Source: an optimization exercise on an open RTL-to-GDS flow (aim: small area). Production flows keep margins and buffers that such runs may drop. At most, simulation tests tie the RTL to the original design; equivalence was not proved. The series may have gaps, and a smaller design here may also do less where the tests do not look. Only the layout flow was run in runs 2 to 7; the RTL was not checked for function there.

### Cells by drive strength, run 1

The bar under the picture is 100 µm long.
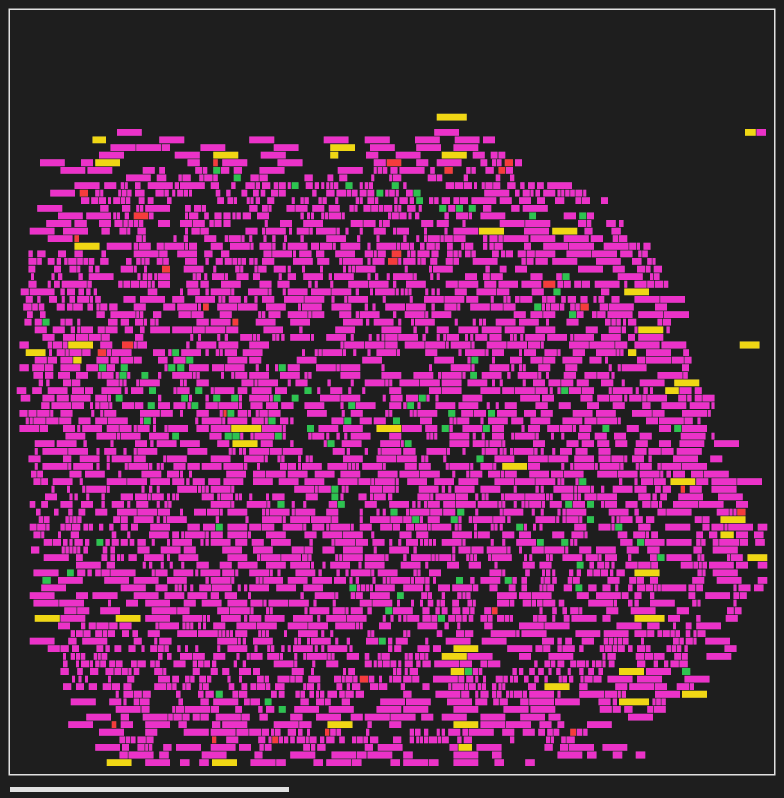
### Clock wiring as the flow saved it, run 1

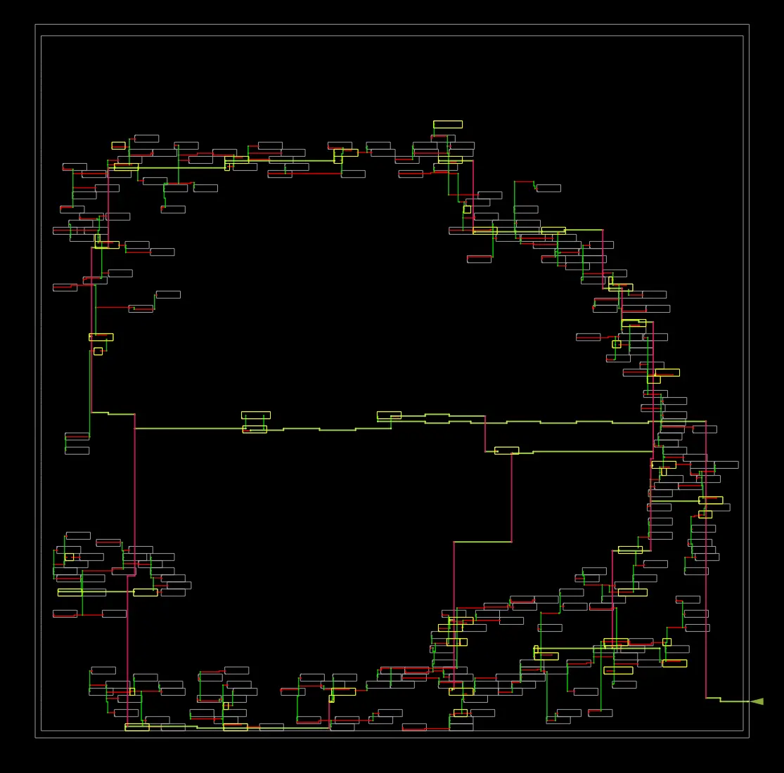
### Sequential cells colored by netlist name, run 1

The bar under the picture is 100 µm long.
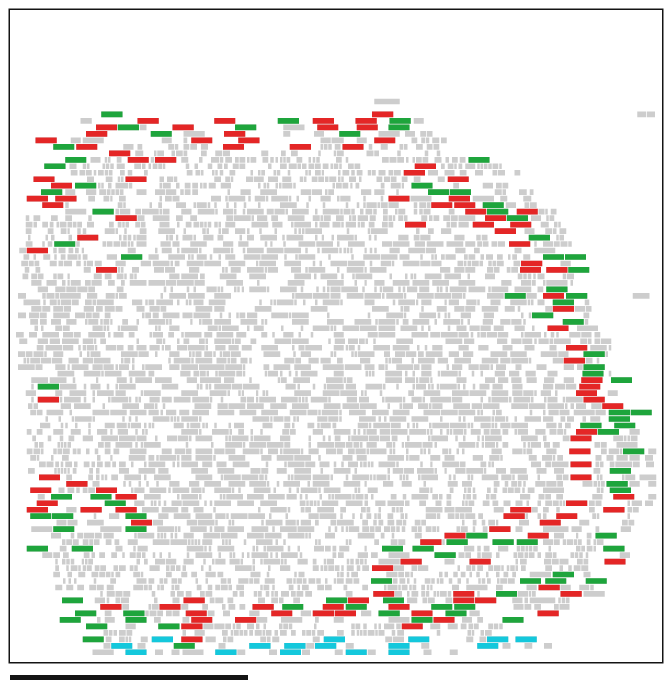
==> flow/design.v <==
module pipelined_fir(clk,reset,xn,yn);
input clk,reset;
input signed [15:0] xn;
output wire signed [15:0] yn;
parameter signed [15:0] h0=16'b1001100110111011;
parameter signed [15:0] h1=16'b1010111010101110;
parameter signed [15:0] h2=16'b0101001111011011;
parameter signed [15:0] h3=16'b0100100100101000;
reg signed [31:0] mul_reg [0:3];
reg signed [31:0] add_reg [0:2];
reg signed [31:0] yn_reg;
always @(posedge clk or posedge reset)
	if(reset)
		begin
		mul_reg[0]<=0;
		mul_reg[1]<=0;
		mul_reg[2]<=0;
		mul_reg[3]<=0;
		add_reg[0]<=0;
		add_reg[1]<=0;
		add_reg[2]<=0;
		yn_reg<=0;	
		end
	else
		begin
		add_reg[0]<=mul_reg[0];
		add_reg[1]<=mul_reg[1]+add_reg[0];
		add_reg[2]<=mul_reg[2]+add_reg[1];
		yn_reg<=mul_reg[3]+add_reg[2];
		mul_reg[0]<=xn*h3;
		mul_reg[1]<=xn*h2;
		mul_reg[2]<=xn*h1;
		mul_reg[3]<=xn*h0;
		end
	assign yn=yn_reg[31:16];
endmodule 
==> flow/run.sh <==
#!/bin/bash
# synth_recipe.tcl (not shown) runs the flow's synth.tcl, then flattens the netlist and writes it again
# the make line also repeats each setting of config.mk as NAME=value (left out here)
make -C /OpenROAD-flow-scripts/flow DESIGN_CONFIG=/design/flow/config.mk WORK_HOME=/design/flow/orfs CLKGATE_MAP_FILE= SYNTH_SCRIPT=/design/flow/synth_recipe.tcl finish
==> flow/config.mk <==
export PLATFORM = sky130hd
export DESIGN_NAME = pipelined_fir
export DESIGN_NICKNAME = pipelined_fir
export VERILOG_FILES = /design/flow/design.v
export SDC_FILE = /design/flow/constraint.sdc
export NUM_CORES = 4
export LEC_CHECK = 0
export CAP_MARGIN = 20
export CORE_MARGIN = 2
export CORE_UTILIZATION = 40
export SLEW_MARGIN = 20
==> flow/constraint.sdc <==
create_clock -name core_clock -period 8.0 [get_ports {clk}]
set_input_delay 1.6000 -clock core_clock [delete_from_list [all_inputs] [get_ports {clk}]]
set_output_delay 1.6000 -clock core_clock [all_outputs]
set_load 0.01 [all_outputs]
==> flow_summary.toml, run 1 <==
[die]
fp.dieArea_mm2 = 0.0749
dieWidth_um = 274
initial_core_util_pct = 40.6
core_mm2 = 0.0717
ios = 34
rows = 98

[clock_tree]
post_cts_buffers = 0
cts_resized = 0
clk_latency_ps = 590
cts.clk_slew.worst_paths_ps = 60
numCtsBuffers = 28

[timing]
min_period_ps = 7310
worstMarginPinSlew_ps = 1050
finalSetupTns_ps = 0
rsz0062_at_grt = "no"
finalHoldViolations = 0
maxSlewHeadroom_pct = 29.1
holdWs_ps = 343
layout_setup_ws_ps = 692
drv_slew = 0
max_freq_ghz = 0.137

[global_route]
grt_usage_pct = 21.6
grt.overflow.total = 0
antenna_found_initial = 0

[cells_and_area]
nNetsFinal = 3925
insertedDiodeCount = 0
largest_reg_flops = 116
utilization_pct = 45.0
fillers = 6883

[worst_setup_path]
crit_type = "in -> reg"
reg2reg_depth = 11
cp.required_ps = 8450
worstPathMaxFanout = 6
reg2reg_from = "mul_reg[3][3]"
cp-start-kind = "input pin"

[synth]
yosys_warnings = 3
synth_largest_area_cell = "fa_1"
syn_area_mm2 = 0.0291
synth_top_area_share_pct = 26.5
synth_edf_count = 0
yosys-top-cells-count = "inv_1 (677), ha_1 (487), fa_1 (385)"
synth_top_family_by_area = "adder cells"
yosysSeqAreaShare_pct = 19.3
synth-compound-area-share_pct = 11.7
synth-adder-area-share_pct = 47.4
ys_ff_latch = 224
synth_cells = 2905
yosys.area_share.simple_pct = 6.49
netlist_top_cells_area = "fa_1 (26%), ha_1 (21%), dfrtp_1 (19%), inv_1 (8.7%), xnor2_1 (4.0%)"

[detailed_routing]
drt_first_pass_iters = 5
drt-wirelength-per-cell_um = 19.4
drtIter0Drc = 1459
drc = 0
detail-route-antenna-nets = 0
vias = 20700
vias_per_cell = 5.16

[status]
status = "no timing/DRC/antenna violations"

[min_path]
holdCritPathClass = "reg -> reg"
hold_start = "mul_reg[0][18]"
hold_path_end = "add_reg[0][18]"

[placed_design]
gp_congestion = 0.938
place_inst = 3955
dp_hpwl_mm = 67.0
preCtsSetupSlack_ps = 217
## Picture notes: 'Cells by drive strength'
| size | color | cells | share |
|---|---|---|---|
| x2 | red | 27 | 0.88% |
| x1 and smaller | magenta | 2887 | 94% |
| x3 and x4 | green | 99 | 3.2% |
| x6 and larger | yellow | 44 | 1.4% |
buffers outside the clock class: 130
design area: 0.0322 mm²
area grow syn2layout: 10.8%

## Picture notes: 'Clock wiring as the flow saved it'
clock buffers: 35
clock skew: 11.8 ps
number of sequential cells: 224

## Picture notes: 'Sequential cells colored by netlist name'
| name in the netlist | color | placed flops |
|---|---|---|
| add_reg | green | 92 |
| mul_reg | red | 116 |
| yn_reg | cyan | 16 |

-- run 1: worst max path at each step --
stage               slack, ps              to   from  cells after the start
global placement          230  mul_reg[1][28]  xn[4]                     21
CTS                       800  mul_reg[3][28]  xn[6]                     18
finish                    690  mul_reg[3][28]  xn[8]                     20
detailed placement        220  mul_reg[3][28]  xn[6]                     18
floorplan                 270  add_reg[0][10]  reset                      1
global route              450  mul_reg[3][28]  xn[8]                     20
-- run 1: layout by cell type, fill, tap and decap left out, types with 28 or more instances in the layout --
cell type,instances
clkdlybuf4s50_1,32
buf_4,95
o21ai_0,77
nor3_1,29
a21o_1,89
nor2_1,114
a21oi_1,156
dfrtp_1,224
fa_1,385
clkbuf_16,28
ha_1,487
nand2_1,85
xor2_1,52
xnor2_1,134
nand3_1,34
inv_1,676
-- run 1: cells by family after synthesis --
kind of cell | count (synthesis)
AO/OA/AOI/OAI | 518
adder cells (fa/ha/maj) | 872
AND/OR/NAND/NOR | 386
flip-flops | 224
XOR/XNOR | 186
multiplexers | 11
buffers and inverters | 708
-- run 1: critical path, stage by stage --
cell and delay (ps):
clkdlybuf4s50_1 540, inv_1 80, ha_1 500, inv_1 320, fa_1 560, inv_1 50
fa_1 490, inv_1 40, ha_1 290, fa_1 520, fa_1 420, ha_1 360
nand4_1 310, nor2_1 200, o31ai_1 240, o211ai_1 330, a31oi_1 160, o21ai_1 240
mux2i_1 110, a2111oi_0 390
-- run 1: metal layers --
layer	track usage, %	vias up	share of wire (%)
li1	-	9712	-
met1	31.3	10400	47
met2	34.0	464	45
met3	2.99	81	5.9
met4	4.96	0	2.7
met5	0	-	0
-- run 1: final cells by class --
| class | count | area (µm²) | share of cell area, % |
|---|---|---|---|
| Clock buffer | 35 | 777 | 2.41 |
| Multi-Input combinational cell | 1973 | 20800 | 64.6 |
| Clock inverter | 17 | 209 | 0.648 |
| Timing Repair Buffer | 130 | 1090 | 3.39 |
| Inverter | 678 | 2550 | 7.92 |
| Tap cell | 950 | 1190 | 3.69 |
| Sequential cell | 224 | 5610 | 17.4 |
### I/O pins on the die edge, run 1

Pins as bars across the die edge, other pins in gray.
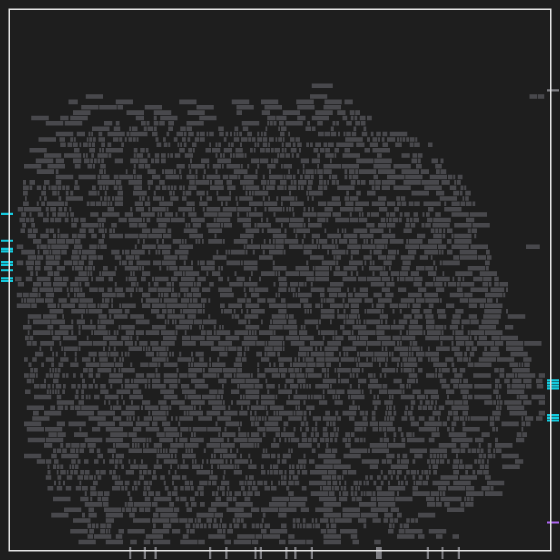

--- run 2 (changed files replaced; the others as in run 1) ---
==> flow/design.v <==
module pipelined_fir(clk,reset,xn,yn);
input clk,reset;
input signed [15:0] xn;
output wire signed [15:0] yn;
reg [15:0] a;
reg [15:0] b;
reg [15:0] c;
reg [15:0] d;   
reg [15:0] yr;
wire [15:0] ysum;
wire [15:0] na = ~a;
wire [15:0] nb = ~b;
wire [15:0] nc = ~c;
wire [15:0] nd = ~d;
always @(posedge clk or posedge reset)
  if (reset) begin
    a <= 16'h0000; b <= 16'h0000; c <= 16'h0000; d <= 16'hffff; yr <= 16'h0000;
  end else begin
    a <= xn; b <= a; c <= b; d <= nc; yr <= ysum;
  end
assign yn = yr;
wire s1, c2;
fir_fa u_s1 (.a(a[1]), .b(b[0]), .c(c[1]), .s(s1), .co(c2));
wire s3, c4;
fir_fa u_s3 (.a(a[0]), .b(a[2]), .c(b[1]), .s(s3), .co(c4));
wire s5, c6;
fir_ha u_s5 (.a(c[0]), .b(c[2]), .s(s5), .co(c6));
wire s7, c8;
fir_fa u_s7 (.a(s5), .b(c2), .c(s3), .s(s7), .co(c8));
wire s9, c10;
fir_fa u_s9 (.a(a[1]), .b(a[3]), .c(b[2]), .s(s9), .co(c10));
wire s11, c12;
fir_fa u_s11 (.a(c[1]), .b(c[3]), .c(d[0]), .s(s11), .co(c12));
wire s13, c14;
fir_fa u_s13 (.a(c6), .b(c4), .c(s11), .s(s13), .co(c14));
wire s15, c16;
fir_fa u_s15 (.a(s9), .b(c8), .c(s13), .s(s15), .co(c16));
wire s17, c18;
fir_fa u_s17 (.a(a[2]), .b(a[4]), .c(b[0]), .s(s17), .co(c18));
wire s19, c20;
fir_fa u_s19 (.a(b[3]), .b(c[2]), .c(c[4]), .s(s19), .co(c20));
wire s21, c22;
fir_fa u_s21 (.a(d[1]), .b(c10), .c(c12), .s(s21), .co(c22));
wire s23, c24;
fir_ha u_s23 (.a(s17), .b(s19), .s(s23), .co(c24));
wire s25, c26;
fir_fa u_s25 (.a(s23), .b(c14), .c(s21), .s(s25), .co(c26));
wire s27, c28;
fir_fa u_s27 (.a(a[3]), .b(a[5]), .c(b[1]), .s(s27), .co(c28));
wire s29, c30;
fir_fa u_s29 (.a(b[4]), .b(c[0]), .c(c[3]), .s(s29), .co(c30));
wire s31, c32;
fir_fa u_s31 (.a(c[5]), .b(d[0]), .c(d[2]), .s(s31), .co(c32));
wire s33, c34;
fir_fa u_s33 (.a(c18), .b(c20), .c(s27), .s(s33), .co(c34));
wire s35, c36;
fir_ha u_s35 (.a(s29), .b(s31), .s(s35), .co(c36));
wire s37, c38;
fir_fa u_s37 (.a(c24), .b(s35), .c(c22), .s(s37), .co(c38));
wire s39, c40;
fir_fa u_s39 (.a(s33), .b(c26), .c(s37), .s(s39), .co(c40));
wire s41, c42;
fir_fa u_s41 (.a(a[0]), .b(a[4]), .c(a[6]), .s(s41), .co(c42));
wire s43, c44;
fir_fa u_s43 (.a(b[0]), .b(b[2]), .c(b[5]), .s(s43), .co(c44));
wire s45, c46;
fir_fa u_s45 (.a(c[1]), .b(c[4]), .c(c[6]), .s(s45), .co(c46));
wire s47, c48;
fir_fa u_s47 (.a(d[1]), .b(d[3]), .c(c28), .s(s47), .co(c48));
wire s49, c50;
fir_fa u_s49 (.a(c30), .b(c32), .c(s41), .s(s49), .co(c50));
wire s51, c52;
fir_fa u_s51 (.a(s43), .b(s45), .c(c36), .s(s51), .co(c52));
wire s53, c54;
fir_fa u_s53 (.a(c34), .b(s47), .c(s49), .s(s53), .co(c54));
wire s55, c56;
fir_fa u_s55 (.a(s51), .b(c38), .c(s53), .s(s55), .co(c56));
wire s57, c58;
fir_fa u_s57 (.a(a[1]), .b(a[5]), .c(a[7]), .s(s57), .co(c58));
wire s59, c60;
fir_fa u_s59 (.a(b[1]), .b(b[3]), .c(b[6]), .s(s59), .co(c60));
wire s61, c62;
fir_fa u_s61 (.a(c[2]), .b(c[5]), .c(c[7]), .s(s61), .co(c62));
wire s63, c64;
fir_ha u_s63 (.a(d[2]), .b(d[4]), .s(s63), .co(c64));
wire s65, c66;
fir_fa u_s65 (.a(s63), .b(c42), .c(c44), .s(s65), .co(c66));
wire s67, c68;
fir_fa u_s67 (.a(c46), .b(s57), .c(s59), .s(s67), .co(c68));
wire s69, c70;
fir_fa u_s69 (.a(s61), .b(c48), .c(c50), .s(s69), .co(c70));
wire s71, c72;
fir_fa u_s71 (.a(s65), .b(s67), .c(c52), .s(s71), .co(c72));
wire s73, c74;
fir_fa u_s73 (.a(c54), .b(s69), .c(s71), .s(s73), .co(c74));
wire s75, c76;
fir_fa u_s75 (.a(a[2]), .b(a[6]), .c(a[8]), .s(s75), .co(c76));
wire s77, c78;
fir_fa u_s77 (.a(b[0]), .b(b[2]), .c(b[4]), .s(s77), .co(c78));
wire s79, c80;
fir_fa u_s79 (.a(b[7]), .b(c[3]), .c(c[6]), .s(s79), .co(c80));
wire s81, c82;
fir_fa u_s81 (.a(c[8]), .b(d[0]), .c(d[3]), .s(s81), .co(c82));
wire s83, c84;
fir_ha u_s83 (.a(d[5]), .b(c64), .s(s83), .co(c84));
wire s85, c86;
fir_fa u_s85 (.a(c58), .b(c60), .c(c62), .s(s85), .co(c86));
wire s87, c88;
fir_fa u_s87 (.a(s75), .b(s77), .c(s79), .s(s87), .co(c88));
wire s89, c90;
fir_fa u_s89 (.a(s81), .b(s83), .c(c66), .s(s89), .co(c90));
wire s91, c92;
fir_fa u_s91 (.a(c68), .b(s85), .c(s87), .s(s91), .co(c92));
wire s93, c94;
fir_fa u_s93 (.a(c70), .b(s89), .c(s91), .s(s93), .co(c94));
wire s95, c96;
fir_fa u_s95 (.a(c72), .b(s93), .c(c74), .s(s95), .co(c96));
wire s97, c98;
fir_fa u_s97 (.a(a[0]), .b(a[3]), .c(a[7]), .s(s97), .co(c98));
wire s99, c100;
fir_fa u_s99 (.a(a[9]), .b(b[1]), .c(b[3]), .s(s99), .co(c100));
wire s101, c102;
fir_fa u_s101 (.a(b[5]), .b(b[8]), .c(c[4]), .s(s101), .co(c102));
wire s103, c104;
fir_fa u_s103 (.a(c[7]), .b(c[9]), .c(d[1]), .s(s103), .co(c104));
wire s105, c106;
fir_ha u_s105 (.a(d[4]), .b(d[6]), .s(s105), .co(c106));
wire s107, c108;
fir_fa u_s107 (.a(s105), .b(c76), .c(c78), .s(s107), .co(c108));
wire s109, c110;
fir_fa u_s109 (.a(c80), .b(c82), .c(c84), .s(s109), .co(c110));
wire s111, c112;
fir_fa u_s111 (.a(s101), .b(s103), .c(s97), .s(s111), .co(c112));
wire s113, c114;
fir_fa u_s113 (.a(s99), .b(c86), .c(c88), .s(s113), .co(c114));
wire s115, c116;
fir_fa u_s115 (.a(s107), .b(s109), .c(s111), .s(s115), .co(c116));
wire s117, c118;
fir_fa u_s117 (.a(c90), .b(c92), .c(s113), .s(s117), .co(c118));
wire s119, c120;
fir_fa u_s119 (.a(s115), .b(c94), .c(s117), .s(s119), .co(c120));
wire s121, c122;
fir_fa u_s121 (.a(a[0]), .b(a[10]), .c(a[1]), .s(s121), .co(c122));
wire s123, c124;
fir_fa u_s123 (.a(a[4]), .b(a[8]), .c(b[2]), .s(s123), .co(c124));
wire s125, c126;
fir_fa u_s125 (.a(b[4]), .b(b[6]), .c(b[9]), .s(s125), .co(c126));
wire s127, c128;
fir_fa u_s127 (.a(c[10]), .b(c[5]), .c(c[8]), .s(s127), .co(c128));
wire s129, c130;
fir_fa u_s129 (.a(d[2]), .b(d[5]), .c(d[7]), .s(s129), .co(c130));
wire s131, c132;
fir_ha u_s131 (.a(nc[0]), .b(c106), .s(s131), .co(c132));
wire s133, c134;
fir_fa u_s133 (.a(c100), .b(c102), .c(c104), .s(s133), .co(c134));
wire s135, c136;
fir_fa u_s135 (.a(c98), .b(s121), .c(s123), .s(s135), .co(c136));
wire s137, c138;
fir_fa u_s137 (.a(s125), .b(s127), .c(s129), .s(s137), .co(c138));
wire s139, c140;
fir_fa u_s139 (.a(s131), .b(c108), .c(c110), .s(s139), .co(c140));
wire s141, c142;
fir_fa u_s141 (.a(c112), .b(s133), .c(s135), .s(s141), .co(c142));
wire s143, c144;
fir_fa u_s143 (.a(s137), .b(c114), .c(c116), .s(s143), .co(c144));
wire s145, c146;
fir_fa u_s145 (.a(s139), .b(s141), .c(c118), .s(s145), .co(c146));
wire s147, c148;
fir_fa u_s147 (.a(s143), .b(c120), .c(s145), .s(s147), .co(c148));
wire s149, c150;
fir_fa u_s149 (.a(a[11]), .b(a[1]), .c(a[2]), .s(s149), .co(c150));
wire s151, c152;
fir_fa u_s151 (.a(a[5]), .b(a[9]), .c(b[10]), .s(s151), .co(c152));
wire s153, c154;
fir_fa u_s153 (.a(b[3]), .b(b[5]), .c(b[7]), .s(s153), .co(c154));
wire s155, c156;
fir_fa u_s155 (.a(c[11]), .b(c[6]), .c(c[9]), .s(s155), .co(c156));
wire s157, c158;
fir_fa u_s157 (.a(d[0]), .b(d[3]), .c(d[6]), .s(s157), .co(c158));
wire s159, c160;
fir_fa u_s159 (.a(d[8]), .b(nc[1]), .c(c122), .s(s159), .co(c160));
wire s161, c162;
fir_fa u_s161 (.a(c124), .b(c126), .c(c128), .s(s161), .co(c162));
wire s163, c164;
fir_fa u_s163 (.a(c130), .b(c132), .c(s149), .s(s163), .co(c164));
wire s165, c166;
fir_fa u_s165 (.a(s151), .b(s153), .c(s155), .s(s165), .co(c166));
wire s167, c168;
fir_fa u_s167 (.a(s157), .b(c134), .c(c136), .s(s167), .co(c168));
wire s169, c170;
fir_fa u_s169 (.a(c138), .b(s159), .c(s161), .s(s169), .co(c170));
wire s171, c172;
fir_fa u_s171 (.a(s163), .b(s165), .c(c140), .s(s171), .co(c172));
wire s173, c174;
fir_fa u_s173 (.a(c142), .b(s167), .c(s169), .s(s173), .co(c174));
wire s175, c176;
fir_fa u_s175 (.a(c144), .b(s171), .c(s173), .s(s175), .co(c176));
wire s177, c178;
fir_fa u_s177 (.a(c146), .b(s175), .c(c148), .s(s177), .co(c178));
wire s179, c180;
fir_fa u_s179 (.a(a[10]), .b(a[12]), .c(a[2]), .s(s179), .co(c180));
wire s181, c182;
fir_fa u_s181 (.a(a[3]), .b(a[6]), .c(b[0]), .s(s181), .co(c182));
wire s183, c184;
fir_fa u_s183 (.a(b[11]), .b(b[4]), .c(b[6]), .s(s183), .co(c184));
wire s185, c186;
fir_fa u_s185 (.a(b[8]), .b(c[10]), .c(c[12]), .s(s185), .co(c186));
wire s187, c188;
fir_fa u_s187 (.a(c[7]), .b(d[1]), .c(d[4]), .s(s187), .co(c188));
wire s189, c190;
fir_fa u_s189 (.a(d[7]), .b(d[9]), .c(nc[0]), .s(s189), .co(c190));
wire s191, c192;
fir_fa u_s191 (.a(nc[2]), .b(c150), .c(c152), .s(s191), .co(c192));
wire s193, c194;
fir_fa u_s193 (.a(c154), .b(c156), .c(c158), .s(s193), .co(c194));
wire s195, c196;
fir_fa u_s195 (.a(s179), .b(s181), .c(s183), .s(s195), .co(c196));
wire s197, c198;
fir_fa u_s197 (.a(s185), .b(s187), .c(s189), .s(s197), .co(c198));
wire s199, c200;
fir_fa u_s199 (.a(c160), .b(c162), .c(c164), .s(s199), .co(c200));
wire s201, c202;
fir_fa u_s201 (.a(c166), .b(s191), .c(s193), .s(s201), .co(c202));
wire s203, c204;
fir_ha u_s203 (.a(s195), .b(s197), .s(s203), .co(c204));
wire s205, c206;
fir_fa u_s205 (.a(s203), .b(c168), .c(c170), .s(s205), .co(c206));
wire s207, c208;
fir_fa u_s207 (.a(s199), .b(s201), .c(c172), .s(s207), .co(c208));
wire s209, c210;
fir_fa u_s209 (.a(c174), .b(s205), .c(s207), .s(s209), .co(c210));
wire s211, c212;
fir_fa u_s211 (.a(c176), .b(s209), .c(c178), .s(s211), .co(c212));
wire s213, c214;
fir_fa u_s213 (.a(a[0]), .b(a[11]), .c(a[13]), .s(s213), .co(c214));
wire s215, c216;
fir_fa u_s215 (.a(a[3]), .b(a[4]), .c(a[7]), .s(s215), .co(c216));
wire s217, c218;
fir_fa u_s217 (.a(b[12]), .b(b[1]), .c(b[5]), .s(s217), .co(c218));
wire s219, c220;
fir_fa u_s219 (.a(b[7]), .b(b[9]), .c(c[11]), .s(s219), .co(c220));
wire s221, c222;
fir_fa u_s221 (.a(c[13]), .b(c[8]), .c(d[10]), .s(s221), .co(c222));
wire s223, c224;
fir_fa u_s223 (.a(d[2]), .b(d[5]), .c(d[8]), .s(s223), .co(c224));
wire s225, c226;
fir_ha u_s225 (.a(nc[1]), .b(nc[3]), .s(s225), .co(c226));
wire s227, c228;
fir_fa u_s227 (.a(s225), .b(c180), .c(c182), .s(s227), .co(c228));
wire s229, c230;
fir_fa u_s229 (.a(c184), .b(c186), .c(c188), .s(s229), .co(c230));
wire s231, c232;
fir_fa u_s231 (.a(c190), .b(s213), .c(s215), .s(s231), .co(c232));
wire s233, c234;
fir_fa u_s233 (.a(s217), .b(s219), .c(s221), .s(s233), .co(c234));
wire s235, c236;
fir_fa u_s235 (.a(s223), .b(c192), .c(c194), .s(s235), .co(c236));
wire s237, c238;
fir_fa u_s237 (.a(c196), .b(s227), .c(s229), .s(s237), .co(c238));
wire s239, c240;
fir_fa u_s239 (.a(c198), .b(s231), .c(s233), .s(s239), .co(c240));
wire s241, c242;
fir_fa u_s241 (.a(c204), .b(c200), .c(c202), .s(s241), .co(c242));
wire s243, c244;
fir_fa u_s243 (.a(s235), .b(s237), .c(s239), .s(s243), .co(c244));
wire s245, c246;
fir_fa u_s245 (.a(c206), .b(s241), .c(s243), .s(s245), .co(c246));
wire s247, c248;
fir_fa u_s247 (.a(c208), .b(s245), .c(c210), .s(s247), .co(c248));
wire s249, c250;
fir_fa u_s249 (.a(a[0]), .b(a[12]), .c(a[14]), .s(s249), .co(c250));
wire s251, c252;
fir_fa u_s251 (.a(a[1]), .b(a[4]), .c(a[5]), .s(s251), .co(c252));
wire s253, c254;
fir_fa u_s253 (.a(a[8]), .b(b[0]), .c(b[10]), .s(s253), .co(c254));
wire s255, c256;
fir_fa u_s255 (.a(b[13]), .b(b[2]), .c(b[6]), .s(s255), .co(c256));
wire s257, c258;
fir_fa u_s257 (.a(b[8]), .b(c[12]), .c(c[14]), .s(s257), .co(c258));
wire s259, c260;
fir_fa u_s259 (.a(c[9]), .b(d[0]), .c(d[11]), .s(s259), .co(c260));
wire s261, c262;
fir_fa u_s261 (.a(d[3]), .b(d[6]), .c(d[9]), .s(s261), .co(c262));
wire s263, c264;
fir_fa u_s263 (.a(nc[0]), .b(nc[2]), .c(nc[4]), .s(s263), .co(c264));
wire s265, c266;
fir_fa u_s265 (.a(c226), .b(c214), .c(c216), .s(s265), .co(c266));
wire s267, c268;
fir_fa u_s267 (.a(c218), .b(c220), .c(c222), .s(s267), .co(c268));
wire s269, c270;
fir_fa u_s269 (.a(c224), .b(s249), .c(s251), .s(s269), .co(c270));
wire s271, c272;
fir_fa u_s271 (.a(s253), .b(s255), .c(s257), .s(s271), .co(c272));
wire s273, c274;
fir_fa u_s273 (.a(s259), .b(s261), .c(s263), .s(s273), .co(c274));
wire s275, c276;
fir_fa u_s275 (.a(c228), .b(c230), .c(c232), .s(s275), .co(c276));
wire s277, c278;
fir_fa u_s277 (.a(c234), .b(s265), .c(s267), .s(s277), .co(c278));
wire s279, c280;
fir_fa u_s279 (.a(s269), .b(s271), .c(s273), .s(s279), .co(c280));
wire s281, c282;
fir_fa u_s281 (.a(c236), .b(c238), .c(c240), .s(s281), .co(c282));
wire s283, c284;
fir_fa u_s283 (.a(s275), .b(s277), .c(s279), .s(s283), .co(c284));
wire s285, c286;
fir_fa u_s285 (.a(c242), .b(c244), .c(s281), .s(s285), .co(c286));
wire s287, c288;
fir_fa u_s287 (.a(s283), .b(c246), .c(s285), .s(s287), .co(c288));
wire s289, c290;
fir_fa u_s289 (.a(a[13]), .b(a[1]), .c(a[2]), .s(s289), .co(c290));
wire s291, c292;
fir_fa u_s291 (.a(a[5]), .b(a[6]), .c(a[9]), .s(s291), .co(c292));
wire s293, c294;
fir_fa u_s293 (.a(b[11]), .b(b[14]), .c(b[1]), .s(s293), .co(c294));
wire s295, c296;
fir_fa u_s295 (.a(b[3]), .b(b[7]), .c(b[9]), .s(s295), .co(c296));
wire s297, c298;
fir_fa u_s297 (.a(c[10]), .b(c[13]), .c(d[10]), .s(s297), .co(c298));
wire s299, c300;
fir_fa u_s299 (.a(d[12]), .b(d[1]), .c(d[4]), .s(s299), .co(c300));
wire s301, c302;
fir_fa u_s301 (.a(d[7]), .b(na[15]), .c(nc[15]), .s(s301), .co(c302));
wire s303, c304;
fir_fa u_s303 (.a(nc[1]), .b(nc[3]), .c(nc[5]), .s(s303), .co(c304));
wire s305, c306;
fir_fa u_s305 (.a(c250), .b(c252), .c(c254), .s(s305), .co(c306));
wire s307, c308;
fir_fa u_s307 (.a(c256), .b(c258), .c(c260), .s(s307), .co(c308));
wire s309, c310;
fir_fa u_s309 (.a(c262), .b(c264), .c(s289), .s(s309), .co(c310));
wire s311, c312;
fir_fa u_s311 (.a(s291), .b(s293), .c(s295), .s(s311), .co(c312));
wire s313, c314;
fir_fa u_s313 (.a(s297), .b(s299), .c(s301), .s(s313), .co(c314));
wire s315, c316;
fir_fa u_s315 (.a(s303), .b(c266), .c(c268), .s(s315), .co(c316));
wire s317, c318;
fir_fa u_s317 (.a(c270), .b(c272), .c(s305), .s(s317), .co(c318));
wire s319, c320;
fir_fa u_s319 (.a(s307), .b(c274), .c(s309), .s(s319), .co(c320));
wire s321, c322;
fir_ha u_s321 (.a(s311), .b(s313), .s(s321), .co(c322));
wire s323, c324;
fir_fa u_s323 (.a(s321), .b(c276), .c(c278), .s(s323), .co(c324));
wire s325, c326;
fir_fa u_s325 (.a(s315), .b(s317), .c(c280), .s(s325), .co(c326));
wire s327, c328;
fir_fa u_s327 (.a(s319), .b(c282), .c(s323), .s(s327), .co(c328));
wire s329, c330;
fir_fa u_s329 (.a(c284), .b(s325), .c(c286), .s(s329), .co(c330));
wire s331, c332;
fir_fa u_s331 (.a(s327), .b(c288), .c(s329), .s(s331), .co(c332));
wire s333, c334;
fir_fa u_s333 (.a(a[10]), .b(a[14]), .c(a[2]), .s(s333), .co(c334));
wire s335, c336;
fir_fa u_s335 (.a(a[3]), .b(a[6]), .c(a[7]), .s(s335), .co(c336));
wire s337, c338;
fir_fa u_s337 (.a(b[10]), .b(b[12]), .c(b[2]), .s(s337), .co(c338));
wire s339, c340;
fir_fa u_s339 (.a(b[4]), .b(b[8]), .c(c[11]), .s(s339), .co(c340));
wire s341, c342;
fir_fa u_s341 (.a(c[14]), .b(d[11]), .c(d[13]), .s(s341), .co(c342));
wire s343, c344;
fir_fa u_s343 (.a(d[2]), .b(d[5]), .c(d[8]), .s(s343), .co(c344));
wire s345, c346;
fir_fa u_s345 (.a(nb[15]), .b(nc[2]), .c(nc[4]), .s(s345), .co(c346));
wire s347, c348;
fir_fa u_s347 (.a(nc[6]), .b(c290), .c(c292), .s(s347), .co(c348));
wire s349, c350;
fir_fa u_s349 (.a(c294), .b(c296), .c(c298), .s(s349), .co(c350));
wire s351, c352;
fir_fa u_s351 (.a(c300), .b(c302), .c(c304), .s(s351), .co(c352));
wire s353, c354;
fir_fa u_s353 (.a(s333), .b(s335), .c(s337), .s(s353), .co(c354));
wire s355, c356;
fir_fa u_s355 (.a(s339), .b(s341), .c(s343), .s(s355), .co(c356));
wire s357, c358;
fir_fa u_s357 (.a(s345), .b(c306), .c(c308), .s(s357), .co(c358));
wire s359, c360;
fir_fa u_s359 (.a(c310), .b(c312), .c(s347), .s(s359), .co(c360));
wire s361, c362;
fir_fa u_s361 (.a(s349), .b(c314), .c(s351), .s(s361), .co(c362));
wire s363, c364;
fir_fa u_s363 (.a(s353), .b(s355), .c(c316), .s(s363), .co(c364));
wire s365, c366;
fir_fa u_s365 (.a(c322), .b(c318), .c(s357), .s(s365), .co(c366));
wire s367, c368;
fir_fa u_s367 (.a(c320), .b(s359), .c(s361), .s(s367), .co(c368));
wire s369, c370;
fir_fa u_s369 (.a(c324), .b(s363), .c(s365), .s(s369), .co(c370));
wire s371, c372;
fir_fa u_s371 (.a(c326), .b(s367), .c(c328), .s(s371), .co(c372));
wire s373, c374;
fir_fa u_s373 (.a(s369), .b(c330), .c(s371), .s(s373), .co(c374));
wire s375, c376;
fir_fa u_s375 (.a(a[11]), .b(a[3]), .c(a[4]), .s(s375), .co(c376));
wire s377, c378;
fir_fa u_s377 (.a(a[7]), .b(a[8]), .c(b[11]), .s(s377), .co(c378));
wire s379, c380;
fir_fa u_s379 (.a(b[13]), .b(b[3]), .c(b[5]), .s(s379), .co(c380));
wire s381, c382;
fir_fa u_s381 (.a(b[9]), .b(c[12]), .c(d[12]), .s(s381), .co(c382));
wire s383, c384;
fir_fa u_s383 (.a(d[14]), .b(d[3]), .c(d[6]), .s(s383), .co(c384));
wire s385, c386;
fir_fa u_s385 (.a(d[9]), .b(na[15]), .c(nc[15]), .s(s385), .co(c386));
wire s387, c388;
fir_fa u_s387 (.a(nc[3]), .b(nc[5]), .c(nc[7]), .s(s387), .co(c388));
wire s389, c390;
fir_fa u_s389 (.a(c334), .b(c336), .c(c338), .s(s389), .co(c390));
wire s391, c392;
fir_fa u_s391 (.a(c340), .b(c342), .c(c344), .s(s391), .co(c392));
wire s393, c394;
fir_fa u_s393 (.a(c346), .b(s375), .c(s377), .s(s393), .co(c394));
wire s395, c396;
fir_fa u_s395 (.a(s379), .b(s381), .c(s383), .s(s395), .co(c396));
wire s397, c398;
fir_ha u_s397 (.a(s385), .b(s387), .s(s397), .co(c398));
wire s399, c400;
fir_fa u_s399 (.a(s397), .b(c348), .c(c350), .s(s399), .co(c400));
wire s401, c402;
fir_fa u_s401 (.a(c352), .b(c354), .c(c356), .s(s401), .co(c402));
wire s403, c404;
fir_fa u_s403 (.a(s389), .b(s391), .c(s393), .s(s403), .co(c404));
wire s405, c406;
fir_fa u_s405 (.a(s395), .b(c358), .c(c360), .s(s405), .co(c406));
wire s407, c408;
fir_fa u_s407 (.a(s399), .b(c362), .c(s401), .s(s407), .co(c408));
wire s409, c410;
fir_fa u_s409 (.a(s403), .b(c364), .c(c366), .s(s409), .co(c410));
wire s411, c412;
fir_fa u_s411 (.a(s405), .b(c368), .c(s407), .s(s411), .co(c412));
wire s413, c414;
fir_fa u_s413 (.a(c370), .b(s409), .c(s411), .s(s413), .co(c414));
wire s415, c416;
fir_fa u_s415 (.a(c372), .b(s413), .c(c374), .s(s415), .co(c416));
wire s417, c418;
fir_fa u_s417 (.a(a[12]), .b(a[4]), .c(a[5]), .s(s417), .co(c418));
wire s419, c420;
fir_fa u_s419 (.a(a[8]), .b(a[9]), .c(b[10]), .s(s419), .co(c420));
wire s421, c422;
fir_fa u_s421 (.a(b[12]), .b(b[14]), .c(b[4]), .s(s421), .co(c422));
wire s423, c424;
fir_fa u_s423 (.a(b[6]), .b(c[13]), .c(d[10]), .s(s423), .co(c424));
wire s425, c426;
fir_fa u_s425 (.a(d[13]), .b(d[4]), .c(d[7]), .s(s425), .co(c426));
wire s427, c428;
fir_fa u_s427 (.a(nc[4]), .b(nc[6]), .c(nc[8]), .s(s427), .co(c428));
wire s429, c430;
fir_fa u_s429 (.a(nd[15]), .b(c376), .c(c378), .s(s429), .co(c430));
wire s431, c432;
fir_fa u_s431 (.a(c380), .b(c382), .c(c384), .s(s431), .co(c432));
wire s433, c434;
fir_fa u_s433 (.a(c386), .b(c388), .c(s417), .s(s433), .co(c434));
wire s435, c436;
fir_fa u_s435 (.a(s419), .b(s421), .c(s423), .s(s435), .co(c436));
wire s437, c438;
fir_ha u_s437 (.a(s425), .b(s427), .s(s437), .co(c438));
wire s439, c440;
fir_fa u_s439 (.a(c398), .b(s437), .c(c390), .s(s439), .co(c440));
wire s441, c442;
fir_fa u_s441 (.a(c392), .b(c394), .c(c396), .s(s441), .co(c442));
wire s443, c444;
fir_fa u_s443 (.a(s429), .b(s431), .c(s433), .s(s443), .co(c444));
wire s445, c446;
fir_fa u_s445 (.a(s435), .b(c400), .c(c402), .s(s445), .co(c446));
wire s447, c448;
fir_fa u_s447 (.a(s439), .b(c404), .c(s441), .s(s447), .co(c448));
wire s449, c450;
fir_fa u_s449 (.a(s443), .b(c406), .c(c408), .s(s449), .co(c450));
wire s451, c452;
fir_fa u_s451 (.a(s445), .b(s447), .c(c410), .s(s451), .co(c452));
wire s453, c454;
fir_fa u_s453 (.a(c412), .b(s449), .c(s451), .s(s453), .co(c454));
wire s455, c456;
fir_fa u_s455 (.a(c414), .b(s453), .c(c416), .s(s455), .co(c456));
wire s457, c458;
fir_fa u_s457 (.a(a[10]), .b(a[13]), .c(a[5]), .s(s457), .co(c458));
wire s459, c460;
fir_fa u_s459 (.a(a[6]), .b(a[9]), .c(b[11]), .s(s459), .co(c460));
wire s461, c462;
fir_fa u_s461 (.a(b[13]), .b(b[5]), .c(b[7]), .s(s461), .co(c462));
wire s463, c464;
fir_fa u_s463 (.a(c[14]), .b(d[11]), .c(d[14]), .s(s463), .co(c464));
wire s465, c466;
fir_fa u_s465 (.a(d[5]), .b(d[8]), .c(nb[15]), .s(s465), .co(c466));
wire s467, c468;
fir_fa u_s467 (.a(nc[5]), .b(nc[7]), .c(nc[9]), .s(s467), .co(c468));
wire s469, c470;
fir_fa u_s469 (.a(c418), .b(c420), .c(c422), .s(s469), .co(c470));
wire s471, c472;
fir_fa u_s471 (.a(c424), .b(c426), .c(c428), .s(s471), .co(c472));
wire s473, c474;
fir_fa u_s473 (.a(s457), .b(s459), .c(s461), .s(s473), .co(c474));
wire s475, c476;
fir_fa u_s475 (.a(s463), .b(s465), .c(s467), .s(s475), .co(c476));
wire s477, c478;
fir_fa u_s477 (.a(c438), .b(c430), .c(c432), .s(s477), .co(c478));
wire s479, c480;
fir_fa u_s479 (.a(c434), .b(c436), .c(s469), .s(s479), .co(c480));
wire s481, c482;
fir_fa u_s481 (.a(s471), .b(s473), .c(s475), .s(s481), .co(c482));
wire s483, c484;
fir_fa u_s483 (.a(c440), .b(c442), .c(s477), .s(s483), .co(c484));
wire s485, c486;
fir_ha u_s485 (.a(c444), .b(s479), .s(s485), .co(c486));
wire s487, c488;
fir_fa u_s487 (.a(s481), .b(s485), .c(c446), .s(s487), .co(c488));
wire s489, c490;
fir_fa u_s489 (.a(c448), .b(s483), .c(c450), .s(s489), .co(c490));
wire s491, c492;
fir_fa u_s491 (.a(s487), .b(c452), .c(s489), .s(s491), .co(c492));
wire s493, c494;
fir_fa u_s493 (.a(c454), .b(s491), .c(c456), .s(s493), .co(c494));
wire s495, c496;
fir_fa u_s495 (.a(a[10]), .b(a[11]), .c(a[14]), .s(s495), .co(c496));
wire s497, c498;
fir_fa u_s497 (.a(a[6]), .b(a[7]), .c(b[12]), .s(s497), .co(c498));
wire s499, c500;
fir_fa u_s499 (.a(b[14]), .b(b[6]), .c(b[8]), .s(s499), .co(c500));
wire s501, c502;
fir_fa u_s501 (.a(d[12]), .b(d[6]), .c(d[9]), .s(s501), .co(c502));
wire s503, c504;
fir_fa u_s503 (.a(nc[10]), .b(nc[15]), .c(nc[6]), .s(s503), .co(c504));
wire s505, c506;
fir_fa u_s505 (.a(nc[8]), .b(nd[15]), .c(c458), .s(s505), .co(c506));
wire s507, c508;
fir_fa u_s507 (.a(c460), .b(c462), .c(c464), .s(s507), .co(c508));
wire s509, c510;
fir_fa u_s509 (.a(c466), .b(c468), .c(s495), .s(s509), .co(c510));
wire s511, c512;
fir_fa u_s511 (.a(s497), .b(s499), .c(s501), .s(s511), .co(c512));
wire s513, c514;
fir_fa u_s513 (.a(s503), .b(c470), .c(c472), .s(s513), .co(c514));
wire s515, c516;
fir_fa u_s515 (.a(c474), .b(s505), .c(s507), .s(s515), .co(c516));
wire s517, c518;
fir_fa u_s517 (.a(c476), .b(s509), .c(s511), .s(s517), .co(c518));
wire s519, c520;
fir_fa u_s519 (.a(c478), .b(c480), .c(s513), .s(s519), .co(c520));
wire s521, c522;
fir_fa u_s521 (.a(s515), .b(c482), .c(s517), .s(s521), .co(c522));
wire s523, c524;
fir_fa u_s523 (.a(c486), .b(c484), .c(s519), .s(s523), .co(c524));
wire s525, c526;
fir_fa u_s525 (.a(s521), .b(c488), .c(s523), .s(s525), .co(c526));
wire s527, c528;
fir_fa u_s527 (.a(c490), .b(s525), .c(c492), .s(s527), .co(c528));
wire s529, c530;
fir_fa u_s529 (.a(a[11]), .b(a[12]), .c(a[7]), .s(s529), .co(c530));
wire s531, c532;
fir_fa u_s531 (.a(a[8]), .b(b[13]), .c(b[7]), .s(s531), .co(c532));
wire s533, c534;
fir_fa u_s533 (.a(b[9]), .b(d[10]), .c(d[13]), .s(s533), .co(c534));
wire s535, c536;
fir_fa u_s535 (.a(d[7]), .b(na[15]), .c(nb[15]), .s(s535), .co(c536));
wire s537, c538;
fir_fa u_s537 (.a(nc[11]), .b(nc[7]), .c(nc[9]), .s(s537), .co(c538));
wire s539, c540;
fir_fa u_s539 (.a(c496), .b(c498), .c(c500), .s(s539), .co(c540));
wire s541, c542;
fir_fa u_s541 (.a(c502), .b(c504), .c(s529), .s(s541), .co(c542));
wire s543, c544;
fir_fa u_s543 (.a(s531), .b(s533), .c(s535), .s(s543), .co(c544));
wire s545, c546;
fir_fa u_s545 (.a(s537), .b(c506), .c(c508), .s(s545), .co(c546));
wire s547, c548;
fir_fa u_s547 (.a(c510), .b(c512), .c(s539), .s(s547), .co(c548));
wire s549, c550;
fir_fa u_s549 (.a(s541), .b(s543), .c(c514), .s(s549), .co(c550));
wire s551, c552;
fir_fa u_s551 (.a(c516), .b(s545), .c(c518), .s(s551), .co(c552));
wire s553, c554;
fir_fa u_s553 (.a(s547), .b(c520), .c(s549), .s(s553), .co(c554));
wire s555, c556;
fir_fa u_s555 (.a(c522), .b(s551), .c(c524), .s(s555), .co(c556));
wire s557, c558;
fir_fa u_s557 (.a(s553), .b(c526), .c(s555), .s(s557), .co(c558));
wire s559, c560;
fir_fa u_s559 (.a(a[12]), .b(a[13]), .c(a[8]), .s(s559), .co(c560));
wire s561, c562;
fir_fa u_s561 (.a(a[9]), .b(b[10]), .c(b[14]), .s(s561), .co(c562));
wire s563, c564;
fir_fa u_s563 (.a(b[8]), .b(d[11]), .c(d[14]), .s(s563), .co(c564));
wire s565, c566;
fir_fa u_s565 (.a(d[8]), .b(nc[10]), .c(nc[12]), .s(s565), .co(c566));
wire s567, c568;
fir_fa u_s567 (.a(nc[8]), .b(c530), .c(c532), .s(s567), .co(c568));
wire s569, c570;
fir_fa u_s569 (.a(c534), .b(c536), .c(c538), .s(s569), .co(c570));
wire s571, c572;
fir_fa u_s571 (.a(s559), .b(s561), .c(s563), .s(s571), .co(c572));
wire s573, c574;
fir_fa u_s573 (.a(s565), .b(c540), .c(c542), .s(s573), .co(c574));
wire s575, c576;
fir_fa u_s575 (.a(s567), .b(c544), .c(s569), .s(s575), .co(c576));
wire s577, c578;
fir_fa u_s577 (.a(s571), .b(c546), .c(c548), .s(s577), .co(c578));
wire s579, c580;
fir_fa u_s579 (.a(s573), .b(s575), .c(c550), .s(s579), .co(c580));
wire s581, c582;
fir_fa u_s581 (.a(c552), .b(s577), .c(c554), .s(s581), .co(c582));
wire s583, c584;
fir_fa u_s583 (.a(s579), .b(c556), .c(s581), .s(s583), .co(c584));
wire s585, c586;
fir_fa u_s585 (.a(a[10]), .b(a[13]), .c(a[14]), .s(s585), .co(c586));
wire s587, c588;
fir_fa u_s587 (.a(a[9]), .b(b[11]), .c(b[9]), .s(s587), .co(c588));
wire s589, c590;
fir_fa u_s589 (.a(d[12]), .b(d[9]), .c(nb[15]), .s(s589), .co(c590));
wire s591, c592;
fir_fa u_s591 (.a(nc[11]), .b(nc[13]), .c(nc[9]), .s(s591), .co(c592));
wire s593, c594;
fir_fa u_s593 (.a(nd[15]), .b(c560), .c(c562), .s(s593), .co(c594));
wire s595, c596;
fir_fa u_s595 (.a(c564), .b(c566), .c(s585), .s(s595), .co(c596));
wire s597, c598;
fir_fa u_s597 (.a(s587), .b(s589), .c(s591), .s(s597), .co(c598));
wire s599, c600;
fir_fa u_s599 (.a(c568), .b(c570), .c(c572), .s(s599), .co(c600));
wire s601, c602;
fir_fa u_s601 (.a(s593), .b(s595), .c(s597), .s(s601), .co(c602));
wire s603, c604;
fir_fa u_s603 (.a(c574), .b(c576), .c(s599), .s(s603), .co(c604));
wire s605, c606;
fir_ha u_s605 (.a(s601), .b(c578), .s(s605), .co(c606));
wire s607, c608;
fir_fa u_s607 (.a(s603), .b(s605), .c(c580), .s(s607), .co(c608));
wire s609, c610;
fir_fa u_s609 (.a(c582), .b(s607), .c(c584), .s(s609), .co(c610));
wire s611, c612;
fir_fa u_s611 (.a(a[10]), .b(a[11]), .c(a[14]), .s(s611), .co(c612));
wire s613, c614;
fir_fa u_s613 (.a(b[10]), .b(b[12]), .c(d[10]), .s(s613), .co(c614));
wire s615, c616;
fir_fa u_s615 (.a(d[13]), .b(na[15]), .c(nc[10]), .s(s615), .co(c616));
wire s617, c618;
fir_ha u_s617 (.a(nc[12]), .b(nc[14]), .s(s617), .co(c618));
wire s619, c620;
fir_fa u_s619 (.a(s617), .b(c586), .c(c588), .s(s619), .co(c620));
wire s621, c622;
fir_fa u_s621 (.a(c590), .b(c592), .c(s611), .s(s621), .co(c622));
wire s623, c624;
fir_fa u_s623 (.a(s613), .b(s615), .c(c594), .s(s623), .co(c624));
wire s625, c626;
fir_fa u_s625 (.a(c596), .b(s619), .c(c598), .s(s625), .co(c626));
wire s627, c628;
fir_fa u_s627 (.a(s621), .b(c600), .c(s623), .s(s627), .co(c628));
wire s629, c630;
fir_fa u_s629 (.a(c602), .b(s625), .c(c604), .s(s629), .co(c630));
wire s631, c632;
fir_fa u_s631 (.a(s627), .b(c606), .c(s629), .s(s631), .co(c632));
wire s633, c634;
fir_fa u_s633 (.a(c608), .b(s631), .c(c610), .s(s633), .co(c634));
wire s635, c636;
fir_fa u_s635 (.a(a[11]), .b(a[12]), .c(b[11]), .s(s635), .co(c636));
wire s637, c638;
fir_fa u_s637 (.a(b[13]), .b(c[15]), .c(d[11]), .s(s637), .co(c638));
wire s639, c640;
fir_fa u_s639 (.a(d[14]), .b(na[15]), .c(nc[11]), .s(s639), .co(c640));
wire s641, c642;
fir_fa u_s641 (.a(nc[13]), .b(c618), .c(c612), .s(s641), .co(c642));
wire s643, c644;
fir_fa u_s643 (.a(c614), .b(c616), .c(s635), .s(s643), .co(c644));
wire s645, c646;
fir_fa u_s645 (.a(s637), .b(s639), .c(c620), .s(s645), .co(c646));
wire s647, c648;
fir_fa u_s647 (.a(c622), .b(s641), .c(s643), .s(s647), .co(c648));
wire s649, c650;
fir_fa u_s649 (.a(c624), .b(s645), .c(c626), .s(s649), .co(c650));
wire s651, c652;
fir_fa u_s651 (.a(s647), .b(c628), .c(s649), .s(s651), .co(c652));
wire s653, c654;
fir_fa u_s653 (.a(c630), .b(s651), .c(c632), .s(s653), .co(c654));
wire s655, c656;
fir_fa u_s655 (.a(a[12]), .b(a[13]), .c(b[12]), .s(s655), .co(c656));
wire s657, c658;
fir_fa u_s657 (.a(b[14]), .b(d[12]), .c(nc[12]), .s(s657), .co(c658));
wire s659, c660;
fir_ha u_s659 (.a(nc[14]), .b(nd[15]), .s(s659), .co(c660));
wire s661, c662;
fir_fa u_s661 (.a(s659), .b(c636), .c(c638), .s(s661), .co(c662));
wire s663, c664;
fir_fa u_s663 (.a(c640), .b(s655), .c(s657), .s(s663), .co(c664));
wire s665, c666;
fir_fa u_s665 (.a(c642), .b(c644), .c(s661), .s(s665), .co(c666));
wire s667, c668;
fir_fa u_s667 (.a(s663), .b(c646), .c(c648), .s(s667), .co(c668));
wire s669, c670;
fir_fa u_s669 (.a(s665), .b(c650), .c(s667), .s(s669), .co(c670));
wire s671, c672;
fir_fa u_s671 (.a(c652), .b(s669), .c(c654), .s(s671), .co(c672));
wire s673, c674;
fir_fa u_s673 (.a(a[13]), .b(a[14]), .c(b[13]), .s(s673), .co(c674));
wire s675, c676;
fir_fa u_s675 (.a(c[15]), .b(d[13]), .c(nb[15]), .s(s675), .co(c676));
wire s677, c678;
fir_fa u_s677 (.a(nc[13]), .b(c660), .c(c656), .s(s677), .co(c678));
wire s679, c680;
fir_fa u_s679 (.a(c658), .b(s673), .c(s675), .s(s679), .co(c680));
wire s681, c682;
fir_fa u_s681 (.a(c662), .b(s677), .c(c664), .s(s681), .co(c682));
wire s683, c684;
fir_fa u_s683 (.a(s679), .b(c666), .c(s681), .s(s683), .co(c684));
wire s685, c686;
fir_fa u_s685 (.a(c668), .b(s683), .c(c670), .s(s685), .co(c686));
wire s687, c688;
fir_fa u_s687 (.a(a[14]), .b(b[14]), .c(d[14]), .s(s687), .co(c688));
wire s689, c690;
fir_ha u_s689 (.a(na[15]), .b(nc[14]), .s(s689), .co(c690));
wire s691, c692;
fir_fa u_s691 (.a(s689), .b(c674), .c(c676), .s(s691), .co(c692));
wire s693, c694;
fir_fa u_s693 (.a(s687), .b(c678), .c(c680), .s(s693), .co(c694));
wire s695, c696;
fir_fa u_s695 (.a(s691), .b(c682), .c(s693), .s(s695), .co(c696));
wire s697, c698;
fir_fa u_s697 (.a(c684), .b(s695), .c(c686), .s(s697), .co(c698));
wire s699, c700;
fir_fa u_s699 (.a(c[15]), .b(na[15]), .c(nb[15]), .s(s699), .co(c700));
wire s701, c702;
fir_fa u_s701 (.a(nd[15]), .b(c690), .c(c688), .s(s701), .co(c702));
wire s703, c704;
fir_fa u_s703 (.a(s699), .b(c692), .c(s701), .s(s703), .co(c704));
wire s705, c706;
fir_fa u_s705 (.a(c694), .b(s703), .c(c696), .s(s705), .co(c706));
wire s707, c708;
fir_ha u_s707 (.a(c700), .b(c702), .s(s707), .co(c708));
wire s709, c710;
fir_fa u_s709 (.a(s707), .b(c704), .c(c706), .s(s709), .co(c710));
wire g711 = ~a[0] & ~c[0];
wire p712 = ~a[0] ^ ~c[0];
wire g713 = 1'b1 & ~s15;
wire p714 = 1'b1 ^ ~s15;
wire g715 = ~c16 & ~s25;
wire p716 = ~c16 ^ ~s25;
wire g717 = ~c40 & ~s55;
wire p718 = ~c40 ^ ~s55;
wire g719 = ~c56 & ~s73;
wire p720 = ~c56 ^ ~s73;
wire g721 = ~s119 & ~c96;
wire p722 = ~s119 ^ ~c96;
wire g723 = ~s247 & ~c212;
wire p724 = ~s247 ^ ~c212;
wire g725 = ~s287 & ~c248;
wire p726 = ~s287 ^ ~c248;
wire g727 = ~c332 & ~s373;
wire p728 = ~c332 ^ ~s373;
wire g729 = ~s527 & ~c494;
wire p730 = ~s527 ^ ~c494;
wire g731 = ~s557 & ~c528;
wire p732 = ~s557 ^ ~c528;
wire g733 = ~c558 & ~s583;
wire p734 = ~c558 ^ ~s583;
wire g735 = ~s653 & ~c634;
wire p736 = ~s653 ^ ~c634;
wire g737 = ~s685 & ~c672;
wire p738 = ~s685 ^ ~c672;
wire g739 = ~s705 & ~c698;
wire p740 = ~s705 ^ ~c698;
wire g741 = ~c708 & ~c710;
wire p742 = ~c708 ^ ~c710;
wire G743 = ~s1 & g711;
wire P744 = ~s1 & p712;
wire G745 = ~s7 & G743;
wire P746 = ~s7 & P744;
wire G747 = g713 | p714 & G745;
wire P748 = p714 & P746;
wire G749 = g715 | p716 & G747;
wire P750 = p716 & P748;
wire G751 = ~s39 & G749;
wire P752 = ~s39 & P750;
wire G753 = g717 | p718 & G751;
wire P754 = p718 & P752;
wire G755 = g719 | p720 & G753;
wire P756 = p720 & P754;
wire G757 = ~s95 & G755;
wire P758 = ~s95 & P756;
wire G759 = g721 | p722 & G757;
wire P760 = p722 & P758;
wire G761 = ~s147 & G759;
wire P762 = ~s147 & P760;
wire G763 = ~s177 & G761;
wire P764 = ~s177 & P762;
wire G765 = ~s211 & G763;
wire P766 = ~s211 & P764;
wire G767 = g723 | p724 & G765;
wire P768 = p724 & P766;
wire G769 = g725 | p726 & G767;
wire P770 = p726 & P768;
wire G771 = ~s331 & G769;
wire P772 = ~s331 & P770;
wire G773 = g727 | p728 & G771;
wire P774 = p728 & P772;
wire P775 = ~s455 & ~s415;
wire P776 = p730 & ~s493;
wire G777 = g733 | p734 & g731;
wire P778 = p734 & p732;
wire P779 = ~s633 & ~s609;
wire G780 = ~s671 & g735;
wire P781 = ~s671 & p736;
wire G782 = ~s697 & g737;
wire P783 = ~s697 & p738;
wire G784 = ~s709 & g739;
wire P785 = ~s709 & p740;
wire G786 = ~s415 & G773;
wire P787 = ~s415 & P774;
wire G788 = P775 & G773;
wire P789 = P775 & P774;
wire G790 = g731 | p732 & g729;
wire P791 = p732 & P776;
wire G792 = G777 | P778 & g729;
wire P793 = P778 & P776;
wire P794 = p736 & P779;
wire P795 = P781 & P779;
wire G796 = g739 | p740 & G782;
wire P797 = p740 & P783;
wire G798 = G784 | P785 & G782;
wire P799 = P785 & P783;
wire G800 = ~s493 & G788;
wire P801 = ~s493 & P789;
wire G802 = g729 | P776 & G788;
wire P803 = P776 & P789;
wire G804 = G790 | P791 & G788;
wire P805 = P791 & P789;
wire G806 = G792 | P793 & G788;
wire P807 = P793 & P789;
wire G808 = g737 | p738 & G780;
wire P809 = p738 & P795;
wire G810 = G782 | P783 & G780;
wire P811 = P783 & P795;
wire G812 = G796 | P797 & G780;
wire P813 = P797 & P795;
wire G814 = G798 | P799 & G780;
wire P815 = P799 & P795;
wire G816 = ~s609 & G806;
wire P817 = ~s609 & P807;
wire G818 = P779 & G806;
wire P819 = P779 & P807;
wire G820 = g735 | P794 & G806;
wire P821 = P794 & P807;
wire G822 = G780 | P795 & G806;
wire P823 = P795 & P807;
wire G824 = G808 | P809 & G806;
wire P825 = P809 & P807;
wire G826 = G810 | P811 & G806;
wire P827 = P811 & P807;
wire G828 = G812 | P813 & G806;
wire P829 = P813 & P807;
wire G830 = G814 | P815 & G806;
wire P831 = P815 & P807;
wire G832 = g741 | p742 & G830;
wire P833 = p742 & P831;
wire y834 = p728 ^ G771;
wire y835 = ~s415 ^ G773;
wire y836 = ~s455 ^ G786;
wire y837 = ~s493 ^ G788;
wire y838 = p730 ^ G800;
wire y839 = p732 ^ G802;
wire y840 = p734 ^ G804;
wire y841 = ~s609 ^ G806;
wire y842 = ~s633 ^ G816;
wire y843 = p736 ^ G818;
wire y844 = ~s671 ^ G820;
wire y845 = p738 ^ G822;
wire y846 = ~s697 ^ G824;
wire y847 = p740 ^ G826;
wire y848 = ~s709 ^ G828;
wire y849 = p742 ^ G830;
assign ysum = {y849, y848, y847, y846, y845, y844, y843, y842, y841, y840, y839, y838, y837, y836, y835, y834};
endmodule
module fir_fa(a, b, c, s, co);
input a, b, c;
output s, co;
assign s = a ^ b ^ c;
assign co = (a & b) | (a & c) | (b & c);
endmodule
module fir_ha(a, b, s, co);
input a, b;
output s, co;
assign s = a ^ b;
assign co = a & b;
endmodule
==> flow/config.mk <==
export PLATFORM = sky130hd
export DESIGN_NAME = pipelined_fir
export DESIGN_NICKNAME = pipelined_fir
export VERILOG_FILES = /design/flow/design.v
export SDC_FILE = /design/flow/constraint.sdc
export NUM_CORES = 4
export LEC_CHECK = 0
export CAP_MARGIN = 20
export CORE_MARGIN = 2
export CORE_UTILIZATION = 40
export SLEW_MARGIN = 20
export SYNTH_HIERARCHICAL = 1
### I/O pins on the die edge, run 2

Pins as bars across the die edge, other pins in gray.
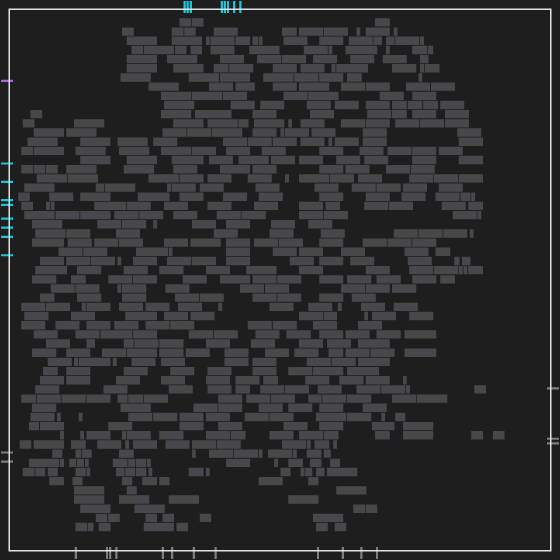
| port | color | pins | direction | edge |
|---|---|---|---|---|
| xn | cyan | 16 | input | 8 top, 8 left |
| clk | purple | 1 | input | left |
all pins by edge: 12 bottom, 11 left, 8 top, 3 right
Die Y: 160 µm
IO buf count: 33
Die X: 160 µm

### Cells by drive strength, run 2

The bar under the picture is 50 µm long.
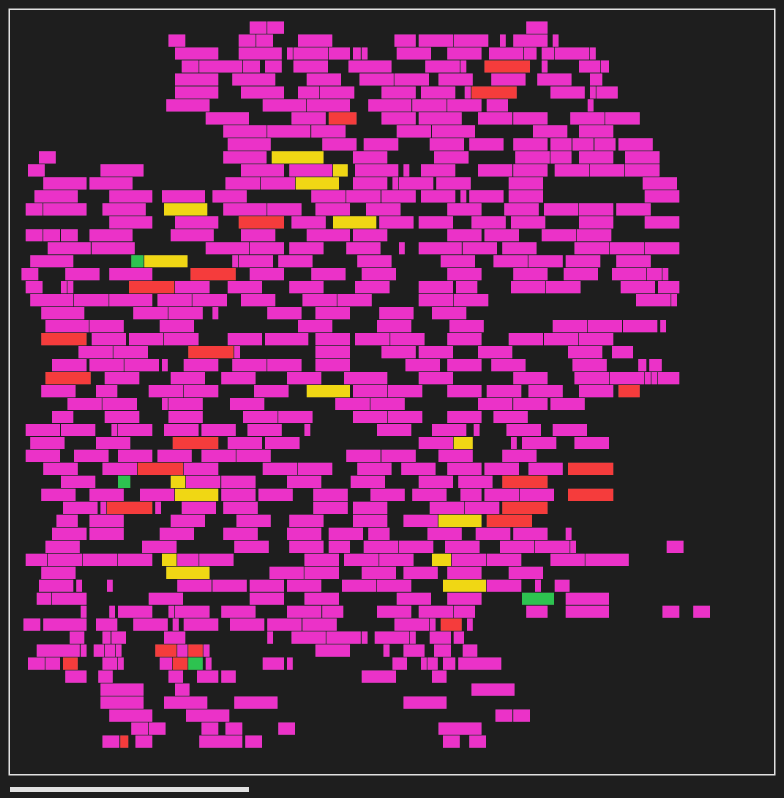
| size | color | cells | share |
|---|---|---|---|
| x2 | red | 24 | 4.0% |
| x6 and larger | yellow | 15 | 2.5% |
| x3 and x4 | green | 4 | 0.67% |
| x1 and smaller | magenta | 552 | 93% |

==> flow_summary.toml, run 2 <==
[timing]
finalHoldViolations = 0
finClkSkew_ps = 11.9
finalCritPeriodShare_pct = 83.9
drv_slew = 0
maxSlewHeadroom_pct = 50.0
rsz0062_at_grt = "no"
setup_viol = 0
worstMarginPinSlew_ps = 750
min_period_ps = 6710
finalSetupTns_ps = 0
max_freq_ghz = 0.149

[global_route]
grt_pass1_vias = 5989
grt_pass1_wl_mm = 37.2
grt_usage_pct = 20.4
grt_max_degree = 60
grt.overflow.total = 0
antenna_found_initial = 0

[min_path]
hold_path_end = "c[15]"
hold_start = "b[15]"
hold_depth = 0
holdCritPathClass = "reg -> reg"

[worst_setup_path]
endpoint_kind = "flip-flop"
cp.required_ps = 8230
cp-start-kind = "flip-flop"
critical_path.max_stage_delay_ps = 700
crit_family = "adder cells"
worstPathArrival_ps = 6940
reg2reg_from = "a[2]"
critPathBufInv = 1
cp_slowest_cell = "dfrtp_1"
crit_type = "reg -> reg"
worstPathMaxFanout = 8
worst_path_most_repeated_cell = "fa_1"
r2r-end = "yr[13]"
crit_chain = "fa_1, fa_1, fa_1, fa_1, fa_1, fa_1, fa_1, fa_1, inv_1, ha_1, nor4b_1, o21a_1, nor2_1, a211oi_2, fa_1, nor3b_4, a22oi_2, o22ai_2, a21oi_1, nor2_1, xor2_1"
r2r_slack_ps = 1290
reg2reg_depth = 21

[placed_design]
place_area_mm2 = 0.0105
dp_hpwl_mm = 20.6
gp_congestion = 0.968

[die]
rows = 57
core_mm2 = 0.0241
ios = 34
initial_core_util_pct = 40.4
fp.dieArea_mm2 = 0.0256

[synth]
ys_types = 30
yosysSeqAreaShare_pct = 20.7
yosys_warnings = 7
netlist_top_cells_area = "fa_1 (69%), dfrtp_1 (16%), dfstp_2 (4.3%), ha_1 (4.2%), inv_1 (1.9%)"
synth_edf_count = 0
synth.most_common_cell = "fa_1"
yosys-top-cells-count = "fa_1 (338), dfrtp_1 (64), inv_1 (50)"
syn_area_mm2 = 0.00974
async_flop_share_pct = 100
synth_largest_area_cell = "fa_1"
synth_top_area_share_pct = 69.4
ys_ff_latch = 80
syn-num-nets = 934
yosys_most_used_dff = "dfrtp_1"
synth_cells = 545
postSynthAreaPerCell_um2 = 17.9

[detailed_routing]
drt_first_pass_iters = 4
drtIter0Drc = 370
drt-wirelength-per-cell_um = 25.4
vias_per_cell = 4.98
vias = 4577
detail-route-antenna-nets = 0
drc = 0
drt_wl_total_mm = 23.3

[clock_tree]
cts-root-buf = "clkbuf_16"
holdBufCountCts = 0
htree_num_levels = 3
post_cts_buffers = 0
cts_buffer_depth = 2
cts_resized = 0
cts_tree = "done"
cts.clk_slew.worst_paths_ps = 60

[cells_and_area]
insertedDiodeCount = 0
fin_area_mm2 = 0.0108
final_layout_size_suffix_gt1_share_pct = 7.23
final_common_cell = "fa_1"
nNetsFinal = 979
area_growth_syn_to_layout_pct = 10.8
final_cell_mix = "fa_1 (338), dfrtp_1 (64), inv_1 (49), ha_1 (33), clkdlybuf4s50_1 (33)"

[job]
drv_cap = 0

[status]
status = "no timing/DRC/antenna violations"
### Clock wiring as the flow saved it, run 2

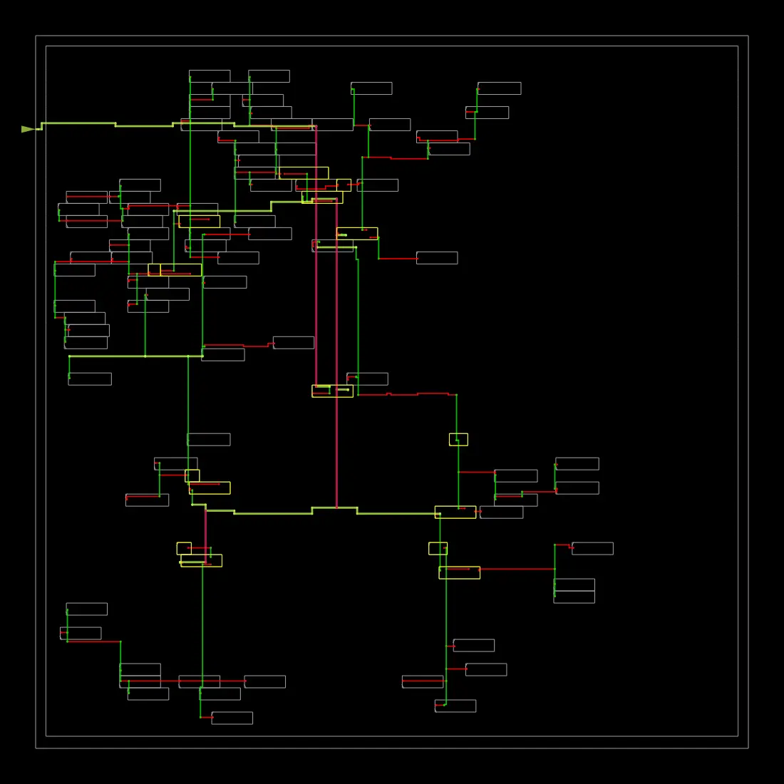
total CTS buffers: 9
number of sequential cells: 80
worst skew pair latency: 350 ps
clock sink count: 80

-- run 2: cell count changes in the layout (fill, tap and decap cells not counted), sizes merged, moves of 90 or more --
cell,before,now
a21o,91,1
buf,98,1
xnor2,134,8
ha,487,33
a21oi,157,4
nor2,114,4
dfrtp,224,64
inv,681,54
-- run 2: how the worst max path moves through the flow --
stage               endpoint  start  slack [ps]  cells past startpoint
CTS                   yr[13]   a[8]        1240                     21
detailed placement    yr[13]  a[10]        1250                     18
global route          yr[13]   a[8]         910                     21
global placement      yr[13]  a[10]        1320                     18
floorplan             yr[13]  a[12]        1850                     18
finish                yr[13]   a[2]        1290                     21
-- run 2: area by class of cell --
type                            instances  area, µm²
Tap cell                              324        405
Clock buffer                            9        225
Timing Repair Buffer                   34        338
Inverter                               50        189
Clock inverter                          7       86.3
Sequential cell                        80       2020
Fill cell                            2136      13300
Multi-Input combinational cell        415       7530
-- run 2: Yosys stat by module (local to each module, per instance) --
module / times used / area, µm²
fir_ha: 18 / 12.5
pipelined_fir: 1 / 2770
fir_fa: 337 / 20.0
-- run 2: cell families after synthesis --
kind of cell    Yosys count  synth area share (%)
compound gates           15                  1.31
flops                    80                  20.7
simple gates             16                  1.17
fa+ha+maj               371                  73.7
xor+xnor                 13                  1.17
buf+inv                  50                  1.93
-- run 2: through the flow --
stage | utilization, % | hold slack (ps) | setup WS, ps | instances
after global placement | 43.5 | 370 | 1320 | 903
after floorplan | - | 354 | 1850 | 545
after global routing | 44.8 | 390 | 909 | 919
after detailed placement | 43.5 | 371 | 1250 | 903
after CTS | 44.8 | 385 | 1240 | 919
final | 44.8 | 383 | 1290 | 919
-- run 2: per-layer routing --
metal	vias up	track usage, %	part of all wire [%]
li1	1756	-	-
met1	2654	26.2	38
met2	135	35.2	53
met3	32	4.47	5.8
met4	0	6.02	2.7
met5	-	0	0
### Clock network drawn from the DEF, run 2

The bar under the picture is 50 µm long.
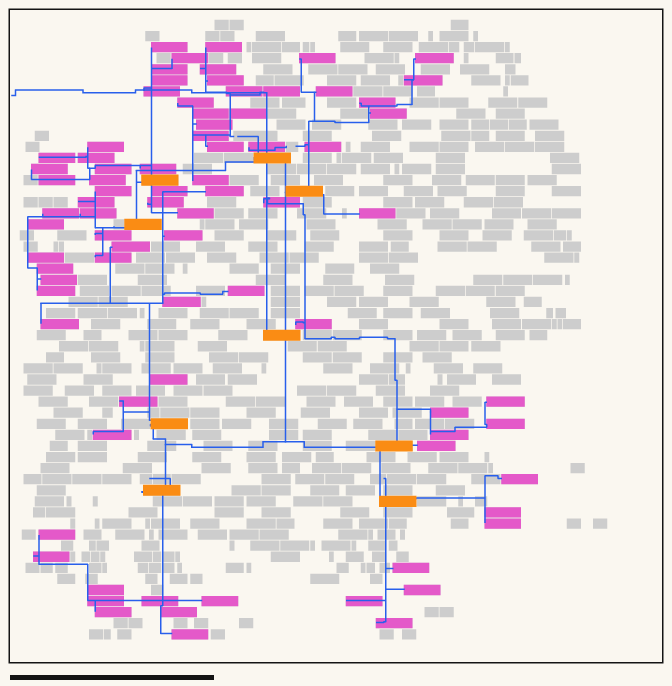

==> inputs of run 3 (changes only) <==
--- a/flow/config.mk
+++ b/flow/config.mk
@@ -10,2 +10,3 @@
 export CORE_UTILIZATION = 40
+export CTS_BUF_LIST = sky130_fd_sc_hd__clkbuf_8
 export SLEW_MARGIN = 20
### Clock network drawn from the DEF, run 3

The bar under the picture is 50 µm long.
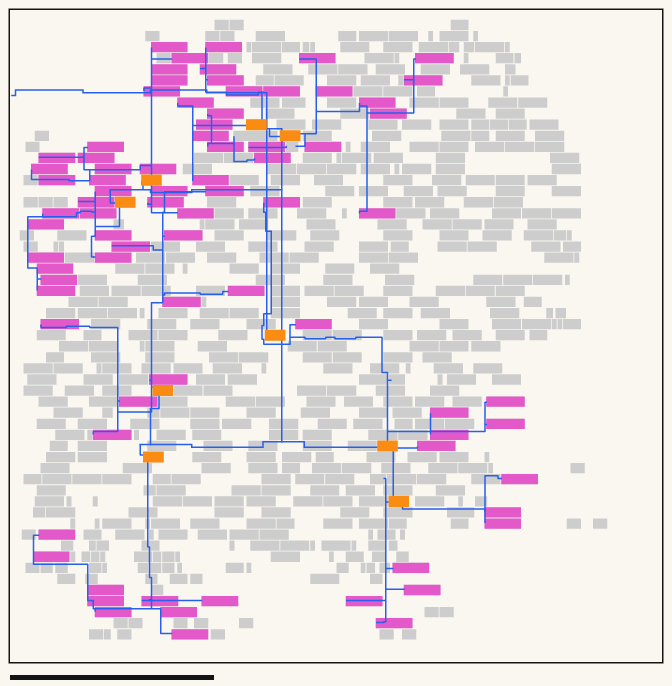
[clock-net drivers] orange | count: 9
[flip-flops] magenta | count: 80
[clock wires] blue | length: 1300 µm
routed clock nets: 10

### Placement density heat map, run 3

16 x 16 tiles, from dark purple (low) to yellow (high), 0 to 100% covered.
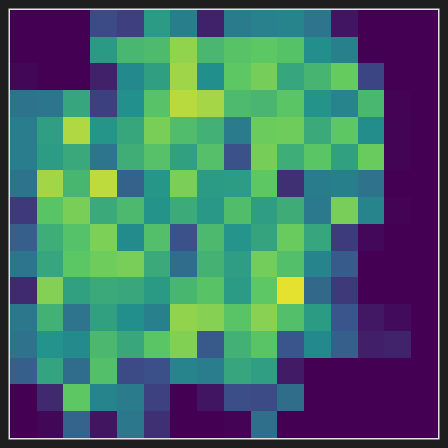
emptiest ninth of the die: lower right
nearly empty tiles: 23%
mean over tiles: 40%
tiles over 75% full: 11%
fullest tile: 96%

==> flow_summary.toml, run 3 <==
[status]
status = "no timing/DRC/antenna violations"

[cells_and_area]
fillers = 2148
final_layout_size_suffix_gt1_share_pct = 7.23
final_common_cell = "fa_1"
nNetsFinal = 979
insertedDiodeCount = 0
area_growth_syn_to_layout_pct = 9.80
fin_area_mm2 = 0.0107

[timing]
worstMarginPinSlew_ps = 762
finClkSkew_ps = 20.7
finalHoldViolations = 0
finalSetupTns_ps = 0
finalCritPeriodShare_pct = 83.6
max_freq_ghz = 0.149
drv_slew = 0
setup_viol = 0
min_period_ps = 6690

[synth]
yosys-top-cells-count = "fa_1 (338), dfrtp_1 (64), inv_1 (50)"
postSynthAreaPerCell_um2 = 17.9
synth.most_common_cell = "fa_1"
yosys_warnings = 7
syn-num-nets = 934
netlist_top_cells_area = "fa_1 (69%), dfrtp_1 (16%), dfstp_2 (4.3%), ha_1 (4.2%), inv_1 (1.9%)"
synth_top_area_share_pct = 69.4
syn_area_mm2 = 0.00974
yosysSeqAreaShare_pct = 20.7
yosys_most_used_dff = "dfrtp_1"
ys_types = 30
synth_edf_count = 0
ys_ff_latch = 80
synth_largest_area_cell = "fa_1"
synth_cells = 545

[placed_design]
dp_hpwl_mm = 20.6
place_area_mm2 = 0.0105
portBuffers = 33

[worst_setup_path]
crit_family = "adder cells"
reg2reg_depth = 21
endpoint_kind = "flip-flop"
cp.depth = 21
setup.worst_path.start = "a[8]"
r2r-end = "yr[13]"
worst_path_most_repeated_cell = "fa_1"
critPathBufInv = 1
crit_type = "reg -> reg"
cp_slowest_cell = "dfrtp_1"
r2r_slack_ps = 1310
worstPathArrival_ps = 6970
reg2reg_from = "a[8]"
critical_path.max_stage_delay_ps = 680

[clock_tree]
holdBufCountCts = 0
cts.clk_slew.worst_paths_ps = 100
numCtsBuffers = 9
cts_resized = 0
cts-root-buf = "clkbuf_8"
htree_num_levels = 3
cts_tree = "done"
cts_buffer_depth = 2

[global_route]
grt-busiest-layer = "met2"
antenna_found_initial = 0
grtUsageMet2_pct = 34.9
grt_max_degree = 60
grt_use_met3_pct = 4.99
grt_pass1_vias = 5993
grt_usage_pct = 20.4
met1_usage_pct = 25.9

[die]
ios = 34
fp.dieArea_mm2 = 0.0256
rows = 57
initial_core_util_pct = 40.4
dieWidth_um = 160
dieHeight_um = 160
core_mm2 = 0.0241

[detailed_routing]
drt-wirelength-per-cell_um = 25.5
vias_per_cell = 5.03
drc = 0
drt_wl_total_mm = 23.4
detail-route-antenna-nets = 0
drt_first_pass_iters = 4

[job]
drv_cap = 0

[min_path]
holdCritPathClass = "reg -> reg"
### Clock wiring as the flow saved it, run 3

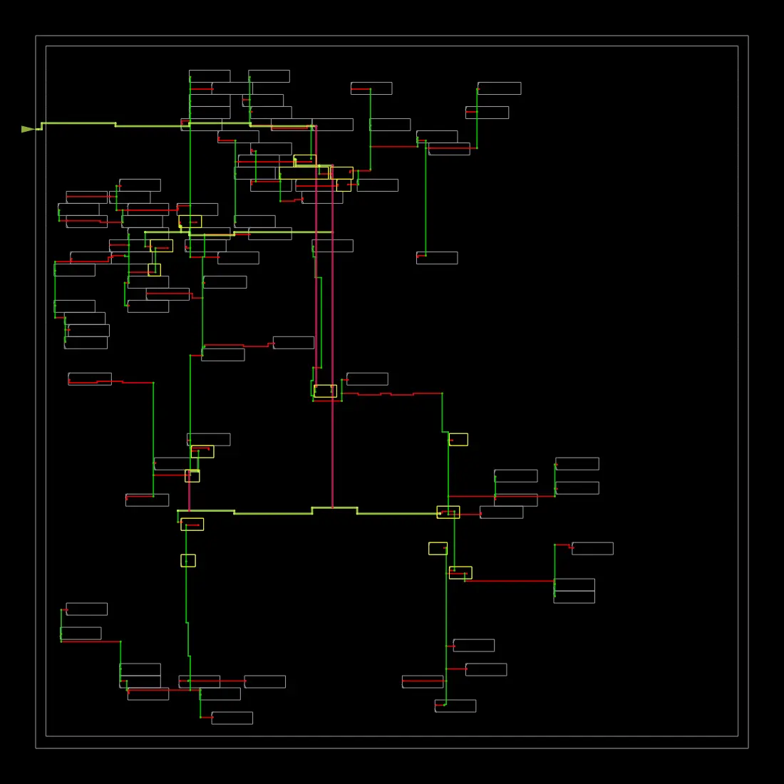
clock buffers: 9
worst skew pair latency: 390 ps

-- run 3: modules after synthesis, one instance, submodules excluded --
module	cells inside	copies in the design	flip-flops and latches
fir_fa	1	337	0
pipelined_fir	190	1	80
fir_ha	1	18	0
-- run 3: worst register-to-register path, cell delays in order (launching register included) --
cell and delay [ps]:
dfrtp_1 680, fa_1 550, fa_1 570, fa_1 450
fa_1 430, fa_1 460, fa_1 420, fa_1 400
fa_1 380, inv_1 70, ha_1 210, nor4b_1 150
o21a_1 160, nor2_1 120, a211oi_2 70, fa_1 410
nor3b_4 180, a22oi_2 290, o22ai_2 140, a21oi_1 250
nor2_1 80, xor2_1 140
-- run 3: cell type report --
cell class                 instances  area (µm²)  area share, %
clock buffer                       9         124           1.16
clock inverter                     7        86.3          0.807
inverter                          50         189           1.77
multi-input combinational        415        7530           70.4
sequential                        80        2020           18.9
tap                              324         405           3.79
timing repair buffer              34         338           3.16
-- run 3: stage by stage --
stage	std cells	hold slack (ps)	worst slack [ps]	util [%]
2_1_floorplan	545	354	1850	-
3_3_place_gp	903	370	1320	43.5
3_5_place_dp	903	371	1250	43.5
4_1_cts	919	391	1240	44.4
5_1_grt	919	396	908	44.4
6_report	919	389	1310	44.4
-- run 3: cells by family (layout without fill, tap and decap cells) --
kind of cell	Yosys count	after routing	share of synthesized area (%)
xor gates and xnor gates	13	13	1.17
and+or+nand+nor	16	16	1.17
buffers and inverters	50	100	1.93
adders and majority gates	371	371	73.7
AOI/OAI and AO/OA	15	15	1.31
DFF	80	80	20.7
-- run 3: worst min-delay path by stage --
| stage | slack (ps) | end | from | depth (start not counted) |
|---|---|---|---|---|
| floorplan | 350 | b[15] | a[15] | 0 |
| global placement | 370 | c[15] | b[15] | 0 |
| detailed placement | 370 | c[15] | b[15] | 0 |
| CTS | 390 | c[15] | b[15] | 0 |
| global route | 400 | c[15] | b[15] | 0 |
| finish | 390 | c[15] | b[15] | 0 |
-- run 3: routing by layer --
metal | wire length (µm) | vias to the layer above | part of all wire (%)
met1 | 8910 | 2700 | 38
met5 | 0 | - | 0
met2 | 12400 | 134 | 53
met4 | 629 | 0 | 2.7
met3 | 1490 | 38 | 6.3
li1 | - | 1750 | -
### I/O pins on the die edge, run 3

Pins as bars across the die edge, other pins in gray.
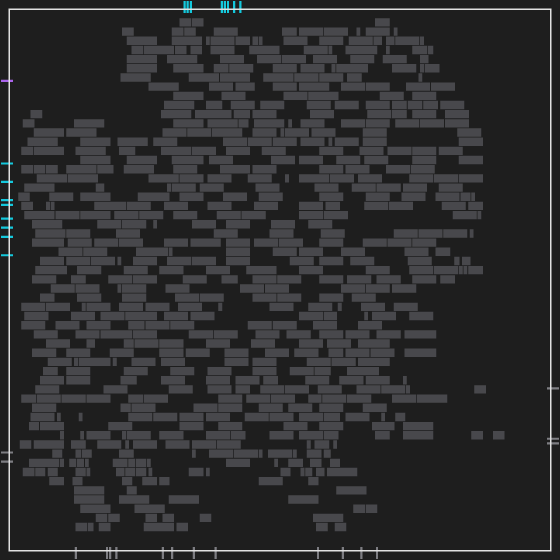

==> inputs of run 4 (changes only) <==
==> flow/flow/run.sh (new file) <==
#!/bin/bash
# Layout flow: the standard flow (standard.sh, unchanged synthesis), with
# the port buffers made from the smallest buffer cell and clock tree synthesis
# run without dummy balancing loads. The make output goes to standard.log.
set -e
bash standard.sh \
  'BUFFER_PORTS_ARGS=-buffer_cell sky130_fd_sc_hd__buf_1' \
  'CTS_ARGS=-sink_clustering_enable -repair_clock_nets -dont_use_dummy_load -buf_list sky130_fd_sc_hd__clkbuf_8' \
  finish > standard.log 2>&1
==> flow/standard.sh (new file) <==
#!/bin/bash
# synth_recipe.tcl (not shown) runs the flow's synth.tcl, then flattens the netlist and writes it again
# the make line also repeats each setting of config.mk as NAME=value (left out here)
make -C /OpenROAD-flow-scripts/flow DESIGN_CONFIG=/design/flow/config.mk WORK_HOME=/design/flow/orfs CLKGATE_MAP_FILE= SYNTH_SCRIPT=/design/flow/synth_recipe.tcl "${@:-finish}"
removed: flow/run.sh
### I/O pins on the die edge, run 4

Pins as bars across the die edge, other pins in gray.
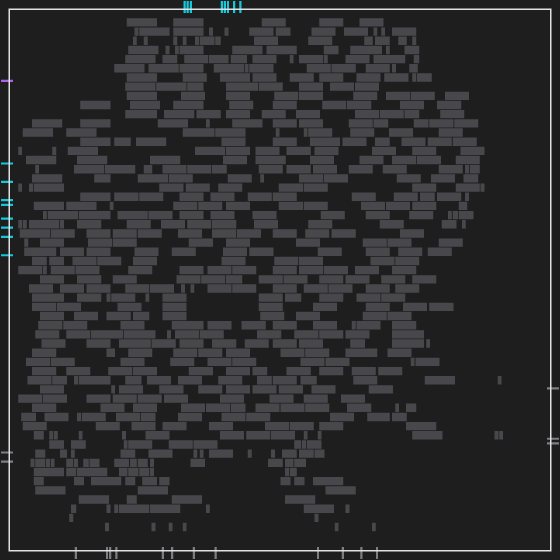
| port | color | pins | direction | edge |
|---|---|---|---|---|
| clk | purple | 1 | input | left |
| xn | cyan | 16 | input | 8 top, 8 left |
all pins by edge: 12 bottom, 11 left, 8 top, 3 right

### Cells by drive strength, run 4

The bar under the picture is 50 µm long.
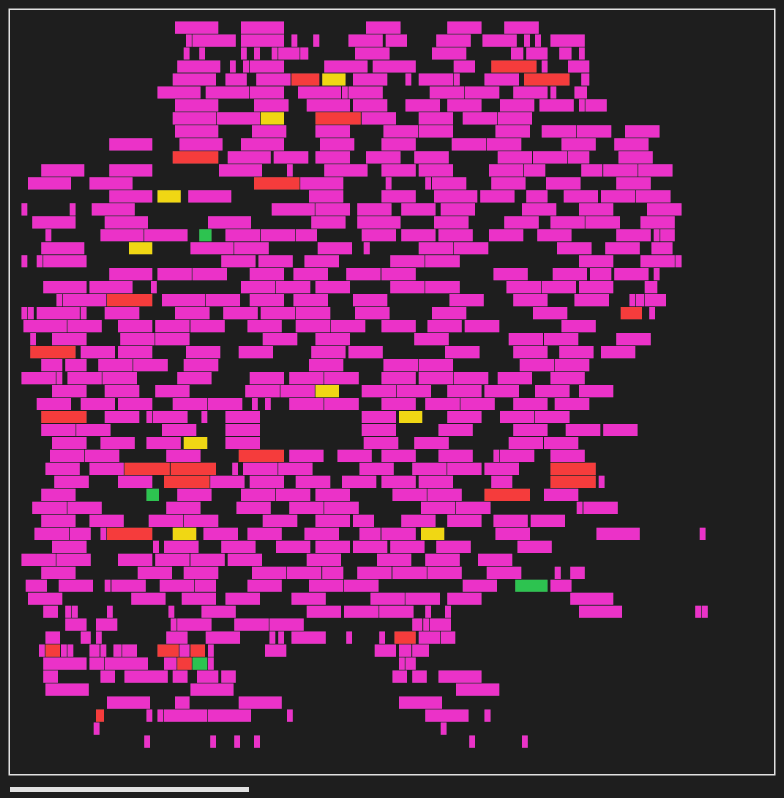
| size | color | cells | share |
|---|---|---|---|
| x6 and larger | yellow | 9 | 1.5% |
| x2 | red | 24 | 4.1% |
| x3 and x4 | green | 4 | 0.68% |
| x1 and smaller | magenta | 552 | 94% |

==> flow_summary.toml, run 4 <==
[global_route]
met1_usage_pct = 26.4
antenna_found_initial = 0
grt_pass1_wl_mm = 36.4
grt.overflow.total = 0
grt_use_met3_pct = 5.01
grt_usage_pct = 20.0
grt_max_degree = 60
grtUsageMet2_pct = 32.9
grt-busiest-layer = "met2"
grt_pass1_vias = 5937

[synth]
async_flop_share_pct = 100
synth.most_common_cell = "fa_1"
yosysSeqAreaShare_pct = 20.7
ys_types = 30
ys_ff_latch = 80
yosys-top-cells-count = "fa_1 (338), dfrtp_1 (64), inv_1 (50)"
yosys_warnings = 7
yosys_most_used_dff = "dfrtp_1"
syn_area_mm2 = 0.00974
syn-num-nets = 934
synth_edf_count = 0
netlist_top_cells_area = "fa_1 (69%), dfrtp_1 (16%), dfstp_2 (4.3%), ha_1 (4.2%), inv_1 (1.9%)"
synth_largest_area_cell = "fa_1"
synth_top_area_share_pct = 69.4
postSynthAreaPerCell_um2 = 17.9
synth_cells = 545

[worst_setup_path]
critical_path.max_stage_delay_ps = 760
worstPathMaxFanout = 8
worstPathArrival_ps = 6960
worst_path_most_repeated_cell = "fa_1"
reg2reg_depth = 18
r2r-end = "yr[13]"
r2r_slack_ps = 1300
reg2reg_from = "a[10]"
crit_type = "reg -> reg"
crit_chain = "fa_1, fa_1, fa_1, fa_1, fa_1, fa_1, fa_1, fa_1, fa_1, fa_1, inv_1, ha_1, and4b_1, a22oi_2, o22ai_2, a21oi_1, nor2_1, xor2_1"
cp-start-kind = "flip-flop"
cp.required_ps = 8260
endpoint_kind = "flip-flop"
cp_slowest_cell = "dfrtp_1"

[die]
dieHeight_um = 160
dieWidth_um = 160
rows = 57
ios = 34
initial_core_util_pct = 40.4
fp.dieArea_mm2 = 0.0256
core_mm2 = 0.0241

[cells_and_area]
final_layout_size_suffix_gt1_share_pct = 6.28
area_growth_syn_to_layout_pct = 6.87
finalNonFillerCells = 913
final_cell_mix = "fa_1 (338), dfrtp_1 (64), inv_1 (49), ha_1 (33), buf_1 (33)"
insertedDiodeCount = 0
utilization_pct = 43.2
nNetsFinal = 980
final_common_cell = "fa_1"

[clock_tree]
cts.clk_slew.worst_paths_ps = 90
cts-root-buf = "clkbuf_8"
cts_buffer_depth = 2
numCtsBuffers = 9
holdBufCountCts = 0
cts_tree = "done"
clock_sinks = 80
htree_num_levels = 3
post_cts_buffers = 0
cts_resized = 0

[detailed_routing]
detail-route-antenna-nets = 0
drc = 0
drt_wl_total_mm = 23.3
vias_per_cell = 5.12
drtIter0Drc = 298
drt-wirelength-per-cell_um = 25.6
vias = 4670
drt_first_pass_iters = 4

[min_path]
hold_depth = 0
holdCritPathClass = "reg -> reg"
hold_path_end = "c[15]"
hold_start = "b[15]"

[timing]
worstMarginPinSlew_ps = 746
min_period_ps = 6700
finalCritPeriodShare_pct = 83.8
finalHoldViolations = 0
maxSlewHeadroom_pct = 50.3
setup_viol = 0
rsz0062_at_grt = "no"
drv_slew = 0
finalSetupTns_ps = 0
max_freq_ghz = 0.149

[status]
status = "no timing/DRC/antenna violations"

[placed_design]
dp_hpwl_mm = 20.4
place_inst = 904
gp_congestion = 0.967
portBuffers = 33

[job]
drv_cap = 0
### Clock wiring as the flow saved it, run 4

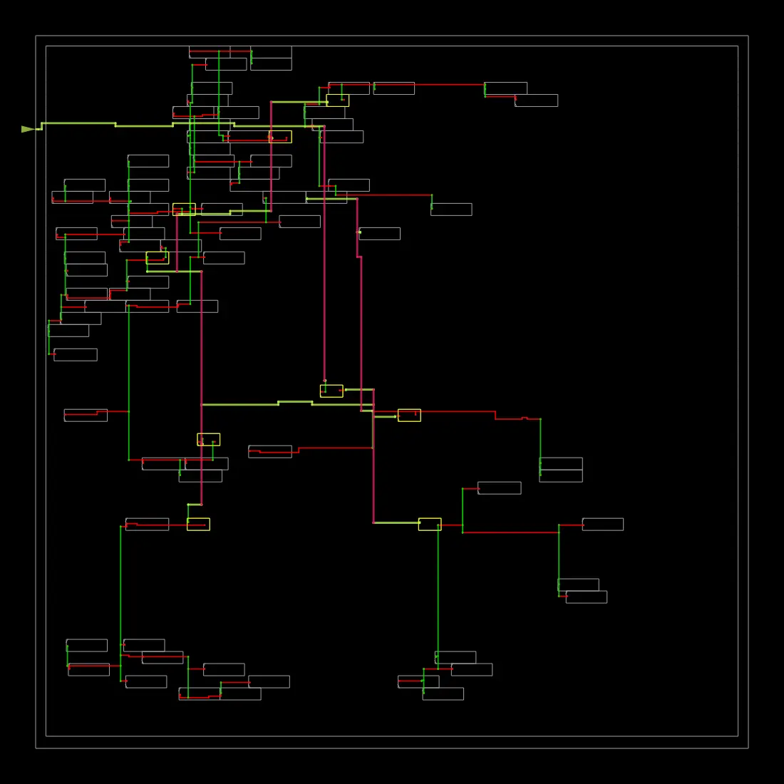
clock skew: 19.2 ps
worst skew pair latency: 380 ps

==> run 4: cell families after synthesis <==
| group | share of synthesized area [%] |
|---|---|
| adders and majority gates | 73.7 |
| xor gates and xnor gates | 1.17 |
| and+or+nand+nor | 1.17 |
| buffers and inverters | 1.93 |
| DFF | 20.7 |
| AOI/OAI and AO/OA | 1.31 |
==> run 4: worst max-delay path, delay by kind of cell, from the launching register on <==
family / cells / cell delay [ps]
adder cells (fa/ha/maj): 11 / 4680
flip-flops: 1 / 760
buffers and inverters: 1 / 60
AO/OA/AOI/OAI: 3 / 670
XOR/XNOR: 1 / 140
AND/OR/NAND/NOR: 2 / 280
==> run 4: worst max-delay path by stage <==
stage | from | end | slack, ps
after detailed placement | a[10] | yr[13] | 1230
final | a[10] | yr[13] | 1300
after CTS | a[10] | yr[13] | 1210
after global placement | a[11] | yr[13] | 1260
after floorplan | a[12] | yr[13] | 1850
after global routing | a[10] | yr[13] | 950
==> run 4: stage by stage <==
| stage | worst slack (ps) | area, µm² | hold WS, ps |
|---|---|---|---|
| 2_1_floorplan | 1850 | 9740 | 354 |
| 3_3_place_gp | 1260 | 10300 | 369 |
| 3_5_place_dp | 1230 | 10300 | 366 |
| 4_1_cts | 1210 | 10400 | 384 |
| 5_1_grt | 955 | 10400 | 402 |
| 6_report | 1300 | 10400 | 384 |
==> run 4: metal layers <==
layer | vias to the layer above | share of wire [%]
li1 | 1750 | -
met3 | 44 | 6.9
met2 | 149 | 50
met5 | - | 0.21
met4 | 2 | 3.1
met1 | 2725 | 39
==> run 4: per-module statistics from Yosys (local to each module, per instance) <==
module / times used / cells inside / area (µm²)
pipelined_fir: 1 / 190 / 2770
fir_fa: 337 / 1 / 20.0
fir_ha: 18 / 1 / 12.5
==> run 4: area by class of cell <==
type	instances	area (µm²)
inverters	50	189
well taps	324	405
clock buffers	9	124
fillers	2202	13700
flip-flops and latches	80	2020
repair buffers	35	139
multi-input cells	415	7530
### Clock network drawn from the DEF, run 4

The bar under the picture is 50 µm long.
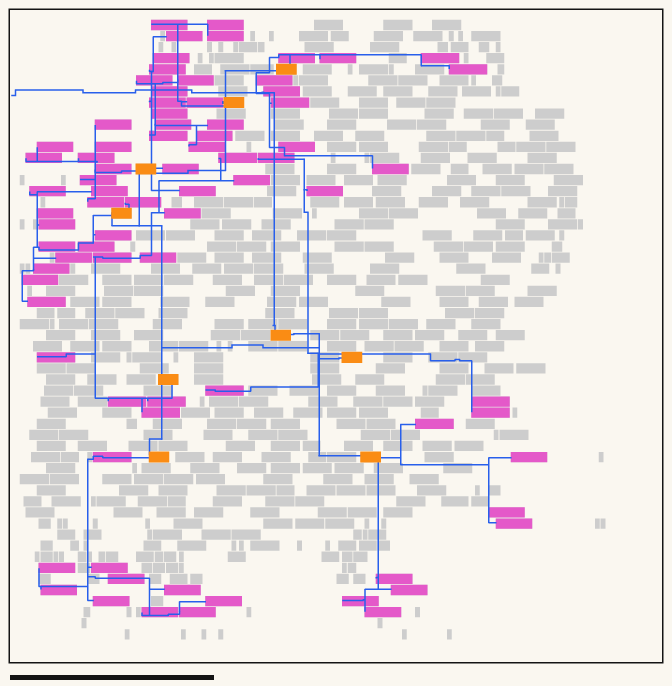

==> inputs of run 5 (changes only) <==
--- a/flow/config.mk
+++ b/flow/config.mk
@@ -9,4 +9,4 @@
 export CORE_MARGIN = 2
-export CORE_UTILIZATION = 40
-export CTS_BUF_LIST = sky130_fd_sc_hd__clkbuf_8
+export CORE_UTILIZATION = 70
+export PLACE_DENSITY = 0.8
 export SLEW_MARGIN = 20
### Clock network drawn from the DEF, run 5

The bar under the picture is 20 µm long.
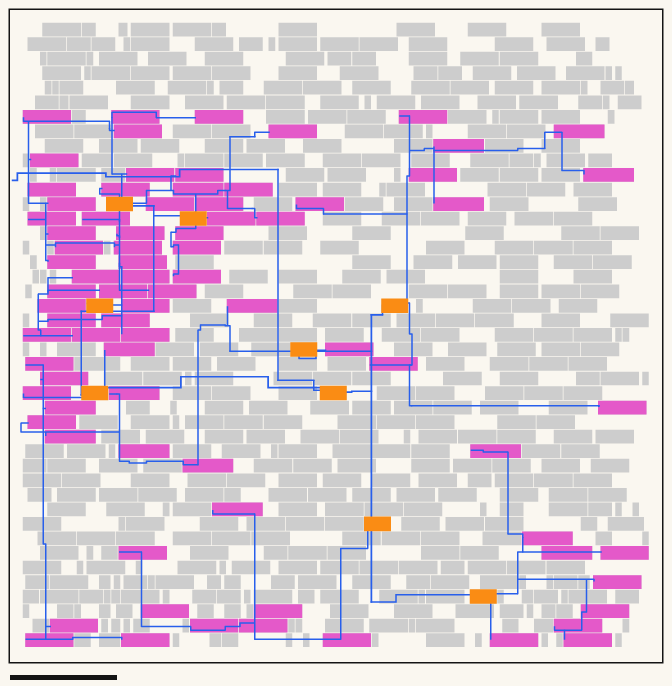
[flip-flops] magenta | count: 80
[clock-net drivers] orange | count: 9
[clock wires] blue | length: 1230 µm
flops lie: widely spread
routed clock nets: 10

### I/O pins on the die edge, run 5

Pins as bars across the die edge, other pins in gray.
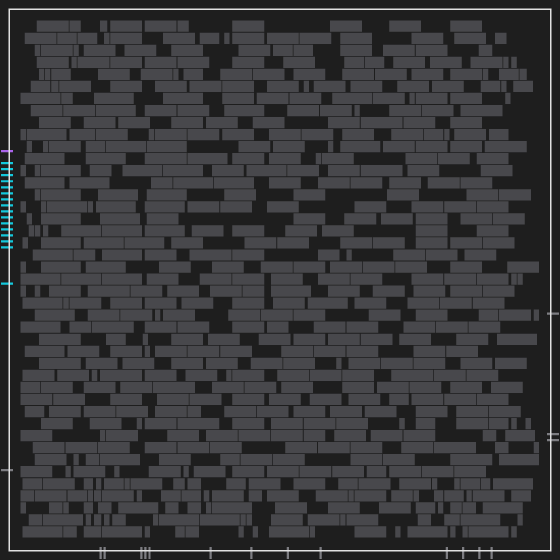
| port | color | pins | direction | edge |
|---|---|---|---|---|
| xn | cyan | 16 | input | left |
| clk | purple | 1 | input | left |
all pins by edge: 18 left, 13 bottom, 3 right
Die X: 122 µm
Die Y: 122 µm

==> flow_summary.toml, run 5 <==
[status]
status = "no timing/DRC/antenna violations"

[synth]
ys_ff_latch = 80
yosysSeqAreaShare_pct = 20.7
syn-num-nets = 934
async_flop_share_pct = 100
yosys-top-cells-count = "fa_1 (338), dfrtp_1 (64), inv_1 (50)"
yosys_most_used_dff = "dfrtp_1"
syn_area_mm2 = 0.00974
synth_cells = 545
ys_types = 30
postSynthAreaPerCell_um2 = 17.9
synth_edf_count = 0
synth_top_area_share_pct = 69.4
synth.most_common_cell = "fa_1"
yosys_warnings = 7
synth_largest_area_cell = "fa_1"
netlist_top_cells_area = "fa_1 (69%), dfrtp_1 (16%), dfstp_2 (4.3%), ha_1 (4.2%), inv_1 (1.9%)"

[detailed_routing]
route.met2.wl_mm = 11.3
top_layer = "met4"
drc = 0
vias = 4804
detail-route-antenna-nets = 0
drt-wirelength-per-cell_um = 29.8
vias_per_cell = 6.26
drt_first_pass_iters = 5
drtIter0Drc = 475
wl_met1_mm = 8.62
drt_wl_total_mm = 22.9
met3_length_mm = 2.42

[placed_design]
place_area_mm2 = 0.0101
dp_hpwl_mm = 19.8
portBuffers = 33
gp_congestion = 0.995

[global_route]
grt_pass1_vias = 6050
grt_pass1_wl_mm = 35.7
grt_usage_pct = 35.6
grt.overflow.total = 0
antenna_found_initial = 0
grt_max_degree = 81

[cells_and_area]
seq_area_mm2 = 0.00202
fillers = 825
insertedDiodeCount = 0
fin_area_mm2 = 0.0102
nNetsFinal = 979
utilization_pct = 74.6
final_common_cell = "fa_1"
final_layout_size_suffix_gt1_share_pct = 6.12
final_cell_mix = "fa_1 (338), dfrtp_1 (64), inv_1 (49), ha_1 (33), buf_1 (33)"
multi_input_area_mm2 = 0.00753
area_growth_syn_to_layout_pct = 4.98

[clock_tree]
cts_tree = "done"
holdBufCountCts = 0
clk_latency_ps = 370
post_cts_buffers = 0
numCtsBuffers = 9
htree_num_levels = 3
cts-root-buf = "clkbuf_8"
cts.clk_slew.worst_paths_ps = 90
cts_resized = 0
clock_sinks = 80
cts_buffer_depth = 2

[timing]
max_freq_ghz = 0.146
finalCritPeriodShare_pct = 85.8
worstMarginPinSlew_ps = 740
drv_slew = 0
finalHoldViolations = 0
rsz0062_at_grt = "no"
finalSetupTns_ps = 0
maxSlewHeadroom_pct = 50.6
finClkSkew_ps = 23.5
setup_viol = 0
min_period_ps = 6870

[min_path]
holdCritPathClass = "reg -> reg"

[worst_setup_path]
worstPathArrival_ps = 7110
worstPathMaxFanout = 8
crit_type = "reg -> reg"
endpoint_kind = "flip-flop"
cp-start-kind = "flip-flop"
cp.required_ps = 8240
r2r_slack_ps = 1130

[die]
rows = 43
ios = 34
core_mm2 = 0.0137
fp.dieArea_mm2 = 0.0149
initial_core_util_pct = 71.0

[job]
drv_cap = 0
### Cells by drive strength, run 5

The bar under the picture is 20 µm long.
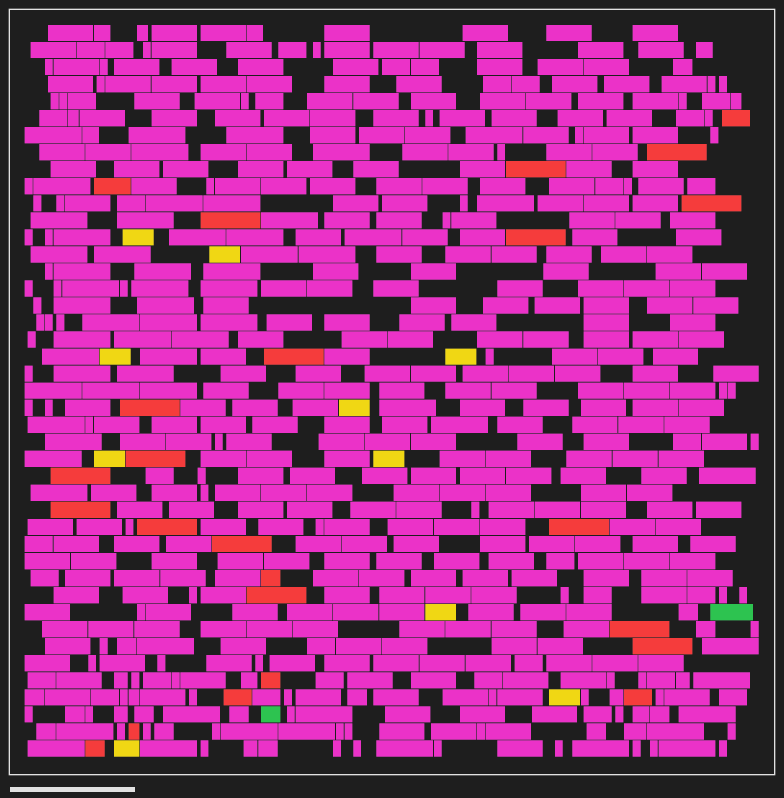
| size | color | cells | share |
|---|---|---|---|
| x3 and x4 | green | 2 | 0.34% |
| x6 and larger | yellow | 10 | 1.7% |
| x1 and smaller | magenta | 552 | 94% |
| x2 | red | 24 | 4.1% |

==> run 5: cell counts after synthesis <==
Identical to the previous run, type by type.
==> run 5: final cells by class <==
| type | count | area share (%) |
|---|---|---|
| multi-input cells | 415 | 73.7 |
| flip-flops and latches | 80 | 19.8 |
| clock buffers | 9 | 1.21 |
| repair buffers | 34 | 1.32 |
| well taps | 180 | 2.20 |
| inverters | 50 | 1.85 |
==> run 5: final timing paths <==
check / startpoint / end / cells after the start
setup / recovery: a[6] / yr[13] / 21
hold / removal: b[15] / c[15] / 0
setup reg to reg: a[6] / yr[13] / 21
hold reg to reg: b[15] / c[15] / 0
max in group asynchronous: reset / b[14] / 3
min in group asynchronous: reset / yr[0] / 3
==> run 5: cells by family after synthesis <==
group,count (synthesis),synth area share [%]
adders and majority gates,371,73.7
DFF,80,20.7
buffers and inverters,50,1.93
and+or+nand+nor,16,1.17
AOI/OAI and AO/OA,15,1.31
xor gates and xnor gates,13,1.17
==> run 5: per-layer routing <==
layer / GRT usage (%) / vias up
li1: - / 1751
met1: 51.1 / 2747
met2: 54.7 / 265
met3: 12.3 / 41
met4: 8.48 / 0
met5: 0 / -
==> run 5: modules after synthesis, one instance, submodules excluded <==
| module | copies in the design | area [µm²] | flip-flops and latches |
|---|---|---|---|
| fir_fa | 337 | 20.0 | 0 |
| pipelined_fir | 1 | 2770 | 80 |
| fir_ha | 18 | 12.5 | 0 |
==> run 5: critical path, cell delays in order, from the launching register on <==
cell,delay [ps]
dfrtp_1,740
fa_1,550
fa_1,570
fa_1,440
fa_1,430
fa_1,490
fa_1,440
fa_1,390
fa_1,380
inv_1,70
ha_1,220
nor4b_1,140
o21a_1,170
nor2_1,110
a211oi_2,60
fa_1,430
nor3b_4,190
a22oi_2,320
o22ai_2,150
a21oi_1,240
nor2_1,80
xor2_1,140
==> run 5: through the flow <==
stage,hold slack [ps],setup slack (ps),std cells
after CTS,380,1100,768
after detailed placement,359,1130,759
after floorplan,354,1850,545
final,377,1130,768
after global placement,363,1330,759
after global routing,398,902,768
==> inputs of run 6 (changes only) <==
--- a/flow/flow/run.sh
+++ b/flow/flow/run.sh
@@ -7,3 +7,3 @@
   'BUFFER_PORTS_ARGS=-buffer_cell sky130_fd_sc_hd__buf_1' \
-  'CTS_ARGS=-sink_clustering_enable -repair_clock_nets -dont_use_dummy_load -buf_list sky130_fd_sc_hd__clkbuf_8' \
+  'CTS_ARGS=-repair_clock_nets -dont_use_dummy_load -buf_list sky130_fd_sc_hd__clkbuf_8' \
   finish > standard.log 2>&1
### Clock wiring as the flow saved it, run 6

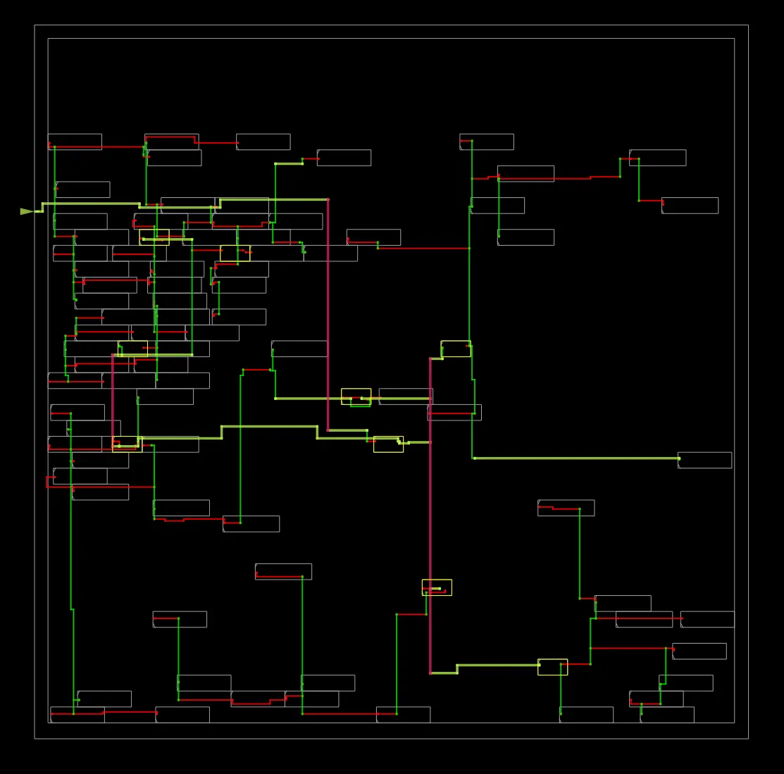
clock skew: 23.5 ps
worst skew pair latency: 370 ps

==> flow_summary.toml, run 6 <==
[synth]
synth_edf_count = 0
synth_largest_area_cell = "fa_1"
yosys-top-cells-count = "fa_1 (338), dfrtp_1 (64), inv_1 (50)"
synth_top_area_share_pct = 69.4
ys_types = 30
ys_ff_latch = 80
synth_cells = 545
yosys_warnings = 7
async_flop_share_pct = 100
syn-num-nets = 934
netlist_top_cells_area = "fa_1 (69%), dfrtp_1 (16%), dfstp_2 (4.3%), ha_1 (4.2%), inv_1 (1.9%)"
yosys_most_used_dff = "dfrtp_1"
syn_area_mm2 = 0.00974
postSynthAreaPerCell_um2 = 17.9
yosysSeqAreaShare_pct = 20.7
synth.most_common_cell = "fa_1"

[job]
drv_cap = 0

[clock_tree]
cts-root-buf = "clkbuf_8"
cts_buffer_depth = 2
cts_resized = 0
cts_tree = "done"
cts.clk_slew.worst_paths_ps = 90
post_cts_buffers = 0
clock_sinks = 80
htree_num_levels = 3
holdBufCountCts = 0
numCtsBuffers = 9

[placed_design]
place_inst = 759
preCtsSetupSlack_ps = 1130
dp_hpwl_mm = 19.8
portBuffers = 33
gp_congestion = 0.995

[timing]
finalCritPeriodShare_pct = 85.8
rsz0062_at_grt = "no"
maxSlewHeadroom_pct = 50.6
max_freq_ghz = 0.146
finalSetupTns_ps = 0
min_period_ps = 6870
drv_slew = 0
worstMarginPinSlew_ps = 740
layout_setup_ws_ps = 1130
setup_viol = 0
finalHoldViolations = 0

[worst_setup_path]
r2r_slack_ps = 1130
crit_family = "adder cells"
worst_path_most_repeated_cell = "fa_1"
crit_chain = "fa_1, fa_1, fa_1, fa_1, fa_1, fa_1, fa_1, fa_1, inv_1, ha_1, nor4b_1, o21a_1, nor2_1, a211oi_2, fa_1, nor3b_4, a22oi_2, o22ai_2, a21oi_1, nor2_1, xor2_1"
critPathBufInv = 1
reg2reg_depth = 21
cp.required_ps = 8240
endpoint_kind = "flip-flop"
worstPathArrival_ps = 7110
cp_slowest_cell = "dfrtp_1"
cp-start-kind = "flip-flop"
reg2reg_from = "a[6]"
r2r-end = "yr[13]"
critical_path.max_stage_delay_ps = 740
crit_type = "reg -> reg"
worstPathMaxFanout = 8

[detailed_routing]
drtIter0Drc = 475
drt_wl_total_mm = 22.9
drc = 0
vias_per_cell = 6.26
vias = 4804
drt-wirelength-per-cell_um = 29.8
detail-route-antenna-nets = 0
drt_first_pass_iters = 5

[die]
dieWidth_um = 122
fp.dieArea_mm2 = 0.0149
ios = 34
dieHeight_um = 122
rows = 43

[cells_and_area]
final_layout_size_suffix_gt1_share_pct = 6.12
area_growth_syn_to_layout_pct = 4.98
final_common_cell = "fa_1"
fillers = 825
final_cell_mix = "fa_1 (338), dfrtp_1 (64), inv_1 (49), ha_1 (33), buf_1 (33)"
insertedDiodeCount = 0
nNetsFinal = 979
finalNonFillerCells = 768

[global_route]
grt_pass1_wl_mm = 35.7
grt.overflow.total = 0
antenna_found_initial = 0
grt_pass1_vias = 6050
grt_usage_pct = 35.6
grt_max_degree = 81

[status]
status = "no timing/DRC/antenna violations"

[min_path]
holdCritPathClass = "reg -> reg"
hold_depth = 0
hold_path_end = "c[15]"
hold_start = "b[15]"
### Placement density heat map, run 6

12 x 12 tiles, from dark purple (low) to yellow (high), 0 to 100% covered.
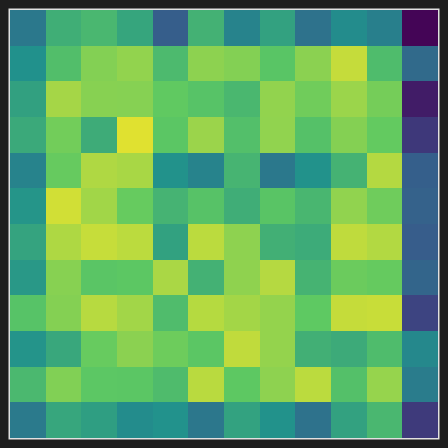
fullest tile: 95%
mean over tiles: 67%
tiles over 75% full: 42%
nearly empty tiles: 0.70%
Initial Util: 71.0%
core area: 0.0137 mm²
share of the core filled with cells: 74.6%

## run 6: cell counts in the layout (fill, tap and decap cells not counted)
No cell type changed its count.
## run 6: how the worst max path moves through the flow
stage,startpoint,end,slack [ps],cells past startpoint
6_report,a[6],yr[13],1130,21
4_1_cts,a[6],yr[13],1100,21
5_1_grt,a[6],yr[13],900,21
3_3_place_gp,a[6],yr[13],1330,21
3_5_place_dp,a[6],yr[13],1130,21
2_1_floorplan,a[12],yr[13],1850,18
## run 6: logic make-up after synthesis
| family | Yosys count | synth area share (%) |
|---|---|---|
| AO/OA/AOI/OAI | 15 | 1.31 |
| buffers and inverters | 50 | 1.93 |
| flip-flops | 80 | 20.7 |
| AND/OR/NAND/NOR | 16 | 1.17 |
| adder cells (fa/ha/maj) | 371 | 73.7 |
| XOR/XNOR | 13 | 1.17 |
## run 6: worst register-to-register path: cells and delay by family, from the launching register on
family	cells	cell delay, ps
buffers and inverters	1	70
xor gates and xnor gates	1	140
adders and majority gates	10	4340
AOI/OAI and AO/OA	5	940
DFF	1	740
and+or+nand+nor	4	520
## run 6: area by class of cell
type | count | area [µm²] | area share [%]
Inverter | 50 | 189 | 1.85
Timing Repair Buffer | 34 | 135 | 1.32
Tap cell | 180 | 225 | 2.20
Multi-Input combinational cell | 415 | 7530 | 73.7
Clock buffer | 9 | 124 | 1.21
Sequential cell | 80 | 2020 | 19.8
## run 6: per-layer routing
layer | vias to the layer above | share of wire, % | GRT usage (%)
li1 | 1751 | - | -
met1 | 2747 | 38 | 51.1
met2 | 265 | 50 | 54.7
met3 | 41 | 11 | 12.3
met4 | 0 | 2.1 | 8.48
met5 | - | 0 | 0
## run 6: modules after synthesis, one instance, submodules excluded
module         cell area [µm²]  copies in the design  flip-flops and latches  cells inside
fir_ha                    12.5                    18                       0             1
fir_fa                    20.0                   337                       0             1
pipelined_fir             2770                     1                      80           190
## run 6: stage by stage
stage | cell area [µm²] | util [%] | hold WS [ps]
after floorplan | 9740 | - | 354
after global routing | 10200 | 74.6 | 398
after CTS | 10200 | 74.5 | 380
after global placement | 10100 | 73.6 | 363
after detailed placement | 10100 | 73.6 | 359
final | 10200 | 74.6 | 377
==> inputs of run 7 (changes only) <==
--- a/flow/flow/run.sh
+++ b/flow/flow/run.sh
@@ -7,3 +7,3 @@
   'BUFFER_PORTS_ARGS=-buffer_cell sky130_fd_sc_hd__buf_1' \
-  'CTS_ARGS=-repair_clock_nets -dont_use_dummy_load -buf_list sky130_fd_sc_hd__clkbuf_8' \
+  'CTS_ARGS=-sink_clustering_enable -sink_clustering_size 40 -sink_clustering_max_diameter 300 -repair_clock_nets -dont_use_dummy_load -buf_list sky130_fd_sc_hd__clkbuf_8' \
   finish > standard.log 2>&1
--- a/flow/config.mk
+++ b/flow/config.mk
@@ -9,4 +9,4 @@
 export CORE_MARGIN = 2
-export CORE_UTILIZATION = 70
-export PLACE_DENSITY = 0.8
+export CORE_UTILIZATION = 40
+export CTS_BUF_LIST = sky130_fd_sc_hd__clkbuf_8
 export SLEW_MARGIN = 20
### Placement density heat map, run 7

16 x 16 tiles, from dark purple (low) to yellow (high), 0 to 100% covered.
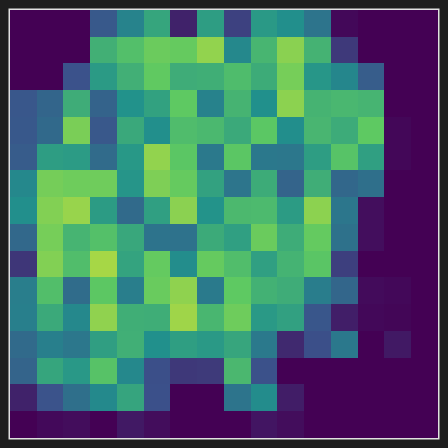
tiles over 75% full: 12%
mean over tiles: 39%
fullest tile: 86%
emptiest ninth of the die: lower right
nearly empty tiles: 23%

==> flow_summary.toml, run 7 <==
[placed_design]
dp_hpwl_mm = 20.4
gp_congestion = 0.967
place_area_mm2 = 0.0103
portBuffers = 33
preCtsSetupSlack_ps = 1230

[detailed_routing]
vias = 4670
drt-wirelength-per-cell_um = 25.6
drtIter0Drc = 298
drc = 0
drt_first_pass_iters = 4
detail-route-antenna-nets = 0
vias_per_cell = 5.12
drt_wl_total_mm = 23.3

[worst_setup_path]
cp-start-kind = "flip-flop"
reg2reg_depth = 18
reg2reg_from = "a[10]"
worstPathMaxFanout = 8
setup.worst_path.start = "a[10]"
crit_type = "reg -> reg"
cp.required_ps = 8260
endpoint_kind = "flip-flop"
worstPathArrival_ps = 6960

[clock_tree]
numCtsBuffers = 9
clock_sinks = 80
cts-root-buf = "clkbuf_8"
cts.clk_slew.worst_paths_ps = 90
cts_tree = "done"
clk_latency_ps = 380
cts_resized = 0
cts_buffer_depth = 2
htree_num_levels = 3
post_cts_buffers = 0
holdBufCountCts = 0

[cells_and_area]
area_growth_syn_to_layout_pct = 6.87
final_layout_size_suffix_gt1_share_pct = 6.28
final_cell_mix = "fa_1 (338), dfrtp_1 (64), inv_1 (49), ha_1 (33), buf_1 (33)"
fin_area_mm2 = 0.0104
nNetsFinal = 980
fillers = 2202
insertedDiodeCount = 0
final_common_cell = "fa_1"

[synth]
netlist_top_cells_area = "fa_1 (69%), dfrtp_1 (16%), dfstp_2 (4.3%), ha_1 (4.2%), inv_1 (1.9%)"
yosys-top-cells-count = "fa_1 (338), dfrtp_1 (64), inv_1 (50)"
synth.most_common_cell = "fa_1"
yosysSeqAreaShare_pct = 20.7
synth_largest_area_cell = "fa_1"
postSynthAreaPerCell_um2 = 17.9
async_flop_share_pct = 100
yosys_most_used_dff = "dfrtp_1"
ys_ff_latch = 80
syn-num-nets = 934
synth_edf_count = 0
syn_area_mm2 = 0.00974
yosys_warnings = 7
ys_types = 30
synth_top_area_share_pct = 69.4
synth_cells = 545

[timing]
finClkSkew_ps = 19.2
finalHoldViolations = 0
finalCritPeriodShare_pct = 83.8
min_period_ps = 6700
drv_slew = 0
worstMarginPinSlew_ps = 746
rsz0062_at_grt = "no"
finalSetupTns_ps = 0
setup_viol = 0
maxSlewHeadroom_pct = 50.3
max_freq_ghz = 0.149
layout_setup_ws_ps = 1300

[min_path]
hold_start = "b[15]"
hold_depth = 0
holdCritPathClass = "reg -> reg"

[die]
ios = 34
initial_core_util_pct = 40.4
dieWidth_um = 160
fp.dieArea_mm2 = 0.0256
core_mm2 = 0.0241
rows = 57
dieHeight_um = 160

[global_route]
grt_usage_pct = 20.0
grt_pass1_wl_mm = 36.4
grt_pass1_vias = 5937
antenna_found_initial = 0
grt_max_degree = 60
grt.overflow.total = 0

[job]
drv_cap = 0

[status]
status = "no timing/DRC/antenna violations"
-- run 7: modules after synthesis (local to each module, per instance) --
module	cell area, µm²	flops+latches	times used
fir_fa	20.0	0	337
fir_ha	12.5	0	18
pipelined_fir	2770	80	1
-- run 7: per-layer routing --
layer | GRT usage, % | vias to the layer above | part of all wire (%)
met4 | 6.43 | 2 | 3.1
met5 | 1.52 | - | 0.21
li1 | - | 1750 | -
met2 | 32.9 | 149 | 50
met1 | 26.4 | 2725 | 39
met3 | 5.01 | 44 | 6.9
-- run 7: layout make-up --
cell class                 count  area, µm²  area share [%]
tap                          324        405            3.89
sequential                    80       2020            19.4
timing repair buffer          35        139            1.33
inverter                      50        189            1.81
multi-input combinational    415       7530            72.4
clock buffer                   9        124            1.19
-- run 7: final timing paths --
kind	slack [ps]	end
worst max-delay path	1300	yr[13]
worst min-delay path	380	c[15]
worst max register to register	1300	yr[13]
worst min register to register	380	c[15]
max in group asynchronous	5740	c[6]
min in group asynchronous	1180	yr[14]
-- run 7: cells by family (layout without fill, tap and decap cells) --
family	count (synthesis)	in the layout	share of synthesized area (%)
XOR/XNOR	13	13	1.17
AND/OR/NAND/NOR	16	16	1.17
buffers and inverters	50	94	1.93
adder cells (fa/ha/maj)	371	371	73.7
flip-flops	80	80	20.7
AO/OA/AOI/OAI	15	15	1.31
-- run 7: worst max-delay path: stages (launching register included) --
cell and delay [ps]:
dfrtp_1 760, fa_1 560, fa_1 500, fa_1 520, fa_1 430, fa_1 440
fa_1 410, fa_1 420, fa_1 390, fa_1 390, fa_1 360, inv_1 60
ha_1 260, and4b_1 200, a22oi_2 290, o22ai_2 140, a21oi_1 240, nor2_1 80
xor2_1 140
-- run 7: per-stage QoR --
step                      util [%]  hold slack, ps  instances
after floorplan                  -             354        545
final                         43.2             384        913
after detailed placement      42.7             366        904
after CTS                     43.2             384        913
after global placement        42.7             369        904
after global routing          43.2             402        913

-- re-timing with driven ports --
No port has a modelled driver above. Below, the same layouts with a new extraction and two added sets of constraints. Step 1: set_driving_cell puts a clkbuf_16 on clk and a buf_2 on each other input, an assumption about the parent block. Step 2 times the ports against the registers' clock, not the clock port: input delays grow and output delays shrink by t, the midpoint of the rising clock arrivals with the driver on. Three values: ideal, step 1, step 2; two values: the first two.
run	t, ns	setup WS [ns]	worst hold slack (ns)
run 1	0.646	0.692 / 0.709 / 0.063	0.343 / 0.343 / 0.343
run 2	0.392	1.289 / 1.289 / 1.289	0.383 / 0.383 / 0.383
run 3	0.418	1.308 / 1.308 / 1.308	0.389 / 0.389 / 0.389
run 4	0.414	1.299 / 1.299 / 1.299	0.384 / 0.384 / 0.384
run 5	0.400	1.134 / 1.134 / 1.134	0.377 / 0.377 / 0.377
run 6	0.400	1.134 / 1.134 / 1.134	0.377 / 0.377 / 0.377
run 7	0.414	1.299 / 1.299 / 1.299	0.384 / 0.384 / 0.384
After both steps every run listed still meets setup and hold. The setup slack of run 1, which loses most, moves by +0.017 ns with the drivers and by -0.629 ns with both steps.
